What follows belongs to an exercise in optimizing a design on an open flow for small area; a production flow would make more cautious choices.
Function was checked by simulation only, so behaviour that the tests miss may differ from the original.
The series may have gaps, and a smaller design here may also do less where the tests do not look.

==> design.v <==
module adder #(parameter WIDTH = 32) (
    input       [WIDTH-1:0] a, b,
    output      [WIDTH-1:0] sum
);
assign sum = a + b;
endmodule
module mux2 #(parameter WIDTH = 32) (
    input       [WIDTH-1:0] d0, d1,
    input       sel,
    output      [WIDTH-1:0] y
);
assign y = sel ? d1 : d0;
endmodule
module mux4 #(parameter WIDTH = 8) (
    input       [WIDTH-1:0] d0, d1, d2, d3,
    input       [1:0] sel,
    output      [WIDTH-1:0] y
);
assign y = sel[1] ? (sel[0] ? d3 : d2) : (sel[0] ? d1 : d0);
endmodule
module mux5 #(parameter WIDTH = 8) (
    input  [WIDTH-1:0] d0, d1, d2, d3, d4,
    input  [2:0]       sel,         
    output [WIDTH-1:0] y
);
assign y = (sel == 3'b000) ? d0 :
           (sel == 3'b001) ? d1 :
           (sel == 3'b010) ? d2 :
           (sel == 3'b011) ? d3 :
           (sel == 3'b100) ? d4 :
           {WIDTH{1'b0}};  
endmodule
module reset_ff #(parameter WIDTH = 32) (
    input       clk, rst,
    input       [WIDTH-1:0] d,
    output reg  [WIDTH-1:0] q
);
always @(posedge clk or posedge rst) begin
    if (rst) q <= 0;
    else     q <= d;
end
endmodule
module instr_fetch(
    input clk,
    input rst,FlushD,
    input  PCSrcE,
    input [31:0] PCTargetE,
    input  [31:0] InstrF,
    output [31:0] PCF_out,
    output  [31:0] InstrD,
    output  [31:0] PCD,
    output [31:0] PCPlus4D
);
  wire [31:0] PCPlus4F, PCF_1, PCF;
  reg  [31:0] PCF_reg, PCPlus4F_reg, InstrF_reg;
  adder pc_adder (
    .a(PCF), 
    .b(32'd4), 
    .sum(PCPlus4F)
  );
  mux2 pc_mux (
    .d0(PCPlus4F), 
    .d1(PCTargetE), 
    .sel(PCSrcE), 
    .y(PCF_1)
  );
  assign PCF_out = PCF;
reset_ff PC_update (
    .clk(clk),
    .rst(rst),
    .d(PCF_1),
    .q(PCF)
);
  always @(posedge clk or posedge rst) begin
    if (rst) begin
      PCF_reg <= 32'b0;
      PCPlus4F_reg <= 32'b0;
      InstrF_reg <= 32'b0;
    end else if(FlushD) begin
      InstrF_reg <= 32'b0;
      PCF_reg <= 32'b0; 
      PCPlus4F_reg <= 32'b0;
    end else begin
      PCF_reg <= PCF;
      PCPlus4F_reg <= PCPlus4F;
      InstrF_reg <= InstrF;
    end
  end
assign PCD       = PCF_reg;
assign PCPlus4D  =  PCPlus4F_reg;
assign InstrD    =  InstrF_reg;
endmodule
module main_decoder (
    input  [6:0] op,
    output [2:0] ResultSrc,
    output       MemWrite, Branch, ALUSrc,
    output       RegWrite,
    output [2:0] ImmSrc,
    output [1:0] ALUOp,
    output [1:0] Jump
);
reg [13:0] controls;  
always @(*) begin
    casez (op)
        7'b0000011: controls = 14'b1_000_1_0_001_00_00_0;  
        7'b0100011: controls = 14'b0_001_1_1_000_00_00_0;  
        7'b0110011: controls = 14'b1_000_0_0_000_10_00_0;  
        7'b0010011: controls = 14'b1_000_1_0_000_10_00_0;  
        7'b1100011: controls = 14'b0_010_0_0_000_01_00_1;  
        7'b0110111: controls = 14'b1_100_1_0_011_00_00_0;  
        7'b0010111: controls = 14'b1_100_1_0_011_00_00_0;  
        7'b1101111: controls = 14'b1_011_0_0_010_00_01_0;  
        7'b1100111: controls = 14'b1_000_1_0_010_00_10_0;  
        7'b1110011: controls = 14'b1_000_1_0_100_00_00_0;  
        default:    controls = 14'b0_000_0_0_000_00_00_0;  
    endcase
end
assign {RegWrite, ImmSrc, ALUSrc, MemWrite, ResultSrc, ALUOp, Jump, Branch} = controls;
endmodule
module alu_decoder (
    input            opb5,
    input [2:0]      funct3,
    input            funct7b5,
    input [1:0]      ALUOp,
    output reg [2:0] ALUControl
);
always @(*) begin
    case (ALUOp)
        2'b00: ALUControl = 3'b000;              
        2'b01: ALUControl = 3'b001;              
        default:
            case (funct3)  
                3'b000: begin
                    if   (funct7b5 & opb5) ALUControl = 3'b001;  
                    else ALUControl = 3'b000;  
                end
                3'b001:  ALUControl = 3'b100; 
                3'b010:  ALUControl = 3'b101;  
					 3'b011:  ALUControl = 3'b101;  
                3'b100:  ALUControl = 3'b111; 
					 3'b101:  ALUControl = 3'b110;  
                3'b110:  ALUControl = 3'b011;  
                3'b111:  ALUControl = 3'b010;  
                default: ALUControl = 3'b000;  
            endcase
    endcase
end
endmodule
module controller (
    input [6:0]  op,
    input [2:0]  funct3,
    input        funct7b5,
    output       [2:0] ResultSrc,
    output       MemWrite,
    output     ALUSrc,
    output       RegWrite,Branch,
    output [1:0] Jump,
    output [2:0] ALUControl,ImmSrc
);
wire [1:0] ALUOp;
main_decoder    md (.op(op),.ResultSrc(ResultSrc), .MemWrite(MemWrite),.Branch(Branch),
                    .ALUSrc(ALUSrc), .RegWrite(RegWrite), .Jump(Jump), .ImmSrc(ImmSrc), .ALUOp(ALUOp));
alu_decoder     ad (op[5], funct3, funct7b5, ALUOp, ALUControl);
endmodule
module reg_file #(parameter DATA_WIDTH = 32) (
    input       clk,
    input       wr_en,
    input       [4:0] rd_addr1, rd_addr2, wr_addr,
    input       [DATA_WIDTH-1:0] wr_data,
    output      [DATA_WIDTH-1:0] rd_data1, rd_data2
);
reg [DATA_WIDTH-1:0] reg_file_arr [0:31];
always @(posedge clk) begin
    if (wr_en) reg_file_arr[wr_addr] <= wr_data;
end
assign rd_data1 = ( rd_addr1 == 0 ) ? 0 : (wr_en && wr_addr == rd_addr1) ? wr_data : reg_file_arr[rd_addr1];
assign rd_data2 = ( rd_addr2 == 0 ) ? 0 : (wr_en && wr_addr == rd_addr2) ? wr_data : reg_file_arr[rd_addr2];
endmodule
module imm_extend (
    input  [31:0]  instr,      
    input  [2:0]   immsrc,
    output reg [31:0] immext
);
always @(*) begin
    case(immsrc)
        3'b000: immext = {{21{instr[31]}}, instr[30:20]};
        3'b001: immext = {{21{instr[31]}}, instr[30:25], instr[11:7]};
        3'b010: immext = {{20{instr[31]}}, instr[7], instr[30:25], instr[11:8], 1'b0};
        3'b011: immext = {{12{instr[31]}}, instr[19:12], instr[20], instr[30:21], 1'b0};
        3'b100: immext = {instr[31:12], 12'b0};
        3'b101:immext={27'b0,instr[19:15]};
        default: immext = 32'b0;  
    endcase
end
endmodule
module decode_cycle(
    input clk,rst,RegWriteW,FlushE,
    input [31:0] ResultW,
    input [4:0] RDW,
    input [31:0] InstrD,PCD,PCPlus4D,
    output RegWriteE,MemWriteE,BranchE,ALUSrcE,luiE,
    output [2:0] ALUControlE,ResultSrcE,
    output [1:0] JumpE,
    output [4:0] RdE,RS1E,RS2E,
    output [31:0] RD1E,RD2E,PCE,PCPlus4E,ImmExtE,InstrE
);
wire [2:0]ImmSrcD;
wire [1:0]JumpD;
wire [2:0]ResultSrcD;
reg [2:0] ResultSrc_r;
wire ALUSrcD,BranchD,MemWriteD;
reg RegWrite_r,MemWrite_r,Branch_r,ALUSrc_r;
wire lui_control_bit,Final_RegWrite,RegWriteD;
reg [1:0] Jump_r;
wire [31:0] RD1,RD2;
reg [31:0] RD1_r,RD2_r,InstrD_r;
wire [2:0] ALUControlD;
reg [2:0]ALUControl_r;
wire [4:0] RdD;
reg [4:0] Rd_r,RS1_r,RS2_r;
wire [31:0] ImmExtD;
reg [31:0] ImmExt_r;
reg lui_r;
reg [31:0]PC_r,PCPlus4_r;
assign RdD=InstrD[11:7];
assign Final_RegWrite=RdD!=5'b00000 ? RegWriteD : 1'b0;  
assign lui_control_bit=InstrD[5];
controller c(
 .op(InstrD[6:0]),
 .funct3(InstrD[14:12]),
 .funct7b5(InstrD[30]),
  .ResultSrc(ResultSrcD),
  .MemWrite(MemWriteD),
  .ALUSrc(ALUSrcD),
  .Branch(BranchD),
  .RegWrite(RegWriteD),
  .Jump(JumpD),
  .ImmSrc(ImmSrcD),
  .ALUControl(ALUControlD));
reg_file reg1(.clk(clk),.wr_en(RegWriteW),
              .rd_addr1(InstrD[19:15]),
              .rd_addr2(InstrD[24:20]),
               .wr_addr(RDW),
               .wr_data(ResultW),
               .rd_data1(RD1),
               .rd_data2(RD2));
imm_extend ext(InstrD,
               ImmSrcD,
               ImmExtD);
always @(posedge clk or posedge rst)begin
  if(rst)begin 
    RegWrite_r<=1'b0;
    ALUSrc_r<=1'b0;
    MemWrite_r<=1'b0;
    ResultSrc_r<=3'b0;
    Jump_r<=2'b0;
    Branch_r<=1'b0;
    RD1_r<=32'h00000000;
    RD2_r<=32'h00000000;
    Rd_r<=32'h00000000;
    ImmExt_r<=32'h00000000;
    PC_r<=32'h00000000;
    PCPlus4_r<=32'h00000000;
    ALUControl_r<=2'b0;
    ImmExt_r<=32'h00000000;
    InstrD_r<=32'h00000000;
    RS1_r<=5'b00000;
    RS2_r<=5'b00000;
    lui_r<=1'b0;
 end else if (FlushE) begin
    RegWrite_r   <= 1'b0;
    ALUSrc_r     <= 1'b0;
    MemWrite_r   <= 1'b0;
    ResultSrc_r  <= 3'b0;
    Jump_r       <= 2'b0;
    Branch_r     <= 1'b0;
    RD1_r        <= 32'h00000000;
    RD2_r        <= 32'h00000000;
    Rd_r         <= 5'b00000;
    ImmExt_r     <= 32'h00000000;
    ALUControl_r <= 3'b000;
    InstrD_r     <= 32'h00000000;  
    RS1_r        <= 5'b00000;
    RS2_r        <= 5'b00000;
    lui_r        <= 1'b0;
    PC_r<=32'b0;
    PCPlus4_r<=32'b0;
  end
 else begin 
    RegWrite_r<=Final_RegWrite;
    ALUSrc_r<=ALUSrcD;
    MemWrite_r<=MemWriteD;
    ResultSrc_r<=ResultSrcD;
    Jump_r<=JumpD;
    Branch_r<=BranchD;
    RD1_r<=RD1;
    RD2_r<=RD2;
    Rd_r<=RdD;
    PC_r<=PCD;
    PCPlus4_r<=PCPlus4D;
    ALUControl_r<=ALUControlD;
    ImmExt_r<=ImmExtD;
    InstrD_r<=InstrD;
    RS1_r<=InstrD[19:15];
    RS2_r<=InstrD[24:20];
    lui_r<=lui_control_bit;
 end
  end 
assign RegWriteE =RegWrite_r;
assign ALUSrcE =ALUSrc_r;
assign MemWriteE =MemWrite_r;
assign ResultSrcE =ResultSrc_r;
assign JumpE =Jump_r;
assign BranchE=Branch_r;
assign RD1E=RD1_r;
assign RD2E=RD2_r;
assign RdE=Rd_r;
assign PCE =PC_r;
assign PCPlus4E=PCPlus4_r;
assign ALUControlE=ALUControl_r;
assign ImmExtE=ImmExt_r;
assign InstrE=InstrD_r;
assign RS1E=RS1_r;
assign RS2E=RS2_r;
assign luiE=lui_r;
endmodule 
module hazard_detection_unit(
   input rst,RegWriteM,RegWriteW,Branch_or_Jump,
   input [4:0] RD_M,RD_W,Rs1_E,Rs2_E,
   output [1:0] ForwardOp1,ForwardOp2,
   output FlushD,FlushE     
);
assign ForwardOp1 = (RegWriteM && (RD_M != 0) && (RD_M == Rs1_E)) ? 2'b10 : 
                    (RegWriteW && (RD_W != 0) && (RD_W == Rs1_E)) ? 2'b01 : 2'b00;
assign ForwardOp2 = (RegWriteM && (RD_M != 0) && (RD_M == Rs2_E)) ? 2'b10 : 
                    (RegWriteW && (RD_W != 0) && (RD_W == Rs2_E)) ? 2'b01 : 2'b00;
assign FlushE=Branch_or_Jump;
assign FlushD= Branch_or_Jump;                                                                               
endmodule 
module alu #(parameter WIDTH = 32) (
    input [WIDTH-1:0] a, b,
    input [2:0] alu_ctrl,
    output reg [WIDTH-1:0] alu_out,
    output zero,
    input op7bit, funct3_bit
);
wire signed [31:0] a_s;
always @(*) begin
    case (alu_ctrl)
        3'b000: alu_out <= a + b;  
        3'b001: alu_out <= a - b;  
        3'b010: alu_out <= a & b;  
        3'b011: alu_out <= a | b;  
		  3'b100: alu_out <= a << b[4:0];  
        3'b101: begin 
            case (funct3_bit)
                1'b0: begin
                    if (a[31] != b[31])
                        alu_out <= a[31] ? 1 : 0; 
                    else
                        alu_out <= (a < b) ? 1 : 0; 
                end
                1'b1: alu_out <= (a < b) ? 1 : 0;  
            endcase
        end
        3'b110: begin  
            if (op7bit == 1'b0)
                alu_out <= (a >> b[4:0]);  
            else
                alu_out <= (a_s >>> b[4:0]);  
        end
        3'b111: alu_out <= a ^ b; 
        default: alu_out <= 0;
    endcase
end
assign zero = (alu_out == 0) ? 1'b1 : 1'b0;
assign a_s = a;
endmodule
module branching_unit (
    input  [2:0] funct3,
    input        zero,    
    input        lt,      
    input        ltu,     
    output reg   Branch   
); 
    always @(*) begin
        case (funct3)
            3'b000: Branch =  zero;      
            3'b001: Branch = !zero;      
            3'b100: Branch =  lt;        
            3'b101: Branch = !lt;        
            3'b110: Branch =  ltu;       
            3'b111: Branch = !ltu;       
            default: Branch = 0;
        endcase
    end
endmodule
module jump_mux (
    input  [31:0] pc,        
    input  [31:0] imm,       
    input  [31:0] rs1,       
    input  [1:0]  Jump,      
    output reg [31:0] next_pc
);
always @(*) begin
    case (Jump)
        2'b00: next_pc = pc + 4;                  
        2'b01: next_pc = pc + imm;                
        2'b10: next_pc = (rs1 + imm) & ~32'h1;    
        default: next_pc = 32'b0;                 
    endcase
end
endmodule
module csr_exec
(
  input  [31:0] csr_old,     
  input  [31:0] csr_wdata,   
  input  [2:0]  funct3,      
  output reg [31:0] csr_data,   
  output reg [31:0] csr_new     
);
always @(*) begin
  case(funct3)
    3'b001: begin  
      csr_data = csr_old;      
      csr_new  = csr_wdata;    
    end
    3'b010: begin  
      csr_data = csr_old;
      csr_new  = csr_old | csr_wdata;
    end
    3'b011: begin  
      csr_data = csr_old;
      csr_new  = csr_old & ~csr_wdata;
    end
    3'b101: begin  
      csr_data = csr_old;
      csr_new  = csr_wdata;
    end
    3'b110: begin  
      csr_data = csr_old;
      csr_new  = csr_old | csr_wdata;
    end
    3'b111: begin  
      csr_data = csr_old;
      csr_new  = csr_old & ~csr_wdata;
    end
    default: begin
      csr_data = 32'b0;
      csr_new  = csr_old;   
    end
  endcase
end
endmodule
module csr_reg_file (
    input         clk,
    input         reset,
    input  [11:0] csr_addr,    
    input  [31:0] wdata,       
    input         we,          
    output reg [31:0] rdata    
);
    reg [31:0] mrTEVi0, mrTEVi1, mrTEVi2, mrTEVi3;
    reg [31:0] mrWDEVi0, mrWDEVi1, mrWDEVi2, mrWDEVi3;
    reg [31:0] mrD1EVi0, mrD1EVi1, mrD1EVi2, mrD1EVi3;
    reg [31:0] mrD2EVi0, mrD2EVi1, mrD2EVi2, mrD2EVi3;
    reg [31:0] crTR0,crTR1,crTR2,crTR3;
    always @(*) begin
        case (csr_addr)
            12'h7E0: rdata = mrTEVi0;
            12'h7E1: rdata = mrWDEVi0;
            12'h7E2: rdata = mrD1EVi0;
            12'h7E3: rdata = mrD2EVi0;
            12'h7E4: rdata= crTR0;
            12'h7E5: rdata=32'b0;
            12'h7E6: rdata=32'b0;
            12'h7E7: rdata=32'b0;
            12'h7F0: rdata = mrTEVi1;
            12'h7F1: rdata = mrWDEVi1;
            12'h7F2: rdata = mrD1EVi1;
            12'h7F3: rdata = mrD2EVi1;
            12'h7F4: rdata = crTR1;
            12'h7F5: rdata = 32'b0;
            12'h7F6: rdata = 32'b0;
            12'h7F7: rdata = 32'b0;
            12'h800: rdata = mrTEVi2;
            12'h801: rdata = mrWDEVi2;
            12'h802: rdata = mrD1EVi2;
            12'h803: rdata = mrD2EVi2;
            12'h804: rdata = crTR2;
            12'h805: rdata = 32'b0;
            12'h806: rdata = 32'b0;
            12'h807: rdata = 32'b0;
            12'h900: rdata = mrTEVi3;
            12'h901: rdata = mrWDEVi3;
            12'h902: rdata = mrD1EVi3;
            12'h903: rdata = mrD2EVi3;
            12'h904: rdata = crTR3;
            12'h905: rdata = 32'b0;
            12'h906: rdata = 32'b0;
            12'h907: rdata = 32'b0;
            default: rdata = 32'b0;
        endcase
    end
    always @(posedge clk or posedge reset) begin
        if (reset) begin
            mrTEVi0  <= 32'b0; mrWDEVi0 <= 32'b0; mrD1EVi0 <= 32'b0; mrD2EVi0 <= 32'b0;
            mrTEVi1  <= 32'b0; mrWDEVi1 <= 32'b0; mrD1EVi1 <= 32'b0; mrD2EVi1 <= 32'b0;
            mrTEVi2  <= 32'b0; mrWDEVi2 <= 32'b0; mrD1EVi2 <= 32'b0; mrD2EVi2 <= 32'b0;
            mrTEVi3  <= 32'b0; mrWDEVi3 <= 32'b0; mrD1EVi3 <= 32'b0; mrD2EVi3 <= 32'b0;
            crTR0    <= 32'b0; crTR1    <= 32'b0; crTR2    <= 32'b0; crTR3    <= 32'b0;
        end else if (we) begin
            case (csr_addr)
                12'h7E0: mrTEVi0  <= wdata;
                12'h7E1: mrWDEVi0 <= wdata;
                12'h7E2: mrD1EVi0 <= wdata;
                12'h7E3: mrD2EVi0 <= wdata;
                12'h7E4: crTR0    <= wdata;
                12'h7F0: mrTEVi1  <= wdata;
                12'h7F1: mrWDEVi1 <= wdata;
                12'h7F2: mrD1EVi1 <= wdata;
                12'h7F3: mrD2EVi1 <= wdata;
                12'h7F4: crTR1    <= wdata;
                12'h800: mrTEVi2  <= wdata;
                12'h801: mrWDEVi2 <= wdata;
                12'h802: mrD1EVi2 <= wdata;
                12'h803: mrD2EVi2 <= wdata;
                12'h804: crTR2    <= wdata;
                12'h900: mrTEVi3  <= wdata;
                12'h901: mrWDEVi3 <= wdata;
                12'h902: mrD1EVi3 <= wdata;
                12'h903: mrD2EVi3 <= wdata;
                12'h904: crTR3    <= wdata;
                default: ;
            endcase
        end
    end
endmodule
module execute_cycle(
input clk,rst,
input RegWriteE, MemWriteE, BranchE, ALUSrcE, op7bit, luiE,
input [2:0] ALUControlE,funct3,ResultSrcE,
input [31:0]InstrE,
input [1:0] JumpE,ForwardOp1,ForwardOp2,
input [4:0] RdE,
input [31:0] RD1E, RD2E, PCE, PCPlus4E, ImmExtE,ResultW,
output PCSrcE,RegWriteM,MemWriteM,Branch_or_Jump,
output [2:0] ResultSrcM,
output [4:0] RdM,
output [31:0] PCTargetE,WriteDataM,ALUResultM,PCPlus4M,luAuiPCM,InstrM
);
wire [31:0] Result_Final;
reg RegWrite_mr,MemWrite_mr;
wire is_lui,is_auipc,is_csr;
reg [2:0] ResultSrc_mr;
wire [31:0] SrcA,SrcB,SrcB_Final,ALUResultE,csr_operand,new_csr,CSR_ResultE;
wire ZeroE, LtE, LtuE, Branch_type;
wire [31:0] BranchAddr,JumpTarget,WriteDataE,Auipc,lAuiPC;
assign WriteDataE=SrcB;
assign Branch_or_Jump=((JumpE!=2'b00)|BranchE)?1'b1:1'b0;
reg [31:0] WriteData_mr,PCPlus4_mr,ALUResult_mr,lAuiPC_r,InstrE_r;
reg[4:0] Rd_mr;
assign is_lui=(InstrE[6:0]==7'b0110111)?1'b1:1'b0;
assign is_auipc=(InstrE[6:0]==7'b0010111)?1'b1:1'b0;
assign is_csr=(ResultSrcE==3'b100)?1'b1:1'b0;
always @(posedge clk or posedge rst)begin
if(rst)begin
RegWrite_mr<=1'b0;
MemWrite_mr<=1'b0;
ResultSrc_mr<=3'b0;
WriteData_mr<=32'b0;
Rd_mr<=5'b0;
PCPlus4_mr<=32'b0;
ALUResult_mr<=32'b0;
lAuiPC_r<=32'b0;
InstrE_r<=32'b0;
end else begin
RegWrite_mr<=RegWriteE;
MemWrite_mr<=MemWriteE;
ResultSrc_mr<=ResultSrcE;
WriteData_mr<=WriteDataE;
Rd_mr<=RdE;
PCPlus4_mr<=PCPlus4E;
ALUResult_mr<=Result_Final;
lAuiPC_r<=lAuiPC;
InstrE_r<=InstrE;
end
end
mux4 #(32) ForwardOperand_1 (
.d0(RD1E),  
.d1(ResultW),  
.d2(ALUResultM),  
.d3(32'b0),  
.sel(ForwardOp1),
.y(SrcA)
);
mux4 #(32) ForwardOperand_2 (
.d0(RD2E),  
.d1(ResultW),  
.d2(ALUResultM),  
.d3(32'b0),
.sel(ForwardOp2),
.y(SrcB)
);
mux2 operand_select(
.d0(SrcB),
.d1(ImmExtE),
.sel(ALUSrcE),
.y(SrcB_Final)
);
adder#(32) auipcadder(PCE,ImmExtE,Auipc);
mux2 #(32) luipcmux( Auipc,ImmExtE, luiE,lAuiPC);
alu alu_unit(
.a(SrcA),
.b(SrcB_Final),
.alu_ctrl(ALUControlE),
.alu_out(ALUResultE),
.zero(ZeroE),
.op7bit(op7bit),
.funct3_bit(funct3[0])
);
assign Result_Final = (is_auipc|is_lui) ? lAuiPC :
                      (ResultSrcE==3'b010) ? PCPlus4E :
                      is_csr ? CSR_ResultE : ALUResultE;
assign LtE  = ($signed(SrcA) < $signed(SrcB_Final)) ? 1'b1 : 1'b0;
assign LtuE = (SrcA < SrcB_Final) ? 1'b1 : 1'b0;
branching_unit branch(
.zero(ZeroE),
.funct3(funct3),
.lt(LtE),
.ltu(LtuE),
.Branch(Branch_type)
);
adder#(32) pcaddbranch(PCE, ImmExtE, BranchAddr);
assign PCTargetE = (JumpE != 2'b00) ? JumpTarget : BranchAddr;
assign PCSrcE = (Branch_type & BranchE) | (JumpE!=2'b00) ;
jump_mux jump_selector (
.pc(PCE),
.imm(ImmExtE),
.rs1(SrcA),
.Jump(JumpE),
.next_pc(JumpTarget)
);
mux2 #(32) op_csr_select(.d0(SrcA),
                         .d1({27'b0,InstrE[19:15]}),
                         .sel(InstrE[14]),
                         .y(csr_operand));
csr_reg_file csr_reg(
    .clk(clk),
    .reset(rst),
    .csr_addr(InstrE[31:20]),
    .we(is_csr),
    .wdata(new_csr),
    .rdata(CSR_ResultE)
);
csr_exec csr_unit(
    .csr_old(CSR_ResultE),
    .csr_wdata(csr_operand),
    .funct3(InstrE[14:12]),
    .csr_data(),
    .csr_new(new_csr)
);
assign RegWriteM = RegWrite_mr;
assign ResultSrcM = ResultSrc_mr;
assign WriteDataM = WriteData_mr;
assign ALUResultM =  ALUResult_mr;
assign RdM =  Rd_mr;
assign PCPlus4M = PCPlus4_mr;
assign luAuiPCM =lAuiPC_r;
assign InstrM=InstrE_r;
assign MemWriteM=MemWrite_mr;
endmodule
module data_mem #(
    parameter DATA_WIDTH = 32,
    parameter ADDR_WIDTH = 32
) (
    input wire wr_en,
    input wire [2:0] funct3,
    input wire [ADDR_WIDTH-1:0] wr_addr,
    input wire [DATA_WIDTH-1:0] wr_data,
    input wire [DATA_WIDTH-1:0] mem_word,       
    output reg [3:0] mem_wstrb,                 
    output reg [DATA_WIDTH-1:0] mem_wdata,      
    output reg [DATA_WIDTH-1:0] rd_data_mem
);
    always @(*) begin
        mem_wstrb = 4'b0000;
        mem_wdata = wr_data;
        if (wr_en) begin
            case (funct3)
                3'b000: begin  
                    mem_wdata = {4{wr_data[7:0]}};
                    case (wr_addr[1:0])
                        2'b00: mem_wstrb = 4'b0001;
                        2'b01: mem_wstrb = 4'b0010;
                        2'b10: mem_wstrb = 4'b0100;
                        2'b11: mem_wstrb = 4'b1000;
                    endcase
                end
                3'b001: begin  
                    mem_wdata = {2{wr_data[15:0]}};
                    case (wr_addr[1:0])
                        2'b00: mem_wstrb = 4'b0011;  
                        2'b10: mem_wstrb = 4'b1100;  
                        default: mem_wstrb = 4'b0000;
                    endcase
                end
                3'b010: begin  
                    mem_wstrb = 4'b1111;
                end
                default: begin
                    mem_wstrb = 4'b0000;
                end
            endcase
        end
    end
    always @(*) begin
        rd_data_mem = 32'b0;
        case (funct3)
            3'b000: begin  
                case (wr_addr[1:0])
                    2'b00: rd_data_mem = {{24{mem_word[7]}}, mem_word[7:0]};
                    2'b01: rd_data_mem = {{24{mem_word[15]}}, mem_word[15:8]};
                    2'b10: rd_data_mem = {{24{mem_word[23]}}, mem_word[23:16]};
                    2'b11: rd_data_mem = {{24{mem_word[31]}}, mem_word[31:24]};
                endcase
            end
            3'b100: begin  
                case (wr_addr[1:0])
                    2'b00: rd_data_mem = {24'b0, mem_word[7:0]};
                    2'b01: rd_data_mem = {24'b0, mem_word[15:8]};
                    2'b10: rd_data_mem = {24'b0, mem_word[23:16]};
                    2'b11: rd_data_mem = {24'b0, mem_word[31:24]};
                endcase
            end
            3'b010: begin  
                rd_data_mem = mem_word;
            end
            3'b001: begin  
                case (wr_addr[1:0])
                    2'b00: rd_data_mem = {{16{mem_word[15]}}, mem_word[15:0]};  
                    2'b10: rd_data_mem = {{16{mem_word[31]}}, mem_word[31:16]};  
                    default: rd_data_mem = 32'b0;
                endcase
            end
            3'b101: begin  
                case (wr_addr[1:0])
                    2'b00: rd_data_mem = {16'b0, mem_word[15:0]};  
                    2'b10: rd_data_mem = {16'b0, mem_word[31:16]};  
                    default: rd_data_mem = 32'b0;
                endcase
            end
            default: begin
                rd_data_mem = 32'b0;
            end
        endcase
    end
endmodule
module memory_cycle(
input clk,rst,RegWriteM,MemWriteM,
input [2:0] ResultSrcM,funct3,
input [31:0] ALUResultM,WriteDataM,PCPlus4M,luAuiPCM,InstrM,
input [4:0] RdM,
output [31:0] mem_addr,mem_wdata,
output [3:0] mem_wstrb,
output mem_re,
input [31:0] mem_rdata,
output [4:0] RdW,
output [31:0]PCPlus4W,
output RegWriteW,
output [31:0] ReadDataW,ALUResultW,luAuiPCW,InstrW,
output [2:0] ResultSrcW
);
wire [31:0] ReadDataM;
reg [31:0] ReadDataw_r,PCPlus4W_r,ALUResultw_r,luAuiPCw_r,Instrw_r;
reg [4:0] Rdw_r;
reg RegWritew_r;
reg [2:0]ResultSrcw_r;
data_mem dmem( .wr_en(MemWriteM),
              .funct3(funct3),
              .wr_addr(ALUResultM),
              .wr_data(WriteDataM),
              .mem_word(mem_rdata),
              .mem_wstrb(mem_wstrb),
              .mem_wdata(mem_wdata),
              .rd_data_mem(ReadDataM));
assign mem_addr = ALUResultM;
assign mem_re = (ResultSrcM==3'b001) ? 1'b1 : 1'b0;
always @(posedge clk or posedge rst)begin
  if(rst)begin
    ReadDataw_r<=32'b0;
    PCPlus4W_r<=32'b0;
    Rdw_r<=5'b0;
    RegWritew_r<=1'b0;
    ResultSrcw_r<=3'b0;
    ALUResultw_r<=32'b0;
    luAuiPCw_r<=32'b0;
    Instrw_r<=32'b0;
  end else begin
    RegWritew_r<=RegWriteM;
    ReadDataw_r<=ReadDataM;
    ResultSrcw_r<=ResultSrcM;
    Rdw_r<=RdM;
    PCPlus4W_r<=PCPlus4M;
    ALUResultw_r<=ALUResultM;
    luAuiPCw_r<=luAuiPCM;
    Instrw_r<=InstrM;
  end
end 
assign ReadDataW=(rst==1'b1)?32'b0:ReadDataw_r;
assign PCPlus4W=(rst==1'b1)?32'b0:PCPlus4W_r;
assign RdW=(rst==1'b1)?5'b0:Rdw_r;
assign RegWriteW=(rst==1'b1)?1'b0: RegWritew_r;
assign ResultSrcW=(rst==1'b1)?3'b0:ResultSrcw_r;
assign ALUResultW=ALUResultw_r;
assign luAuiPCW=luAuiPCw_r;
assign InstrW=Instrw_r;
endmodule
module writeback_cycle(
  input [31:0]InstrM,
   input [2:0] ResultSrcW,
   input [31:0]ReadDataW,
   input [31:0]PCPlus4W,
   input [31:0]ALUResultW,
   input [31:0]luAuiPCW,
   output [31:0]ResultW);
mux5 #(32) resultmux (
        .d0(ALUResultW),
        .d1(ReadDataW),
        .d2(PCPlus4W),
        .d3(luAuiPCW),
        .d4(ALUResultW),  
        .sel(ResultSrcW),
        .y(ResultW)
    );
endmodule
module t1c_riscv_cpu(
    input clk,
    input rst,
    output [31:0] imem_addr,
    input  [31:0] imem_rdata,
    output [31:0] dmem_addr,
    output [31:0] dmem_wdata,
    output [3:0]  dmem_wstrb,
    output        dmem_re,
    input  [31:0] dmem_rdata,
    output        wb_we,
    output [4:0]  wb_rd,
    output [31:0] wb_data
);
    wire PCSrcE;
    wire FlushD,FlushE,Branch_or_Jump;
    wire [31:0] InstrD, PCD, PCPlus4D;
    wire RegWriteE, MemWriteE, BranchE, ALUSrcE, luiE;
    wire [2:0] ALUControlE,ResultSrcE;
    wire [1:0] JumpE;
    wire [4:0] RdE,RS1E,RS2E;
    wire [31:0] RD1E, RD2E, PCE, PCPlus4E, ImmExtE,InstrE;
    wire RegWriteM, MemWriteM;
    wire [1:0] ForwardOp1,ForwardOp2;
    wire [2:0] ResultSrcM;
    wire [4:0] RdM;
    wire [31:0] WriteDataM, ALUResultM, PCPlus4M, PCTargetE;
    wire [31:0] luAuiPCM,InstrM;
    wire RegWriteW;
    wire [2:0] ResultSrcW;
    wire [4:0] RdW;
    wire [31:0] ReadDataW, PCPlus4W, ALUResultW, luAuiPCW, ResultW,InstrW;
    instr_fetch fetch_stage (
        .clk(clk),
        .rst(rst),
        .PCSrcE(PCSrcE),
        .PCTargetE(PCTargetE),
        .InstrF(imem_rdata),
        .PCF_out(imem_addr),
        .InstrD(InstrD),
        .PCD(PCD),
        .PCPlus4D(PCPlus4D),
        .FlushD(FlushD)
    );
    decode_cycle decode_stage (
        .clk(clk),
        .rst(rst),
        .RegWriteW(RegWriteW),
        .RDW(RdW),
        .ResultW(ResultW),
        .InstrD(InstrD),
        .PCD(PCD),
        .PCPlus4D(PCPlus4D),
        .RegWriteE(RegWriteE),
        .MemWriteE(MemWriteE),
        .BranchE(BranchE),
        .ALUSrcE(ALUSrcE),
        .ALUControlE(ALUControlE),
        .JumpE(JumpE),
        .ResultSrcE(ResultSrcE),
        .RdE(RdE),
        .RD1E(RD1E),
        .RD2E(RD2E),
        .PCE(PCE),
        .PCPlus4E(PCPlus4E),
        .ImmExtE(ImmExtE),
        .InstrE(InstrE),
        .RS1E(RS1E),
        .RS2E(RS2E),
        .luiE(luiE),
        .FlushE(FlushE)
    );
    execute_cycle execute_stage (
        .clk(clk),
        .rst(rst),
        .InstrE(InstrE),
        .RegWriteE(RegWriteE),
        .MemWriteE(MemWriteE),
        .BranchE(BranchE),
        .ALUSrcE(ALUSrcE),
        .op7bit(InstrE[30]),
        .funct3(InstrE[14:12]),
        .ALUControlE(ALUControlE),
        .JumpE(JumpE),
        .ResultSrcE(ResultSrcE),
        .RdE(RdE),
        .RD1E(RD1E),
        .RD2E(RD2E),
        .PCE(PCE),
        .PCPlus4E(PCPlus4E),
        .ImmExtE(ImmExtE),
        .PCSrcE(PCSrcE),
        .PCTargetE(PCTargetE),
        .RegWriteM(RegWriteM),
        .ResultSrcM(ResultSrcM),
        .RdM(RdM),
        .luAuiPCM(luAuiPCM),
        .WriteDataM(WriteDataM),
        .ALUResultM(ALUResultM),
        .PCPlus4M(PCPlus4M),
        .InstrM(InstrM),
        .MemWriteM(MemWriteM),
        .ForwardOp1(ForwardOp1),
        .ForwardOp2(ForwardOp2),
        .ResultW(ResultW),
        .luiE(luiE),
        .Branch_or_Jump(Branch_or_Jump)
    );
    memory_cycle mem_cycle_inst (
        .InstrM(InstrM),
        .clk(clk),
        .rst(rst),
        .RegWriteM(RegWriteM),
        .MemWriteM(MemWriteM),
        .ResultSrcM(ResultSrcM),
        .funct3(InstrM[14:12]),
        .ALUResultM(ALUResultM),
        .WriteDataM(WriteDataM),
        .PCPlus4M(PCPlus4M),
        .luAuiPCM(luAuiPCM),
        .RdM(RdM),
        .mem_addr(dmem_addr),
        .mem_wdata(dmem_wdata),
        .mem_wstrb(dmem_wstrb),
        .mem_re(dmem_re),
        .mem_rdata(dmem_rdata),
        .RdW(RdW),
        .PCPlus4W(PCPlus4W),
        .RegWriteW(RegWriteW),
        .ReadDataW(ReadDataW),
        .ALUResultW(ALUResultW),
        .luAuiPCW(luAuiPCW),
        .ResultSrcW(ResultSrcW),
        .InstrW(InstrW)
    );
    writeback_cycle wb_stage (
        .ResultSrcW(ResultSrcW),
        .ReadDataW(ReadDataW),
        .PCPlus4W(PCPlus4W),
        .ALUResultW(ALUResultW),
        .luAuiPCW(luAuiPCW),
        .ResultW(ResultW),
        .InstrM(InstrW)
    );
    hazard_detection_unit hdu (
        .rst(rst),
        .RegWriteM(RegWriteM),
        .RegWriteW(RegWriteW),
        .RD_M(RdM),
        .RD_W(RdW),
        .Rs1_E(RS1E),
        .Rs2_E(RS2E),
        .Branch_or_Jump(PCSrcE),
        .ForwardOp1(ForwardOp1),
        .ForwardOp2(ForwardOp2),
        .FlushD(FlushD),
        .FlushE(FlushE)
    );
    assign wb_we   = RegWriteW;
    assign wb_rd   = RdW;
    assign wb_data = ResultW;
endmodule
==> run.sh <==
#!/bin/bash
# synth_recipe.tcl (not shown) runs the flow's synth.tcl, then flattens the netlist and writes it again
# the make line also repeats each setting of config.mk as NAME=value (left out here)
make -C /OpenROAD-flow-scripts/flow DESIGN_CONFIG=/design/flow/config.mk WORK_HOME=/design/flow/orfs CLKGATE_MAP_FILE= SYNTH_SCRIPT=/design/flow/synth_recipe.tcl finish
==> config.mk <==
export PLATFORM = sky130hd
export DESIGN_NAME = t1c_riscv_cpu
export DESIGN_NICKNAME = t1c_riscv_cpu
export VERILOG_FILES = /design/flow/design.v
export SDC_FILE = /design/flow/constraint.sdc
export NUM_CORES = 4
export LEC_CHECK = 0
export CAP_MARGIN = 20
export CORE_MARGIN = 2
export CORE_UTILIZATION = 40
export SLEW_MARGIN = 20
==> constraint.sdc <==
create_clock -name core_clock -period 10.0 [get_ports {clk}]
set_input_delay 2.0000 -clock core_clock [delete_from_list [all_inputs] [get_ports {clk}]]
set_output_delay 2.0000 -clock core_clock [all_outputs]
set_load 0.01 [all_outputs]
run_1/layer_met1.png
Bar = 200 um. Supply wires on this layer in gray.
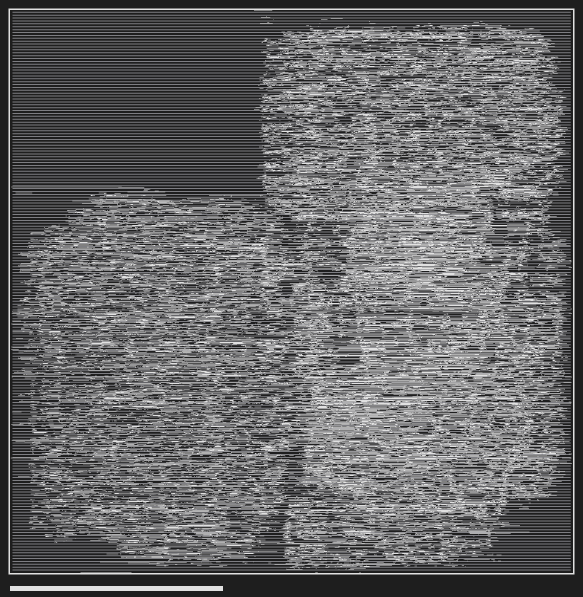
longest straight run: 179 um
wire length on this layer: 165 mm
main direction: horizontal

run_1/layer_met2.png
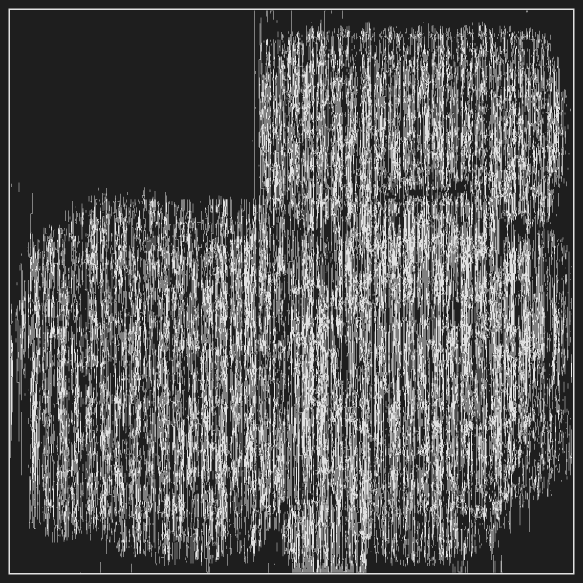
nets with wire on the layer: 7813
main direction: vertical
longest straight run: 223 um
share of all routed wire: 45%
routed vias: 80500
final WL: 420000 um
met2 Use GR: 0.452

==> results_dict.tcl, run 1 <==
set metrics [dict create \
    pg_comb_uw 6960 \
    core_area_sq_um 276000 \
    n_tap_cell 3705 \
    ys_async_sr_fraction 0.549 \
    largest_register_ff_count 1024 \
    reg2reg_from "mem_cycle_inst.ResultSrcw_r[2]" \
    seq_share 0.492 \
    rsz0062_at_grt "no" \
    synth_most_common_cell "dfrtp_1" \
    fin_tns_setup_ps 0 \
    multi_input_area_share 0.368 \
    p_sw_frac 0.331 \
    outcome "no timing/DRC/antenna violations" \
    syn-cell-area_sq_um 111000 \
    io_buffers 204 \
    n_all_inverters 121 \
    slew_violations 0 \
    layout_common_cells "dfrtp_1, nand2_1, edfxtp_1, o21ai_0, mux4_2" \
    cts_sinks 2270 \
    hold_viol_final 0 \
    holdPathEnd "mem_cycle_inst.PCPlus4W_r[22]" \
    drive_gt1_frac 0.174 \
    reg2reg_slack_ps 1320 \
    cp_slowest_stage_delay_ps 610 \
    grt_pass1_vias 79800 \
    period_needed_ps 8760 \
    p_per_area_nw_per_um2 223 \
    place_ws_ps 633 \
    cp-start-kind "input port" \
    ant_nets 0 \
    yosys.area.top_type_share 0.282 \
    ys_seq_area_frac 0.560 \
    nonClkBufAreaFrac 0.0377 \
    multi_input_cells 5749 \
    fin_util 0.457 \
    slew_headroom 0.123 \
    seqCellArea_sq_um 62000 \
    synthToLayoutAreaGrowth_pct 13.9 \
    critPathBufInv 5 \
    cp_data_arrival_time_ps 9530 \
    post_cts_buffers 0 \
    gp_congestion 1.07 \
    fin_worst_skew_ps 113 \
    p_seq_uw 12100 \
    synthAdderAreaFrac 0.0187 \
    wl_met3_um 43300 \
    seq_power_share 0.432 \
    seq_cells 2270 \
    final_cells 12800 \
    max_slew.worst_pin.slew_ps 1300 \
    cp_top_family "simple AND/OR/NAND/NOR gates" \
    p_clk_uw 8980 \
    start_util 0.401 \
    crit_path_end_kind "flip-flop" \
    top_power_group "sequential cells" \
    reg2regPathDepth 30 \
    yosys_warnings 15 \
    p_int_uw 18800 \
    cts.htree.levels 4 \
    endpoint "fetch_stage.PC_update.q[8]" \
    synth_simple_gate_area_frac 0.0960 \
    clockPowerShare 0.320 \
    top_register "decode_stage.reg1.reg_file_arr" \
    holdWs_ps 264 \
    detail_route.wl_per_cell_um 32.8 \
    hold_class "flip-flop to flip-flop" \
    die_x_um 530 \
    grtUsageMet1 0.400 \
    synth_top_family_by_area "multiplexers" \
    path_max_fanout 31 \
    hold_depth 0 \
    ys.flop_type "dfrtp_1" \
    antenna_cells 7 \
    power.switching_uw 9300 \
    worstPathRequired_ps 10770 \
    fmax_mhz 114 \
    grt_pass1_wl_um 594000 \
    stdcell_area_sq_um 126000 \
    combPwrFrac 0.248 \
    grt.busiest_layer "met2" \
    finalWorstSetupSlack_ps 1240 \
    dieArea_sq_um 281000 \
    routed.top_layer "met5" \
    final_nets 9146 \
    critPathLaunch "rst" \
    cts_resized 0 \
    cts_root_buffer "clkbuf_16" \
    setup_viol 0 \
    cts_tree "yes" \
    ys_top_cells_by_count "dfrtp_1, nand2_1, edfxtp_1" \
    hpwl_um 269000 \
    wl_met1_um 165000 \
    postCtsHoldBufs 0 \
    timing.rr.end "fetch_stage.PC_update.q[8]" \
    drc 0 \
    power.static_leakage_uw 0.0485 \
    criticalPathCategory "input port to flip-flop" \
    crit_slowest_cell "or4b_1" \
    final-clk-cell-share 0.0619 \
    yosys_register_bits 2270 \
    first_iter_violations 10600 \
    synth_edf_count 1024 \
    syn_area_per_cell_sq_um 12.5 \
    synth_compound_area_frac 0.120 \
    dp.cells 12400 \
    synth_mux_area_frac 0.163 \
    dieHeight_um 530 \
    nFillCells 24700 \
    cp.depth 29 \
    largest_cell_class "flip-flops and latches" \
    cap_violations 0 \
    cts_made_buffers 242 \
    row_count 193 \
    antenna_found_initial 22 \
    fin_crit_sh 0.876 \
    synth_area_leaders "dfrtp_1, edfxtp_1, mux4_2, o21ai_0, nand2_1" \
    total_power_uw 28100 \
    dpl_cell_area_sq_um 118000 \
    cts.path.max_buffers 4 \
    peakVddDrop_mv 0.157 \
    synth_top_area_cell "dfrtp_1" \
    clkTransAtPathRegs_ps 70 \
    ios 205 \
    layout_commonest_cell "dfrtp_1" \
    hp-start "execute_stage.PCPlus4_mr[22]" \
    synth.distinct_cells 104 \
    via_per_inst 6.28 \
    num-clock-buffers 326 \
]
run_1/layer_met3.png
Cells faint in the background.
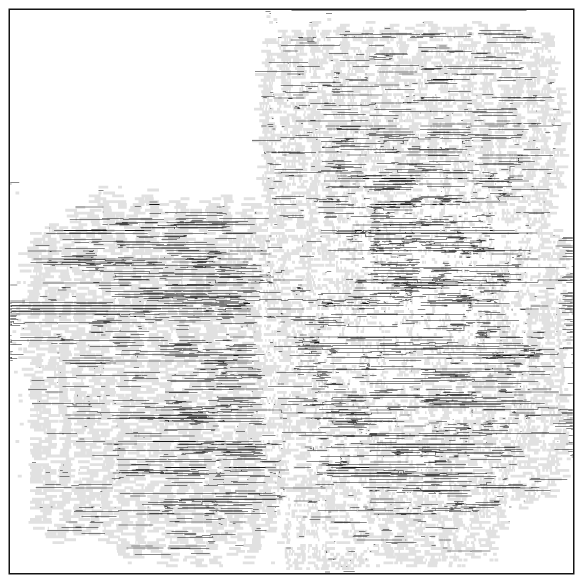
share of all routed wire: 10%
nets with wire on the layer: 1120
GR Util met3: 0.0658

## Run 2: files that changed since run 1, shown whole
==> design.v <==
module t1c_riscv_cpu(
    input clk,
    input rst,
    output [31:0] imem_addr,
    input  [31:0] imem_rdata,
    output [31:0] dmem_addr,
    output [31:0] dmem_wdata,
    output [3:0]  dmem_wstrb,
    output        dmem_re,
    input  [31:0] dmem_rdata,
    output        wb_we,
    output [4:0]  wb_rd,
    output [31:0] wb_data
);
    localparam [3:0] C_NONE  = 4'd0,
                     C_LOAD  = 4'd1,
                     C_STORE = 4'd2,
                     C_BR    = 4'd3,
                     C_R     = 4'd4,
                     C_I     = 4'd5,
                     C_LUI   = 4'd6,
                     C_AUIPC = 4'd7,
                     C_JAL   = 4'd8,
                     C_JALR  = 4'd9,
                     C_CSR   = 4'd10;
    reg  [31:1] pc;
    wire        take;             
    wire [31:1] target;
    assign imem_addr = {pc, 1'b0};
    always @(posedge clk or posedge rst)
        if (rst) pc <= 31'd0;
        else     pc <= take ? target : pc + 31'd2;
    reg [3:0] fclass;
    always @(*) begin
        case (imem_rdata[6:0])
            7'b0000011: fclass = C_LOAD;
            7'b0100011: fclass = C_STORE;
            7'b1100011: fclass = C_BR;
            7'b0110011: fclass = C_R;
            7'b0010011: fclass = C_I;
            7'b0110111: fclass = C_LUI;
            7'b0010111: fclass = C_AUIPC;
            7'b1101111: fclass = C_JAL;
            7'b1100111: fclass = C_JALR;
            7'b1110011: fclass = C_CSR;
            default:    fclass = C_NONE;
        endcase
    end
    reg [3:0]  dclass;
    reg [31:7] dinstr;
    always @(posedge clk or posedge rst)
        if (rst)       dclass <= C_NONE;
        else if (take) dclass <= C_NONE;
        else           dclass <= fclass;
    always @(posedge clk) dinstr <= imem_rdata[31:7];
    reg [3:0]  eclass;
    reg [31:7] ei;
    always @(posedge clk or posedge rst)
        if (rst)       eclass <= C_NONE;
        else if (take) eclass <= C_NONE;
        else           eclass <= dclass;
    always @(posedge clk) ei <= dinstr;
    wire e_load  = eclass == C_LOAD;
    wire e_store = eclass == C_STORE;
    wire e_br    = eclass == C_BR;
    wire e_r     = eclass == C_R;
    wire e_i     = eclass == C_I;
    wire e_lui   = eclass == C_LUI;
    wire e_auipc = eclass == C_AUIPC;
    wire e_jal   = eclass == C_JAL;
    wire e_jalr  = eclass == C_JALR;
    wire e_csr   = eclass == C_CSR;
    wire [4:0] e_rd  = ei[11:7];
    wire [2:0] e_f3  = ei[14:12];
    wire [4:0] e_rs1 = ei[19:15];
    wire [4:0] e_rs2 = ei[24:20];
    wire e_wr = (e_load | e_r | e_i | e_lui | e_auipc | e_jal | e_jalr | e_csr) & (e_rd != 5'd0);
    reg  [31:0] m_res, m_wd;
    reg  [4:0]  m_rd;
    reg  [2:0]  m_f3;
    reg         m_wr, m_ld, m_st;
    reg  [31:0] w_res;
    reg  [4:0]  w_rd;
    reg         w_wr;
    wire fa_m = m_wr & (m_rd == e_rs1);
    wire fa_w = w_wr & (w_rd == e_rs1);
    wire fb_m = m_wr & (m_rd == e_rs2);
    wire fb_w = w_wr & (w_rd == e_rs2);
    wire [31:0] ra [0:31];
    wire [31:0] rb [0:31];
    assign ra[0] = ({32{fa_m}} & m_res) | ({32{~fa_m & fa_w}} & w_res);
    assign rb[0] = ({32{fb_m}} & m_res) | ({32{~fb_m & fb_w}} & w_res);
    genvar g;
    generate
        for (g = 1; g < 32; g = g + 1) begin : rf
            reg [31:0] q;
            always @(posedge clk)
                if (w_wr & (w_rd == g)) q <= w_res;
            assign ra[g] = ra[g-1] | ({32{~fa_m & ~fa_w & (e_rs1 == g)}} & q);
            assign rb[g] = rb[g-1] | ({32{~fb_m & ~fb_w & (e_rs2 == g)}} & q);
        end
    endgenerate
    wire [31:0] srca = ra[31];
    wire [31:0] srcb = rb[31];
    wire [31:0] imm_i = {{21{ei[31]}}, ei[30:20]};
    wire [31:0] imm_s = {{21{ei[31]}}, ei[30:25], ei[11:7]};
    wire [31:0] imm_b = {{20{ei[31]}}, ei[7], ei[30:25], ei[11:8], 1'b0};
    wire [31:0] imm_j = {{12{ei[31]}}, ei[19:12], ei[20], ei[30:21], 1'b0};
    wire [31:0] imm_u = {ei[31:12], 12'b0};
    wire [31:0] alu_imm = e_store ? imm_s : imm_i;
    wire [31:0] opb     = (e_r | e_br) ? srcb : alu_imm;
    wire        is_sub = e_br | ((e_r | e_i) & ((e_f3 == 3'b000 & e_r & ei[30]) | (e_f3[2:1] == 2'b01)));
    wire [32:0] sum    = {1'b0, srca} + {1'b0, opb ^ {32{is_sub}}} + {32'd0, is_sub};
    wire        ltu    = ~sum[32];
    wire        lts    = (srca[31] ^ opb[31]) ? srca[31] : sum[31];
    wire        eq     = (srca == opb);
    wire        sh_left = ~e_f3[2];
    reg  [31:0] sh_in, sh_rev;
    integer j;
    always @(*)
        for (j = 0; j < 32; j = j + 1)
            sh_in[j] = sh_left ? srca[31-j] : srca[j];
    wire        sh_fill = ei[30] & srca[31] & ~sh_left;
    wire [31:0] sh_out  = $signed({sh_fill, sh_in}) >>> opb[4:0];
    always @(*)
        for (j = 0; j < 32; j = j + 1)
            sh_rev[j] = sh_left ? sh_out[31-j] : sh_out[j];
    reg [31:0] alu;
    always @(*) begin
        if (e_r | e_i)
            case (e_f3)
                3'b000:  alu = sum[31:0];
                3'b001:  alu = sh_rev;
                3'b010:  alu = {31'd0, lts};
                3'b011:  alu = {31'd0, ltu};
                3'b100:  alu = srca ^ opb;
                3'b101:  alu = sh_rev;
                3'b110:  alu = srca | opb;
                default: alu = srca & opb;
            endcase
        else
            alu = sum[31:0];
    end
    reg cond;
    always @(*)
        case (e_f3)
            3'b000:  cond = eq;
            3'b001:  cond = ~eq;
            3'b100:  cond = lts;
            3'b101:  cond = ~lts;
            3'b110:  cond = ltu;
            3'b111:  cond = ~ltu;
            default: cond = 1'b0;
        endcase
    assign take = e_jal | e_jalr | (e_br & cond);
    wire [31:1] pc_e  = {pc[31:3] - 29'd1, pc[2:1]};
    wire [31:1] pc_e4 = {pc[31:2] - 30'd1, pc[1]};
    wire [31:0] tgt_imm = e_br ? imm_b : e_jal ? imm_j : imm_u;
    wire [31:0] tgt     = ({32{~e_lui}} & {pc_e, 1'b0}) + tgt_imm;
    assign target = e_jalr ? sum[31:1] : tgt[31:1];
    wire [11:0] csr_addr = ei[31:20];
    reg  [19:0] csr_sel;
    always @(*) begin
        csr_sel = 20'd0;
        case (csr_addr)
            12'h7E0: csr_sel[0]  = 1'b1;
            12'h7E1: csr_sel[1]  = 1'b1;
            12'h7E2: csr_sel[2]  = 1'b1;
            12'h7E3: csr_sel[3]  = 1'b1;
            12'h7E4: csr_sel[4]  = 1'b1;
            12'h7F0: csr_sel[5]  = 1'b1;
            12'h7F1: csr_sel[6]  = 1'b1;
            12'h7F2: csr_sel[7]  = 1'b1;
            12'h7F3: csr_sel[8]  = 1'b1;
            12'h7F4: csr_sel[9]  = 1'b1;
            12'h800: csr_sel[10] = 1'b1;
            12'h801: csr_sel[11] = 1'b1;
            12'h802: csr_sel[12] = 1'b1;
            12'h803: csr_sel[13] = 1'b1;
            12'h804: csr_sel[14] = 1'b1;
            12'h900: csr_sel[15] = 1'b1;
            12'h901: csr_sel[16] = 1'b1;
            12'h902: csr_sel[17] = 1'b1;
            12'h903: csr_sel[18] = 1'b1;
            12'h904: csr_sel[19] = 1'b1;
            default: ;
        endcase
    end
    reg  [19:0] csr_v;
    wire [31:0] cr [0:20];
    assign cr[0] = 32'd0;
    wire [31:0] csr_old = cr[20];
    reg  [31:0] csr_new;
    generate
        for (g = 0; g < 20; g = g + 1) begin : csrs
            reg [31:0] q;
            always @(posedge clk)
                if (e_csr & csr_sel[g]) q <= csr_new;
            assign cr[g+1] = cr[g] | ({32{csr_sel[g] & csr_v[g]}} & q);
        end
    endgenerate
    wire [31:0] csr_op = e_f3[2] ? {27'd0, e_rs1} : srca;
    always @(*)
        case (e_f3[1:0])
            2'b01:   csr_new = csr_op;
            2'b10:   csr_new = csr_old | csr_op;
            2'b11:   csr_new = csr_old & ~csr_op;
            default: csr_new = csr_old;
        endcase
    always @(posedge clk or posedge rst)
        if (rst)        csr_v <= 20'd0;
        else if (e_csr) csr_v <= csr_v | csr_sel;
    wire [31:0] e_res = (e_lui | e_auipc) ? tgt :
                        (e_jal | e_jalr)  ? {pc_e4, 1'b0} :
                        e_csr             ? csr_old : alu;
    always @(posedge clk or posedge rst)
        if (rst) begin
            m_wr <= 1'b0;
            m_ld <= 1'b0;
            m_st <= 1'b0;
        end else begin
            m_wr <= e_wr;
            m_ld <= e_load;
            m_st <= e_store;
        end
    always @(posedge clk) begin
        m_res <= e_res;
        m_wd  <= srcb;
        m_rd  <= e_rd;
        m_f3  <= e_f3;
    end
    assign dmem_addr = m_res;
    assign dmem_re   = m_ld;
    wire [1:0] ma = m_res[1:0];
    reg  [3:0] wstrb;
    always @(*) begin
        wstrb = 4'b0000;
        if (m_st)
            case (m_f3)
                3'b000:  wstrb = 4'b0001 << ma;
                3'b001:  wstrb = (ma == 2'b00) ? 4'b0011 : (ma == 2'b10) ? 4'b1100 : 4'b0000;
                3'b010:  wstrb = 4'b1111;
                default: wstrb = 4'b0000;
            endcase
    end
    assign dmem_wstrb = wstrb;
    assign dmem_wdata[7:0]   = m_wd[7:0];
    assign dmem_wdata[15:8]  = (m_f3[1:0] == 2'b00) ? m_wd[7:0] : m_wd[15:8];
    assign dmem_wdata[23:16] = m_f3[1] ? m_wd[23:16] : m_wd[7:0];
    assign dmem_wdata[31:24] = m_f3[1] ? m_wd[31:24] : m_f3[0] ? m_wd[15:8] : m_wd[7:0];
    reg [31:0] ld;
    reg [7:0]  lb;
    reg [15:0] lh;
    always @(*) begin
        case (ma)
            2'b00: lb = dmem_rdata[7:0];
            2'b01: lb = dmem_rdata[15:8];
            2'b10: lb = dmem_rdata[23:16];
            default: lb = dmem_rdata[31:24];
        endcase
        lh = ma[1] ? dmem_rdata[31:16] : dmem_rdata[15:0];
        case (m_f3)
            3'b000:  ld = {{24{lb[7]}}, lb};
            3'b100:  ld = {24'd0, lb};
            3'b010:  ld = dmem_rdata;
            3'b001:  ld = ma[0] ? 32'd0 : {{16{lh[15]}}, lh};
            3'b101:  ld = ma[0] ? 32'd0 : {16'd0, lh};
            default: ld = 32'd0;
        endcase
    end
    always @(posedge clk or posedge rst)
        if (rst) w_wr <= 1'b0;
        else     w_wr <= m_wr;
    always @(posedge clk) begin
        w_res <= m_ld ? ld : m_res;
        w_rd  <= m_rd;
    end
    assign wb_we   = w_wr;
    assign wb_rd   = w_rd;
    assign wb_data = w_res;
endmodule
==> results_dict.tcl, run 2 <==
set metrics [dict create \
    place_ws_ps 1670 \
    rsz0062_at_grt "no" \
    syn_inst 7143 \
    multi_input_cells 4598 \
    synthAdderAreaFrac 0.0187 \
    combPwrFrac 0.224 \
    overflow 0 \
    largest_register_ff_count 992 \
    hp-start "dinstr[30]" \
    met2WireLength_um 200000 \
    max_slew.worst_pin.slew_ps 1350 \
    synth_compound_area_frac 0.175 \
    synth_xor_area_frac 0.0183 \
    synth.distinct_cells 112 \
    synthToLayoutAreaGrowth_pct 16.9 \
    seq_cells 1854 \
    cpMostUsedCell "nor2_1" \
    peakVddDrop_mv 0.181 \
    n_tap_cell 2975 \
    slew_headroom 0.0946 \
    top_power_group "sequential cells" \
    p_int_uw 15100 \
    die_x_um 476 \
    layout_commonest_cell "edfxtp_1" \
    ant_nets 0 \
    dieArea_sq_um 226000 \
    final_cells 10700 \
    io_buffers 203 \
    nFillCells 19700 \
    top_register "rf.q" \
    setup_viol 0 \
    yosys_register_bits 1854 \
    grt.busiest_layer "met2" \
    p_clk_uw 7770 \
    syn-cell-area_sq_um 89000 \
    synth_mux_area_frac 0.0473 \
    outcome "no timing/DRC/antenna violations" \
    fin_crit_sh 0.871 \
    synth_simple_gate_area_frac 0.102 \
    cts_sinks 1854 \
    cp_top_family "simple AND/OR/NAND/NOR gates" \
    power.switching_uw 7400 \
    p_seq_uw 9680 \
    routed.top_layer "met5" \
    finalWorstSetupSlack_ps 1290 \
    multi_input_area_share 0.320 \
    reg2reg_slack_ps 1290 \
    cts_root_buffer "clkbuf_16" \
    n_all_buffers 674 \
    start_util 0.402 \
    drive_gt1_frac 0.156 \
    num-clock-buffers 233 \
    hold_depth 0 \
    synth_most_common_cell "edfxtp_1" \
    stdcell_area_sq_um 104000 \
    endpoint "pc[11]" \
    criticalPathCategory "flip-flop to flip-flop" \
    cts.path.max_buffers 3 \
    cap_violations 0 \
    row_count 173 \
    grt_max_degree 64 \
    critPathBufInv 4 \
    path_max_fanout 20 \
    fin_tns_setup_ps 0 \
    cts.htree.levels 4 \
    core_area_sq_um 222000 \
    holdPathEnd "ei[30]" \
    multi_input_area_sq_um 33300 \
    hold_viol_final 0 \
    gp_congestion 1.12 \
    seq_power_share 0.430 \
    clk_latency_ps 950 \
    reg2regPathDepth 30 \
    cts_tree "yes" \
    hold_class "flip-flop to flip-flop" \
    cts_made_buffers 196 \
    antenna_cells 70 \
    postCtsHoldBufs 0 \
    synth_top_area_cell "edfxtp_1" \
    crit_slowest_cell "nor2_4" \
    wl_met3_um 87300 \
    critPathLaunch "w_rd[4]" \
    layout_common_cells "edfxtp_1, a22oi_1, buf_4, nor2_1, nand2_1" \
    timing.rr.end "pc[11]" \
    pg_comb_uw 5040 \
    detail_route.wl_per_cell_um 49.2 \
    ys_async_sr_fraction 0.0340 \
    synth_area_leaders "edfxtp_1, a22oi_1, dfxtp_1, mux2i_1, a221oi_1" \
    seq_share 0.517 \
    largest_cell_class "flip-flops and latches" \
    yosys.area.top_type_share 0.551 \
    p_per_area_nw_per_um2 216 \
    ys_top_cells_by_count "edfxtp_1, nor2_1, a22oi_1" \
    power.static_leakage_uw 0.0363 \
    syn_area_per_cell_sq_um 12.5 \
    slew_violations 0 \
    cp-start-kind "flip-flop" \
    post_cts_buffers 0 \
    clockPowerShare 0.346 \
    total_power_uw 22500 \
    cp_slowest_stage_delay_ps 1130 \
    final-clk-cell-share 0.0657 \
    reg2reg_from "w_rd[4]" \
    grt_pass1_vias 71000 \
    synth_edf_count 1632 \
    hpwl_um 348000 \
    antenna_found_initial 72 \
    fmax_mhz 115 \
    drc 0 \
    first_iter_violations 17300 \
    yosys_warnings 1 \
    nonClkBufAreaFrac 0.0551 \
    seqCellArea_sq_um 53800 \
    ys.flop_type "edfxtp_1" \
    clkTransAtPathRegs_ps 60 \
    ios 205 \
    holdWs_ps 325 \
    wl_met1_um 195000 \
    cp_data_arrival_time_ps 9460 \
    drtPass1Iterations 13 \
    groute.usage.overall 0.451 \
    cts_resized 0 \
    worstPathRequired_ps 10740 \
    dp.cells 10200 \
    final_nets 7657 \
    synth_top_family_by_area "compound AO/OA/AOI/OAI gates" \
    crit_path_end_kind "flip-flop" \
    reg_top3 "rf.q: 992 flops, csrs.q: 640 flops" \
    p_sw_frac 0.329 \
    dieHeight_um 476 \
    via_per_inst 7.47 \
    n_all_inverters 135 \
    grt_pass1_wl_um 679000 \
    ys_seq_area_frac 0.604 \
    period_needed_ps 8710 \
    dpl_cell_area_sq_um 97000 \
    fin_worst_skew_ps 124 \
    cp.depth 30 \
]
run_2/congestion.png
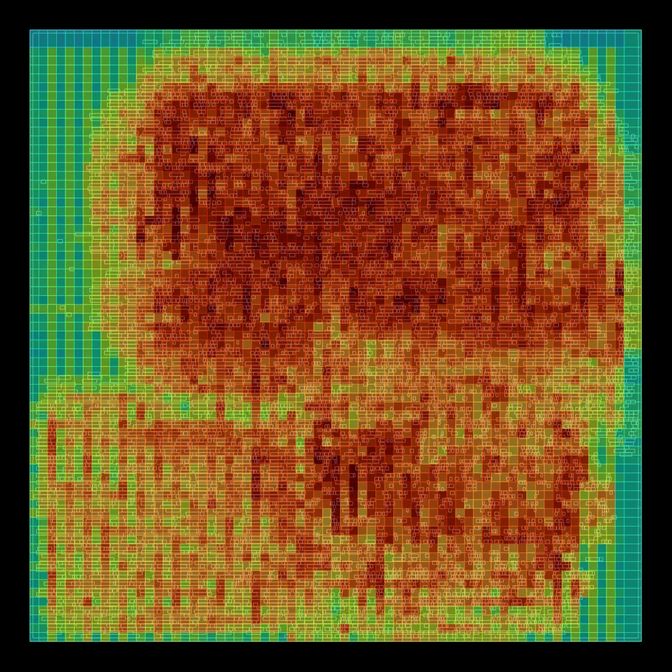
GR Util met3: 0.226
met2 Use GR: 0.585
Core Util, Final: 0.470
grt met1 use: 0.584

run_2/layer_met3.png
Cells faint in the background.
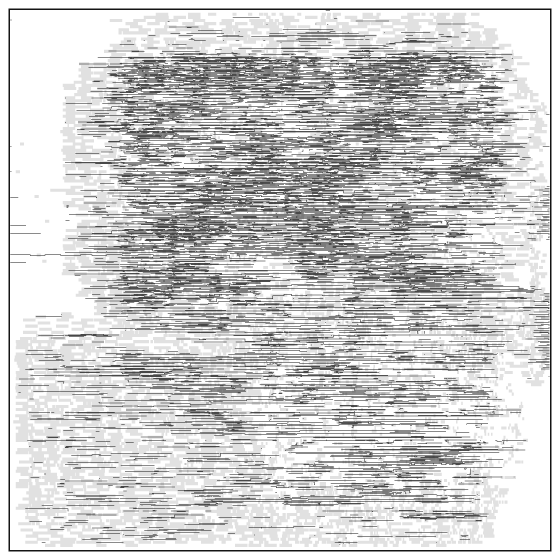
nets with wire on the layer: 1734
share of all routed wire: 17%
wire length on this layer: 87.3 mm
routed vias: 79800
final WL: 526000 um

run_2/layer_met2.png
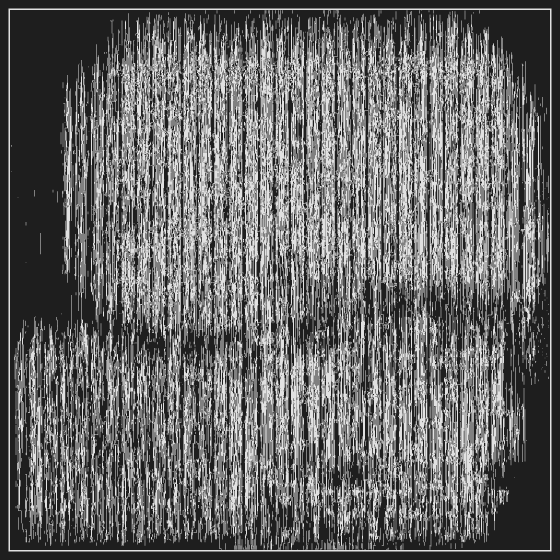
longest straight run: 189 um
wire length on this layer: 200 mm

## Run 3: files that changed since run 2, shown whole
==> design.v <==
module t1c_riscv_cpu(
    input clk,
    input rst,
    output [31:0] imem_addr,
    input  [31:0] imem_rdata,
    output [31:0] dmem_addr,
    output [31:0] dmem_wdata,
    output [3:0]  dmem_wstrb,
    output        dmem_re,
    input  [31:0] dmem_rdata,
    output        wb_we,
    output [4:0]  wb_rd,
    output [31:0] wb_data
);
    localparam [3:0] C_NONE  = 4'd0,
                     C_LOAD  = 4'd1,
                     C_STORE = 4'd2,
                     C_BR    = 4'd3,
                     C_R     = 4'd4,
                     C_I     = 4'd5,
                     C_LUI   = 4'd6,
                     C_AUIPC = 4'd7,
                     C_JAL   = 4'd8,
                     C_JALR  = 4'd9,
                     C_CSR   = 4'd10;
    reg  [31:1] pc;
    wire        take;             
    wire [31:1] target;           
    assign imem_addr = {pc, 1'b0};
    always @(posedge clk or posedge rst)
        if (rst) pc <= 31'd0;
        else     pc <= target;
    reg [3:0] fclass;
    always @(*) begin
        case (imem_rdata[6:0])
            7'b0000011: fclass = C_LOAD;
            7'b0100011: fclass = C_STORE;
            7'b1100011: fclass = C_BR;
            7'b0110011: fclass = C_R;
            7'b0010011: fclass = C_I;
            7'b0110111: fclass = C_LUI;
            7'b0010111: fclass = C_AUIPC;
            7'b1101111: fclass = C_JAL;
            7'b1100111: fclass = C_JALR;
            7'b1110011: fclass = C_CSR;
            default:    fclass = C_NONE;
        endcase
    end
    reg [3:0]  dclass;
    reg [31:7] dinstr;
    always @(posedge clk or posedge rst)
        if (rst)       dclass <= C_NONE;
        else if (take) dclass <= C_NONE;
        else           dclass <= fclass;
    always @(posedge clk) dinstr <= imem_rdata[31:7];
    reg [3:0]  eclass;
    reg [31:7] ei;
    always @(posedge clk or posedge rst)
        if (rst)       eclass <= C_NONE;
        else if (take) eclass <= C_NONE;
        else           eclass <= dclass;
    always @(posedge clk) ei <= dinstr;
    wire e_load  = eclass == C_LOAD;
    wire e_store = eclass == C_STORE;
    wire e_br    = eclass == C_BR;
    wire e_r     = eclass == C_R;
    wire e_i     = eclass == C_I;
    wire e_lui   = eclass == C_LUI;
    wire e_auipc = eclass == C_AUIPC;
    wire e_jal   = eclass == C_JAL;
    wire e_jalr  = eclass == C_JALR;
    wire e_csr   = eclass == C_CSR;
    wire [4:0] e_rd  = ei[11:7];
    wire [2:0] e_f3  = ei[14:12];
    wire [4:0] e_rs1 = ei[19:15];
    wire [4:0] e_rs2 = ei[24:20];
    wire e_wr = (e_load | e_r | e_i | e_lui | e_auipc | e_jal | e_jalr | e_csr) & (e_rd != 5'd0);
    reg  [31:0] m_res, m_wd;
    reg  [4:0]  m_rd;
    reg  [2:0]  m_f3;
    reg         m_wr, m_ld, m_st;
    reg  [31:0] w_res;
    reg  [4:0]  w_rd;
    reg         w_wr;
    wire [11:0] csr_addr = ei[31:20];
    reg  [19:0] csr_sel;
    always @(*) begin
        csr_sel = 20'd0;
        case (csr_addr)
            12'h7E0: csr_sel[0]  = 1'b1;
            12'h7E1: csr_sel[1]  = 1'b1;
            12'h7E2: csr_sel[2]  = 1'b1;
            12'h7E3: csr_sel[3]  = 1'b1;
            12'h7E4: csr_sel[4]  = 1'b1;
            12'h7F0: csr_sel[5]  = 1'b1;
            12'h7F1: csr_sel[6]  = 1'b1;
            12'h7F2: csr_sel[7]  = 1'b1;
            12'h7F3: csr_sel[8]  = 1'b1;
            12'h7F4: csr_sel[9]  = 1'b1;
            12'h800: csr_sel[10] = 1'b1;
            12'h801: csr_sel[11] = 1'b1;
            12'h802: csr_sel[12] = 1'b1;
            12'h803: csr_sel[13] = 1'b1;
            12'h804: csr_sel[14] = 1'b1;
            12'h900: csr_sel[15] = 1'b1;
            12'h901: csr_sel[16] = 1'b1;
            12'h902: csr_sel[17] = 1'b1;
            12'h903: csr_sel[18] = 1'b1;
            12'h904: csr_sel[19] = 1'b1;
            default: ;
        endcase
    end
    reg  [19:0] csr_v;
    wire [31:0] lu;                  
    always @(posedge clk or posedge rst)
        if (rst)        csr_v <= 20'd0;
        else if (e_csr) csr_v <= csr_v | csr_sel;
    wire [639:0] csrq;
    genvar g;
    generate
        for (g = 0; g < 20; g = g + 1) begin : csrs
            reg  [31:0] q;
            wire [31:0] nq;
            wire        we = e_csr & csr_sel[g];
            hold_mux hm (.d(lu), .q(q), .we(we), .wen(~we), .y(nq));
            always @(posedge clk) q <= nq;
            assign csrq[g*32 +: 32] = q;
        end
    endgenerate
    wire zsel = e_csr & e_f3[2];
    wire fa_m = m_wr & (m_rd == e_rs1);
    wire fa_w = w_wr & (w_rd == e_rs1);
    wire fb_m = m_wr & (m_rd == e_rs2);
    wire fb_w = w_wr & (w_rd == e_rs2);
    wire ra_rf = ~zsel & ~fa_m & ~fa_w;
    wire rb_rf = ~e_csr & ~fb_m & ~fb_w;
    wire [30:0]  sela, selb;
    wire [991:0] rfq;
    generate
        for (g = 1; g < 32; g = g + 1) begin : rf
            reg  [31:0] q;
            wire [31:0] nq;
            wire        we = w_wr & (w_rd == g);
            hold_mux hm (.d(w_res), .q(q), .we(we), .wen(~we), .y(nq));
            always @(posedge clk) q <= nq;
            assign rfq[(g-1)*32 +: 32] = q;
            assign sela[g-1] = ra_rf & (e_rs1 == g);
            assign selb[g-1] = rb_rf & (e_rs2 == g);
        end
    endgenerate
    wire [31:0] rda, srcb;
    sel_or #(.N(33)) rd_a (
        .d({w_res, m_res, rfq}),
        .sel({~zsel & ~fa_m & fa_w, ~zsel & fa_m, sela}),
        .y(rda));
    sel_or #(.N(53)) rd_b (
        .d({csrq, w_res, m_res, rfq}),
        .sel({csr_sel & csr_v & {20{e_csr}}, ~e_csr & ~fb_m & fb_w, ~e_csr & fb_m, selb}),
        .y(srcb));
    wire [31:0] srca = {rda[31:5], rda[4:0] | ({5{zsel}} & e_rs1)};
    wire [31:0] imm_i = {{21{ei[31]}}, ei[30:20]};
    wire [31:0] imm_s = {{21{ei[31]}}, ei[30:25], ei[11:7]};
    wire [31:0] imm_b = {{20{ei[31]}}, ei[7], ei[30:25], ei[11:8], 1'b0};
    wire [31:0] imm_j = {{12{ei[31]}}, ei[19:12], ei[20], ei[30:21], 1'b0};
    wire [31:0] imm_u = {ei[31:12], 12'b0};
    wire [31:0] alu_imm = e_store ? imm_s : imm_i;
    wire [31:0] nopb;
    mux2iw #(.W(32)) opb_mux (.a(alu_imm), .b(srcb), .s(e_r | e_br | e_csr), .y(nopb));
    wire [31:0] opb = ~nopb;
    wire e_alu = e_r | e_i;
    wire        is_sub = e_br | (e_alu & ((e_f3 == 3'b000 & e_r & ei[30]) | (e_f3[2:1] == 2'b01)));
    wire [32:0] sum    = {1'b0, srca} + {1'b0, opb ^ {32{is_sub}}} + {32'd0, is_sub};
    wire        ltu    = ~sum[32];
    wire        lts    = (srca[31] ^ opb[31]) ? srca[31] : sum[31];
    reg lt1, lt2, lt3;
    always @(*) begin
        if (e_csr)
            case (e_f3[1:0])
                2'b01:   {lt1, lt2, lt3} = 3'b011;
                2'b10:   {lt1, lt2, lt3} = 3'b111;
                2'b11:   {lt1, lt2, lt3} = 3'b100;
                default: {lt1, lt2, lt3} = 3'b101;
            endcase
        else
            case (e_f3[1:0])
                2'b10:   {lt1, lt2, lt3} = 3'b111;
                2'b11:   {lt1, lt2, lt3} = 3'b001;
                default: {lt1, lt2, lt3} = 3'b110;
            endcase
    end
    assign lu = (~srca & opb & {32{lt1}}) | (srca & ~opb & {32{lt2}}) | (srca & opb & {32{lt3}});
    wire eq = ~|lu;
    wire        sh_left = ~e_f3[2];
    wire [31:0] srca_rev;
    wire [31:0] sh0, sh1, sh2, sh3, sh4, sh5;
    genvar b;
    generate
        for (b = 0; b < 32; b = b + 1) begin : rev
            assign srca_rev[b] = srca[31-b];
        end
    endgenerate
    wire sh_fill = ei[30] & srca[31] & ~sh_left;
    wire nfill = ~sh_fill;
    mux2iw #(.W(32)) sh_m0 (.a(srca), .b(srca_rev), .s(sh_left), .y(sh0));
    mux2iw #(.W(32)) sh_m1 (.a(sh0), .b({nfill, sh0[31:1]}),            .s(opb[0]), .y(sh1));
    mux2iw #(.W(32)) sh_m2 (.a(sh1), .b({{2{sh_fill}}, sh1[31:2]}),     .s(opb[1]), .y(sh2));
    mux2iw #(.W(32)) sh_m3 (.a(sh2), .b({{4{nfill}}, sh2[31:4]}),       .s(opb[2]), .y(sh3));
    mux2iw #(.W(32)) sh_m4 (.a(sh3), .b({{8{sh_fill}}, sh3[31:8]}),     .s(opb[3]), .y(sh4));
    mux2iw #(.W(32)) sh_m5 (.a(sh4), .b({{16{nfill}}, sh4[31:16]}),     .s(opb[4]), .y(sh5));
    wire [31:0] shl;
    generate
        for (b = 0; b < 32; b = b + 1) begin : revo
            assign shl[b] = sh5[31-b];
        end
    endgenerate
    reg cond;
    always @(*)
        case (e_f3)
            3'b000:  cond = eq;
            3'b001:  cond = ~eq;
            3'b100:  cond = lts;
            3'b101:  cond = ~lts;
            3'b110:  cond = ltu;
            3'b111:  cond = ~ltu;
            default: cond = 1'b0;
        endcase
    assign take = e_jal | e_jalr | (e_br & cond);
    wire [31:1] pc_e  = {pc[31:3] - 29'd1, pc[2:1]};
    wire [31:0] tgt_imm = e_br ? imm_b : e_jal ? imm_j : imm_u;
    wire [31:0] tgt     = ({32{~e_lui}} & {pc_e, 1'b0}) + tgt_imm;
    wire [31:0] next_pc;
    sel_or #(.N(3)) pc_mux (
        .d({pc + 31'd2, 1'b0, tgt, sum[31:0]}),
        .sel({~take, take & ~e_jalr, e_jalr}),
        .y(next_pc));
    assign target = next_pc[31:1];
    wire r_lu   = e_alu & (e_f3 == 3'b100 | e_f3[2:1] == 2'b11);
    wire r_shr  = e_alu & (e_f3 == 3'b101);
    wire r_shl  = e_alu & (e_f3 == 3'b001);
    wire r_tgt  = e_lui | e_auipc;
    wire r_link = e_jal | e_jalr;
    wire r_sum  = ~(r_lu | r_shr | r_shl | r_tgt | r_link | e_csr | (e_alu & e_f3[2:1] == 2'b01));
    wire [31:0] res_w;
    sel_or #(.N(8)) res_mux (
        .d({srcb, pc[31:3], 1'b0, pc[1], 1'b0, pc_e[31:3], 1'b1, pc[1], 1'b0,
            tgt, shl, sh5, lu, sum[31:0]}),
        .sel({e_csr, r_link & pc[2], r_link & ~pc[2], r_tgt, r_shl, r_shr, r_lu, r_sum}),
        .y(res_w));
    wire slt = e_alu & (e_f3[2:1] == 2'b01) & (e_f3[0] ? ltu : lts);
    wire [31:0] e_res = {res_w[31:1], res_w[0] | slt};
    always @(posedge clk or posedge rst)
        if (rst) begin
            m_wr <= 1'b0;
            m_ld <= 1'b0;
            m_st <= 1'b0;
        end else begin
            m_wr <= e_wr;
            m_ld <= e_load;
            m_st <= e_store;
        end
    always @(posedge clk) begin
        m_res <= e_res;
        m_wd  <= srcb;
        m_rd  <= e_rd;
        m_f3  <= e_f3;
    end
    assign dmem_addr = m_res;
    assign dmem_re   = m_ld;
    wire [1:0] ma = m_res[1:0];
    reg  [3:0] wstrb;
    always @(*) begin
        wstrb = 4'b0000;
        if (m_st)
            case (m_f3)
                3'b000:  wstrb = 4'b0001 << ma;
                3'b001:  wstrb = (ma == 2'b00) ? 4'b0011 : (ma == 2'b10) ? 4'b1100 : 4'b0000;
                3'b010:  wstrb = 4'b1111;
                default: wstrb = 4'b0000;
            endcase
    end
    assign dmem_wstrb = wstrb;
    assign dmem_wdata[7:0]   = m_wd[7:0];
    assign dmem_wdata[15:8]  = (m_f3[1:0] == 2'b00) ? m_wd[7:0] : m_wd[15:8];
    assign dmem_wdata[23:16] = m_f3[1] ? m_wd[23:16] : m_wd[7:0];
    assign dmem_wdata[31:24] = m_f3[1] ? m_wd[31:24] : m_f3[0] ? m_wd[15:8] : m_wd[7:0];
    reg [31:0] ld;
    reg [7:0]  lb;
    reg [15:0] lh;
    always @(*) begin
        case (ma)
            2'b00: lb = dmem_rdata[7:0];
            2'b01: lb = dmem_rdata[15:8];
            2'b10: lb = dmem_rdata[23:16];
            default: lb = dmem_rdata[31:24];
        endcase
        lh = ma[1] ? dmem_rdata[31:16] : dmem_rdata[15:0];
        case (m_f3)
            3'b000:  ld = {{24{lb[7]}}, lb};
            3'b100:  ld = {24'd0, lb};
            3'b010:  ld = dmem_rdata;
            3'b001:  ld = ma[0] ? 32'd0 : {{16{lh[15]}}, lh};
            3'b101:  ld = ma[0] ? 32'd0 : {16'd0, lh};
            default: ld = 32'd0;
        endcase
    end
    always @(posedge clk or posedge rst)
        if (rst) w_wr <= 1'b0;
        else     w_wr <= m_wr;
    always @(posedge clk) begin
        w_res <= m_ld ? ld : m_res;
        w_rd  <= m_rd;
    end
    assign wb_we   = w_wr;
    assign wb_rd   = w_rd;
    assign wb_data = w_res;
endmodule
module sel_or #(parameter N = 2) (
    input  [N*32-1:0] d,
    input  [N-1:0]    sel,
    output [31:0]     y
);
    localparam G3 = N / 3;
    localparam R  = N - 3 * G3;
    localparam G  = G3 + R;
    localparam H  = (G + 3) / 4;        
    localparam L2 = (H + 2) / 3;        
    genvar i, k;
    generate
        for (i = 0; i < 32; i = i + 1) begin : gb
            wire [G-1:0] lo;
            for (k = 0; k < G; k = k + 1) begin : ga
                localparam W = (k < G3) ? 3 : 1;
                localparam B = (k < G3) ? 3 * k : 3 * G3 + (k - G3);
                wire [W-1:0] dd, ss;
                genvar j;
                for (j = 0; j < W; j = j + 1) begin : gj
                    assign dd[j] = d[(B+j)*32 + i];
                    assign ss[j] = sel[B+j];
                end
                aoi_n #(.W(W)) u (.a(dd), .b(ss), .y(lo[k]));
            end
            if (H == 1) begin : h1
                nand_n #(.W(G)) u (.a(lo), .y(y[i]));
            end else begin : hn
                wire [H-1:0] hi;
                for (k = 0; k < H; k = k + 1) begin : gn
                    localparam W = (4 * k + 4 <= G) ? 4 : G - 4 * k;
                    nand_n #(.W(W)) u (.a(lo[4*k +: W]), .y(hi[k]));
                end
                if (H <= 4) begin : h4
                    or_n #(.W(H)) u (.a(hi), .y(y[i]));
                end else begin : h9
                    wire [L2-1:0] l2;
                    for (k = 0; k < L2; k = k + 1) begin : gr
                        localparam W = (3 * k + 3 <= H) ? 3 : H - 3 * k;
                        nor_n #(.W(W)) u (.a(hi[3*k +: W]), .y(l2[k]));
                    end
                    nand_n #(.W(L2)) u (.a(l2), .y(y[i]));
                end
            end
        end
    endgenerate
endmodule
module aoi_n #(parameter W = 3) (
    input  [W-1:0] a, b,
    output         y
);
    assign y = ~|(a & b);
endmodule
module nand_n #(parameter W = 4) (
    input  [W-1:0] a,
    output         y
);
    assign y = ~&a;
endmodule
module nor_n #(parameter W = 4) (
    input  [W-1:0] a,
    output         y
);
    assign y = ~|a;
endmodule
module or_n #(parameter W = 4) (
    input  [W-1:0] a,
    output         y
);
    assign y = |a;
endmodule
module mux2w #(parameter W = 32) (
    input  [W-1:0] a, b,
    input          s,
    output [W-1:0] y
);
    assign y = s ? b : a;
endmodule
module mux2iw #(parameter W = 32) (
    input  [W-1:0] a, b,
    input          s,
    output [W-1:0] y
);
    assign y = ~(s ? b : a);
endmodule
module hold_mux #(parameter W = 32) (
    input  [W-1:0] d, q,
    input          we, wen,
    output [W-1:0] y
);
    assign y = (d & {W{we}}) | (q & {W{wen}});
endmodule
==> config.mk <==
export PLATFORM = sky130hd
export DESIGN_NAME = t1c_riscv_cpu
export DESIGN_NICKNAME = t1c_riscv_cpu
export VERILOG_FILES = /design/flow/design.v
export SDC_FILE = /design/flow/constraint.sdc
export NUM_CORES = 4
export LEC_CHECK = 0
export CAP_MARGIN = 20
export CORE_MARGIN = 2
export CORE_UTILIZATION = 45
export CTS_BUF_LIST = sky130_fd_sc_hd__clkbuf_16
export CTS_CLUSTER_DIAMETER = 100
export CTS_CLUSTER_SIZE = 20
export SLEW_MARGIN = 20
export SYNTH_HIERARCHICAL = 1
run_3/layer_met3.png
Cells faint in the background.
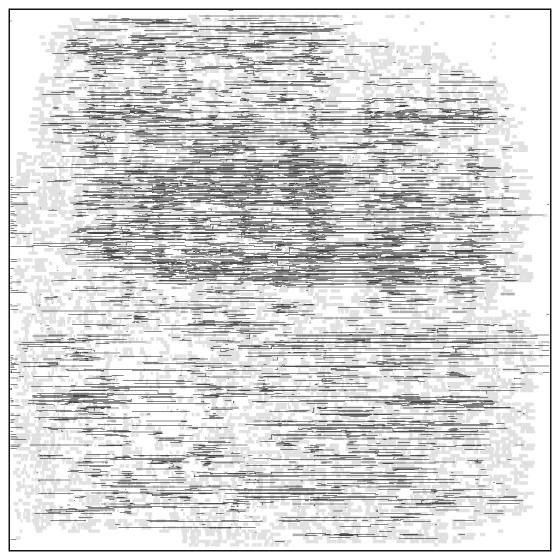
nets with wire on the layer: 1639
wire length on this layer: 59.1 mm
share of all routed wire: 15%

run_3/congestion.png
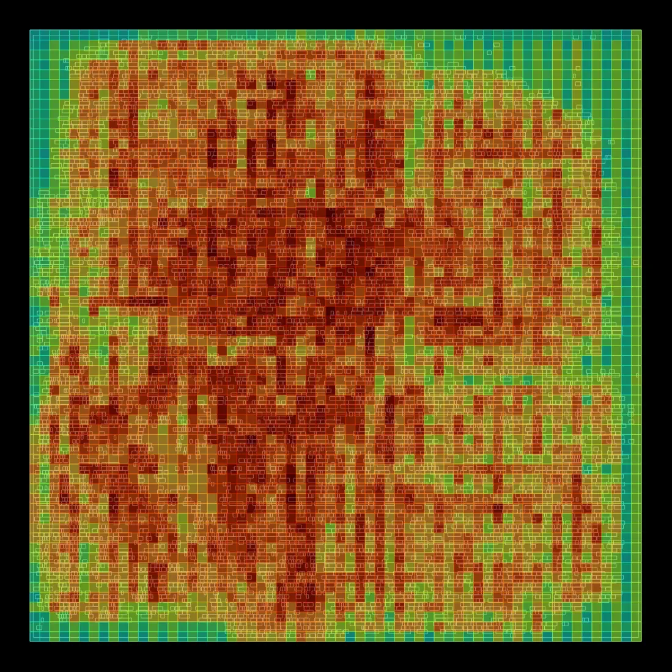
GR Util met3: 0.140
Wirelength per Cell: 40.7 um

run_3/layer_met1.png
Bar = 100 um. Supply wires on this layer in gray.
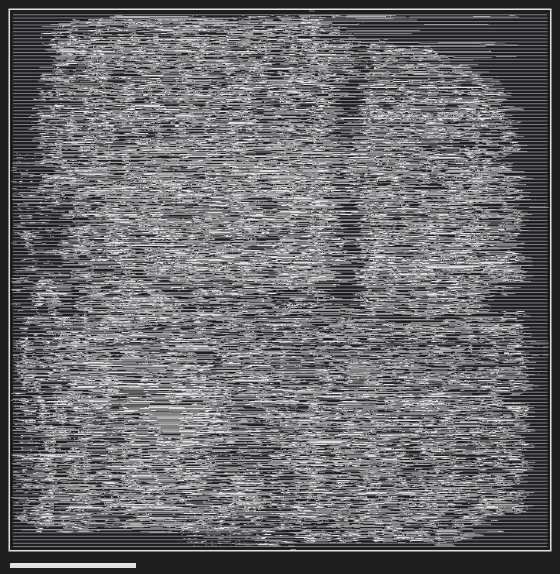
longest straight run: 102 um
main direction: horizontal
routed vias: 75700
final WL: 399000 um
grt met1 use: 0.540

==> results_dict.tcl, run 3 <==
set metrics [dict create \
    outcome "no timing/DRC/antenna violations" \
    clockPowerShare 0.277 \
    layout_common_cells "dfxtp_1, a22o_1, a222oi_1, nand2_1, buf_4" \
    dieArea_sq_um 183000 \
    groute.usage.overall 0.410 \
    holdPathEnd "ei[22]" \
    p_clk_uw 4610 \
    hold_class "flip-flop to flip-flop" \
    drive_gt1_frac 0.110 \
    grt_max_degree 54 \
    seq_power_share 0.515 \
    cts.path.max_buffers 3 \
    fin_tns_setup_ps 0 \
    routed.top_layer "met5" \
    hp-start "dinstr[22]" \
    endpoint "pc[3]" \
    fin_util 0.491 \
    ios 205 \
    n_all_inverters 150 \
    grt.busiest_layer "met2" \
    finalWorstSetupSlack_ps 317 \
    n_tap_cell 2355 \
    hold_depth 0 \
    clk_latency_ps 830 \
    cap_violations 0 \
    critPathLaunch "eclass[2]" \
    peakVddDrop_mv 0.142 \
    crit_slowest_cell "nor2_4" \
    p_per_area_nw_per_um2 190 \
    cp-start-kind "flip-flop" \
    multi_input_area_sq_um 39300 \
    cts_tree "yes" \
    use_met2 0.564 \
    hpwl_um 265000 \
    cp_data_arrival_time_ps 10370 \
    top_power_group "sequential cells" \
    core_area_sq_um 179000 \
    cp_slowest_stage_delay_ps 970 \
    setup_viol 0 \
    grt_pass1_wl_um 548000 \
    syn-cell-area_sq_um 80900 \
    via_per_inst 7.74 \
    largest_cell_class "multi-input combinational cells" \
    final-clk-cell-share 0.0332 \
    drc 0 \
    post_cts_buffers 0 \
    cts_resized 0 \
    num-clock-buffers 105 \
    timing.rr.end "pc[3]" \
    fin_worst_skew_ps 51.8 \
    reg_top3 "rf.q: 992 flops, csrs.q: 640 flops" \
    antenna_cells 13 \
    row_count 155 \
    largest_register_ff_count 992 \
    syn_area_per_cell_sq_um 11.2 \
    path_max_fanout 31 \
    power.static_leakage_uw 0.0337 \
    met2WireLength_um 157000 \
    cp_top_family "simple AND/OR/NAND/NOR gates" \
    combPwrFrac 0.208 \
    hold_viol_final 0 \
    seqCellArea_sq_um 37500 \
    wl_met3_um 59100 \
    top_register "rf.q" \
    nFillCells 16100 \
    p_sw_frac 0.340 \
    wl_met1_um 149000 \
    max_slew.worst_pin.slew_ps 1420 \
    p_seq_uw 8570 \
    final_cells 9785 \
    overflow 0 \
    holdWs_ps 325 \
    stdcell_area_sq_um 87800 \
    drtPass1Iterations 22 \
    seq_share 0.427 \
    seq_cells 1854 \
    reg2regPathDepth 23 \
    postCtsHoldBufs 0 \
    worstPathRequired_ps 10690 \
    n_all_buffers 531 \
    slew_headroom 0.0446 \
    layout_commonest_cell "dfxtp_1" \
    fmax_mhz 103 \
    cts_root_buffer "clkbuf_16" \
    final_nets 7534 \
    cp.depth 23 \
    yosys_warnings 7 \
]
run_3/layer_met4.png
Supply wires on this layer in gray. Cells faint in the background.
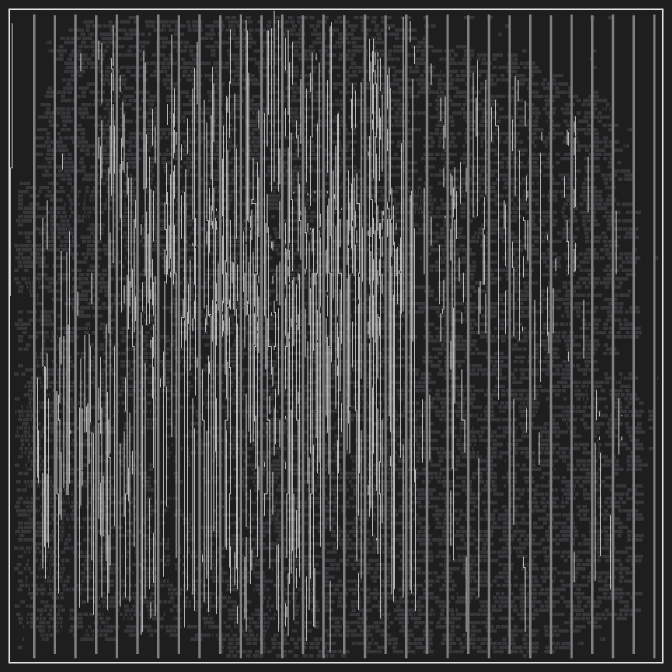

==> run 4: changes to the inputs <==
--- a/design.v
+++ b/design.v
@@ -323,7 +323,6 @@
     localparam R  = N - 3 * G3;
     localparam G  = G3 + R;
     localparam H  = (G + 3) / 4;        
-    localparam L2 = (H + 2) / 3;        
     genvar i, k;
     generate
         for (i = 0; i < 32; i = i + 1) begin : gb
@@ -349,13 +348,15 @@
                 end
                 if (H <= 4) begin : h4
                     or_n #(.W(H)) u (.a(hi), .y(y[i]));
-                end else begin : h9
-                    wire [L2-1:0] l2;
-                    for (k = 0; k < L2; k = k + 1) begin : gr
-                        localparam W = (3 * k + 3 <= H) ? 3 : H - 3 * k;
-                        nor_n #(.W(W)) u (.a(hi[3*k +: W]), .y(l2[k]));
+                end else begin : h8
+                    wire [1:0] h2;
+                    or_n #(.W(4)) u0 (.a(hi[3:0]), .y(h2[0]));
+                    if (H == 5) begin : h5
+                        assign h2[1] = hi[4];
+                    end else begin : h6
+                        or_n #(.W(H-4)) u1 (.a(hi[H-1:4]), .y(h2[1]));
                     end
-                    nand_n #(.W(L2)) u (.a(l2), .y(y[i]));
+                    or_n #(.W(2)) u (.a(h2), .y(y[i]));
                 end
             end
         end
@@ -373,25 +374,12 @@
 );
     assign y = ~&a;
 endmodule
-module nor_n #(parameter W = 4) (
-    input  [W-1:0] a,
-    output         y
-);
-    assign y = ~|a;
-endmodule
 module or_n #(parameter W = 4) (
     input  [W-1:0] a,
     output         y
 );
     assign y = |a;
 endmodule
-module mux2w #(parameter W = 32) (
-    input  [W-1:0] a, b,
-    input          s,
-    output [W-1:0] y
-);
-    assign y = s ? b : a;
-endmodule
 module mux2iw #(parameter W = 32) (
     input  [W-1:0] a, b,
     input          s,
==> flow/run.sh (new file) <==
#!/bin/bash
# The standard layout (standard.sh) with two changes:
#  - the buffers placed on the input and output ports are the smallest
#    buffer, sky130_fd_sc_hd__buf_1, rather than clkdlybuf4s50_1;
#  - clock tree synthesis inserts no dummy loads, with leaf clusters of up
#    to 20 sinks within 100 um, built from clkbuf_16.
# make's full output goes to flow.log here; each ORFS step keeps its own log
# under orfs/logs.
set -euo pipefail
bash standard.sh \
  "BUFFER_PORTS_ARGS=-buffer_cell sky130_fd_sc_hd__buf_1" \
  "CTS_ARGS=-sink_clustering_enable -repair_clock_nets -sink_clustering_size 20 -sink_clustering_max_diameter 100 -buf_list sky130_fd_sc_hd__clkbuf_16 -dont_use_dummy_load" \
  finish > flow.log 2>&1
==> standard.sh (new file) <==
#!/bin/bash
# synth_recipe.tcl (not shown) runs the flow's synth.tcl, then flattens the netlist and writes it again
# the make line also repeats each setting of config.mk as NAME=value (left out here)
make -C /OpenROAD-flow-scripts/flow DESIGN_CONFIG=/design/flow/config.mk WORK_HOME=/design/flow/orfs CLKGATE_MAP_FILE= SYNTH_SCRIPT=/design/flow/synth_recipe.tcl "${@:-finish}"
--- a/config.mk
+++ b/config.mk
@@ -7,9 +7,6 @@
 export LEC_CHECK = 0
 export CAP_MARGIN = 20
 export CORE_MARGIN = 2
-export CORE_UTILIZATION = 45
-export CTS_BUF_LIST = sky130_fd_sc_hd__clkbuf_16
-export CTS_CLUSTER_DIAMETER = 100
-export CTS_CLUSTER_SIZE = 20
+export CORE_UTILIZATION = 40
 export SLEW_MARGIN = 20
 export SYNTH_HIERARCHICAL = 1
removed: run.sh
run_4/layer_met4.png
Supply wires on this layer in gray. Cells faint in the background.
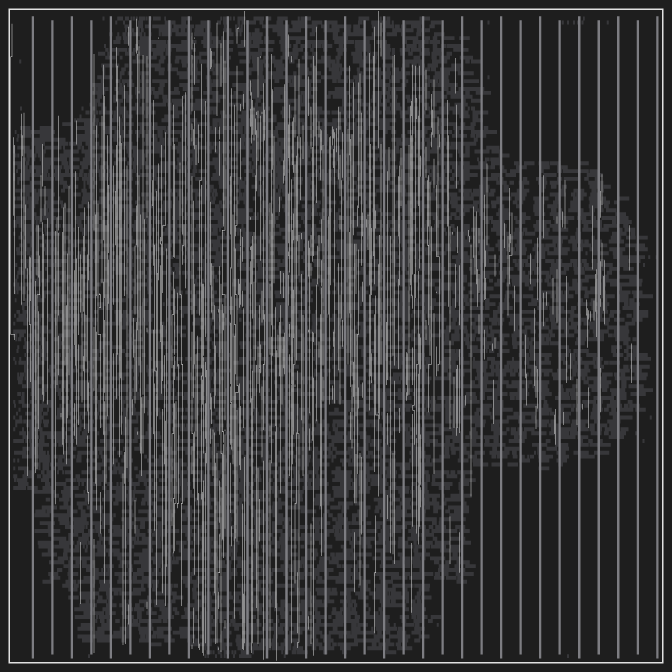
nets with wire on the layer: 404
wire length on this layer: 37.5 mm

run_4/layer_met1.png
Bar = 100 um. Supply wires on this layer in gray.
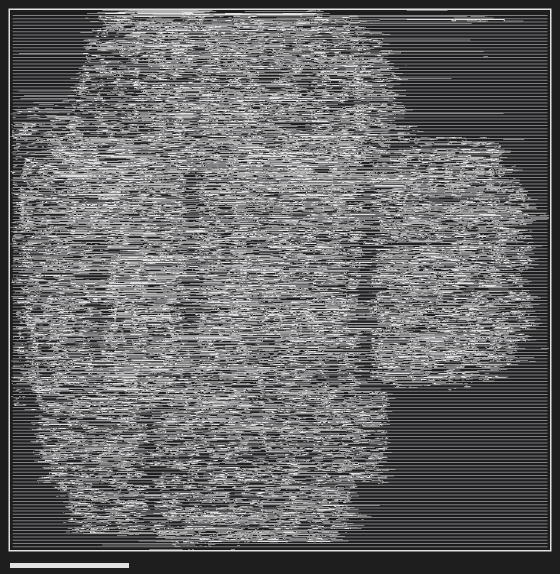
share of all routed wire: 36%
wire length on this layer: 146 mm
nets with wire on the layer: 7269
main direction: horizontal

==> results_dict.tcl, run 4 <==
set metrics [dict create \
    layout_commonest_cell "dfxtp_1" \
    cp_top_family "simple AND/OR/NAND/NOR gates" \
    io_buffers 203 \
    groute.usage.overall 0.368 \
    antenna_found_initial 50 \
    top_register "rf.q" \
    holdPathEnd "ei[16]" \
    post_cts_buffers 0 \
    overflow 0 \
    final_nets 7504 \
    multi_input_area_share 0.452 \
    place_ws_ps 1110 \
    peakVddDrop_mv 0.153 \
    slew_violations 0 \
    timing.rr.end "pc[23]" \
    grtUsageMet1 0.468 \
    critPathBufInv 2 \
    final_cells 10000 \
    max_slew.worst_pin.slew_ps 1330 \
    hold_class "flip-flop to flip-flop" \
    largest_cell_class "multi-input combinational cells" \
    p_clk_uw 4430 \
    hold_depth 0 \
    dp.cells 9909 \
    cts_root_buffer "clkbuf_16" \
    total_power_uw 16300 \
    num_vias 75900 \
    multi_input_cells 4720 \
    crit_slowest_cell "nand4bb_1" \
    seq_power_share 0.523 \
    row_count 164 \
    cap_violations 0 \
    crit_path_cell_trace "nand4bb_1, and3_1, nand4b_1, nor2_4, a222oi_1, nand4_1, or4_1, or2_1, mux2i_1, xnor2_1, ha_1, a211o_1, or3b_2, o211a_1, nor3_1, a211oi_1, nor3_1, a31oi_4, o21bai_2, buf_4, a222oi_1, inv_1" \
    cts.path.max_buffers 3 \
    grt.busiest_layer "met2" \
    clkTransAtPathRegs_ps 80 \
    seqCellArea_sq_um 37500 \
    wl_um 400000 \
    p_seq_uw 8510 \
    num-clock-buffers 106 \
    layout_common_cells "dfxtp_1, a22o_1, a222oi_1, nand2_1, buf_4" \
    worstPathRequired_ps 10680 \
    antenna_cells 30 \
    hpwl_um 263000 \
    grt_pass1_vias 68500 \
    ios 205 \
    first_iter_violations 19700 \
    core_area_sq_um 200000 \
    yosys_warnings 7 \
    drc 0 \
    use_met2 0.509 \
    power.static_leakage_uw 0.0331 \
    postCtsHoldBufs 0 \
    path_max_fanout 32 \
    dieHeight_um 453 \
    slew_headroom 0.106 \
    endpoint "pc[23]" \
    cp_data_arrival_time_ps 10300 \
    grt_pass1_wl_um 548000 \
    start_util 0.403 \
    multi_input_area_sq_um 39100 \
    combPwrFrac 0.204 \
    drtPass1Iterations 23 \
    pg_comb_uw 3330 \
    syn-cell-area_sq_um 80800 \
    reg_top3 "rf.q: 992 flops, csrs.q: 640 flops" \
    wl_met1_um 146000 \
    reg2reg_from "eclass[2]" \
    cts_resized 0 \
    finalWorstSetupSlack_ps 382 \
    seq_cells 1854 \
    met3_usage 0.125 \
    hp-start "dinstr[16]" \
    hold_viol_final 0 \
    largest_register_ff_count 992 \
    cts_made_buffers 106 \
    setup_viol 0 \
    stdcell_area_sq_um 86500 \
    cp-start-kind "flip-flop" \
    cts.htree.levels 3 \
    syn_inst 7161 \
    gp_congestion 1.05 \
    crit_path_end_kind "flip-flop" \
    rsz0062_at_grt "no" \
    routed.top_layer "met5" \
    cp_slowest_stage_delay_ps 820 \
    p_per_area_nw_per_um2 188 \
    critPathLaunch "eclass[2]" \
    nFillCells 18900 \
    holdWs_ps 331 \
    dpl_cell_area_sq_um 83700 \
    fin_crit_sh 0.962 \
    reg2reg_slack_ps 380 \
    fin_util 0.432 \
    fin_tns_setup_ps 0 \
    clk_latency_ps 840 \
    period_needed_ps 9620 \
    detail_route.wl_per_cell_um 39.8 \
    clockPowerShare 0.272 \
    synthToLayoutAreaGrowth_pct 7.08 \
    n_all_buffers 531 \
    ant_nets 0 \
    nonClkBufAreaFrac 0.0380 \
    fmax_mhz 104 \
    top_power_group "sequential cells" \
    drive_gt1_frac 0.104 \
    final-clk-cell-share 0.0307 \
    power.switching_uw 5550 \
    criticalPathCategory "flip-flop to flip-flop" \
    outcome "no timing/DRC/antenna violations" \
    n_tap_cell 2656 \
    die_x_um 453 \
    reg2regPathDepth 22 \
    p_int_uw 10700 \
    met2WireLength_um 158000 \
    p_sw_frac 0.341 \
    dieArea_sq_um 206000 \
    syn_area_per_cell_sq_um 11.3 \
    cts_tree "yes" \
    cts_sinks 1854 \
    seq_share 0.433 \
    via_per_inst 7.55 \
    wl_met3_um 58100 \
    fin_worst_skew_ps 110 \
    n_all_inverters 150 \
    cp.depth 22 \
    grt_max_degree 64 \
]
run_4/layer_met3.png
Cells faint in the background.
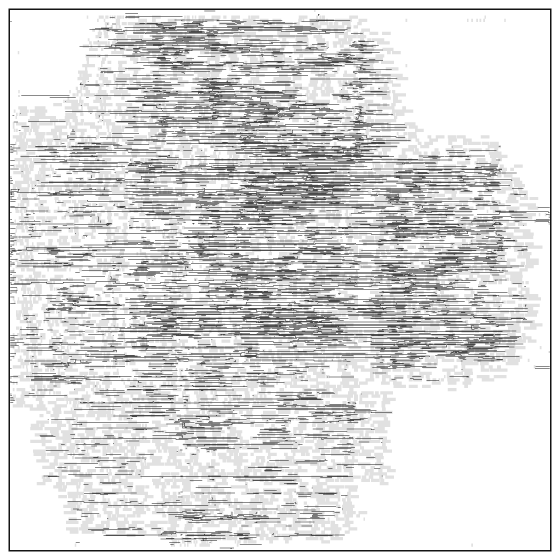
longest straight run: 200 um
nets with wire on the layer: 1629

==> static timing again, ports no longer ideal <==
Ports are ideal in the flow. The routed layouts listed here were re-timed in OpenROAD.
Step 1 (the two cells are an assumption about what drives the block):
set clk [get_ports {clk}]
set_driving_cell -lib_cell sky130_fd_sc_hd__clkbuf_16 $clk
set_driving_cell -lib_cell sky130_fd_sc_hd__buf_2 [delete_from_list [all_inputs] $clk]
Step 2 moves the port delays by t, midway between the first and last clock arrival at a register: inputs arrive t later, outputs are due t later. That takes back most of the time a late clock gives input paths.
Three values: no drivers, after step 1, after step 2; two values: the first two.
| run | shift t [ns] | slack for setup (ns) | clock arrival spread, ns |
|---|---|---|---|
| run 1 | 0.984 | 1.243 / 1.303 / 0.320 | 0.113 / 0.113 |
| run 2 | 0.980 | 1.285 / 1.285 / 1.285 | 0.125 / 0.125 |
| run 3 | 0.893 | 0.317 / 0.317 / 0.317 | 0.058 / 0.058 |
| run 4 | 0.886 | 0.382 / 0.382 / 0.382 | 0.111 / 0.112 |
After both steps setup and hold are still met in every run listed. For run 1, which loses most, drivers alone change the setup slack by +0.060 ns; drivers and shift together by -0.923 ns.
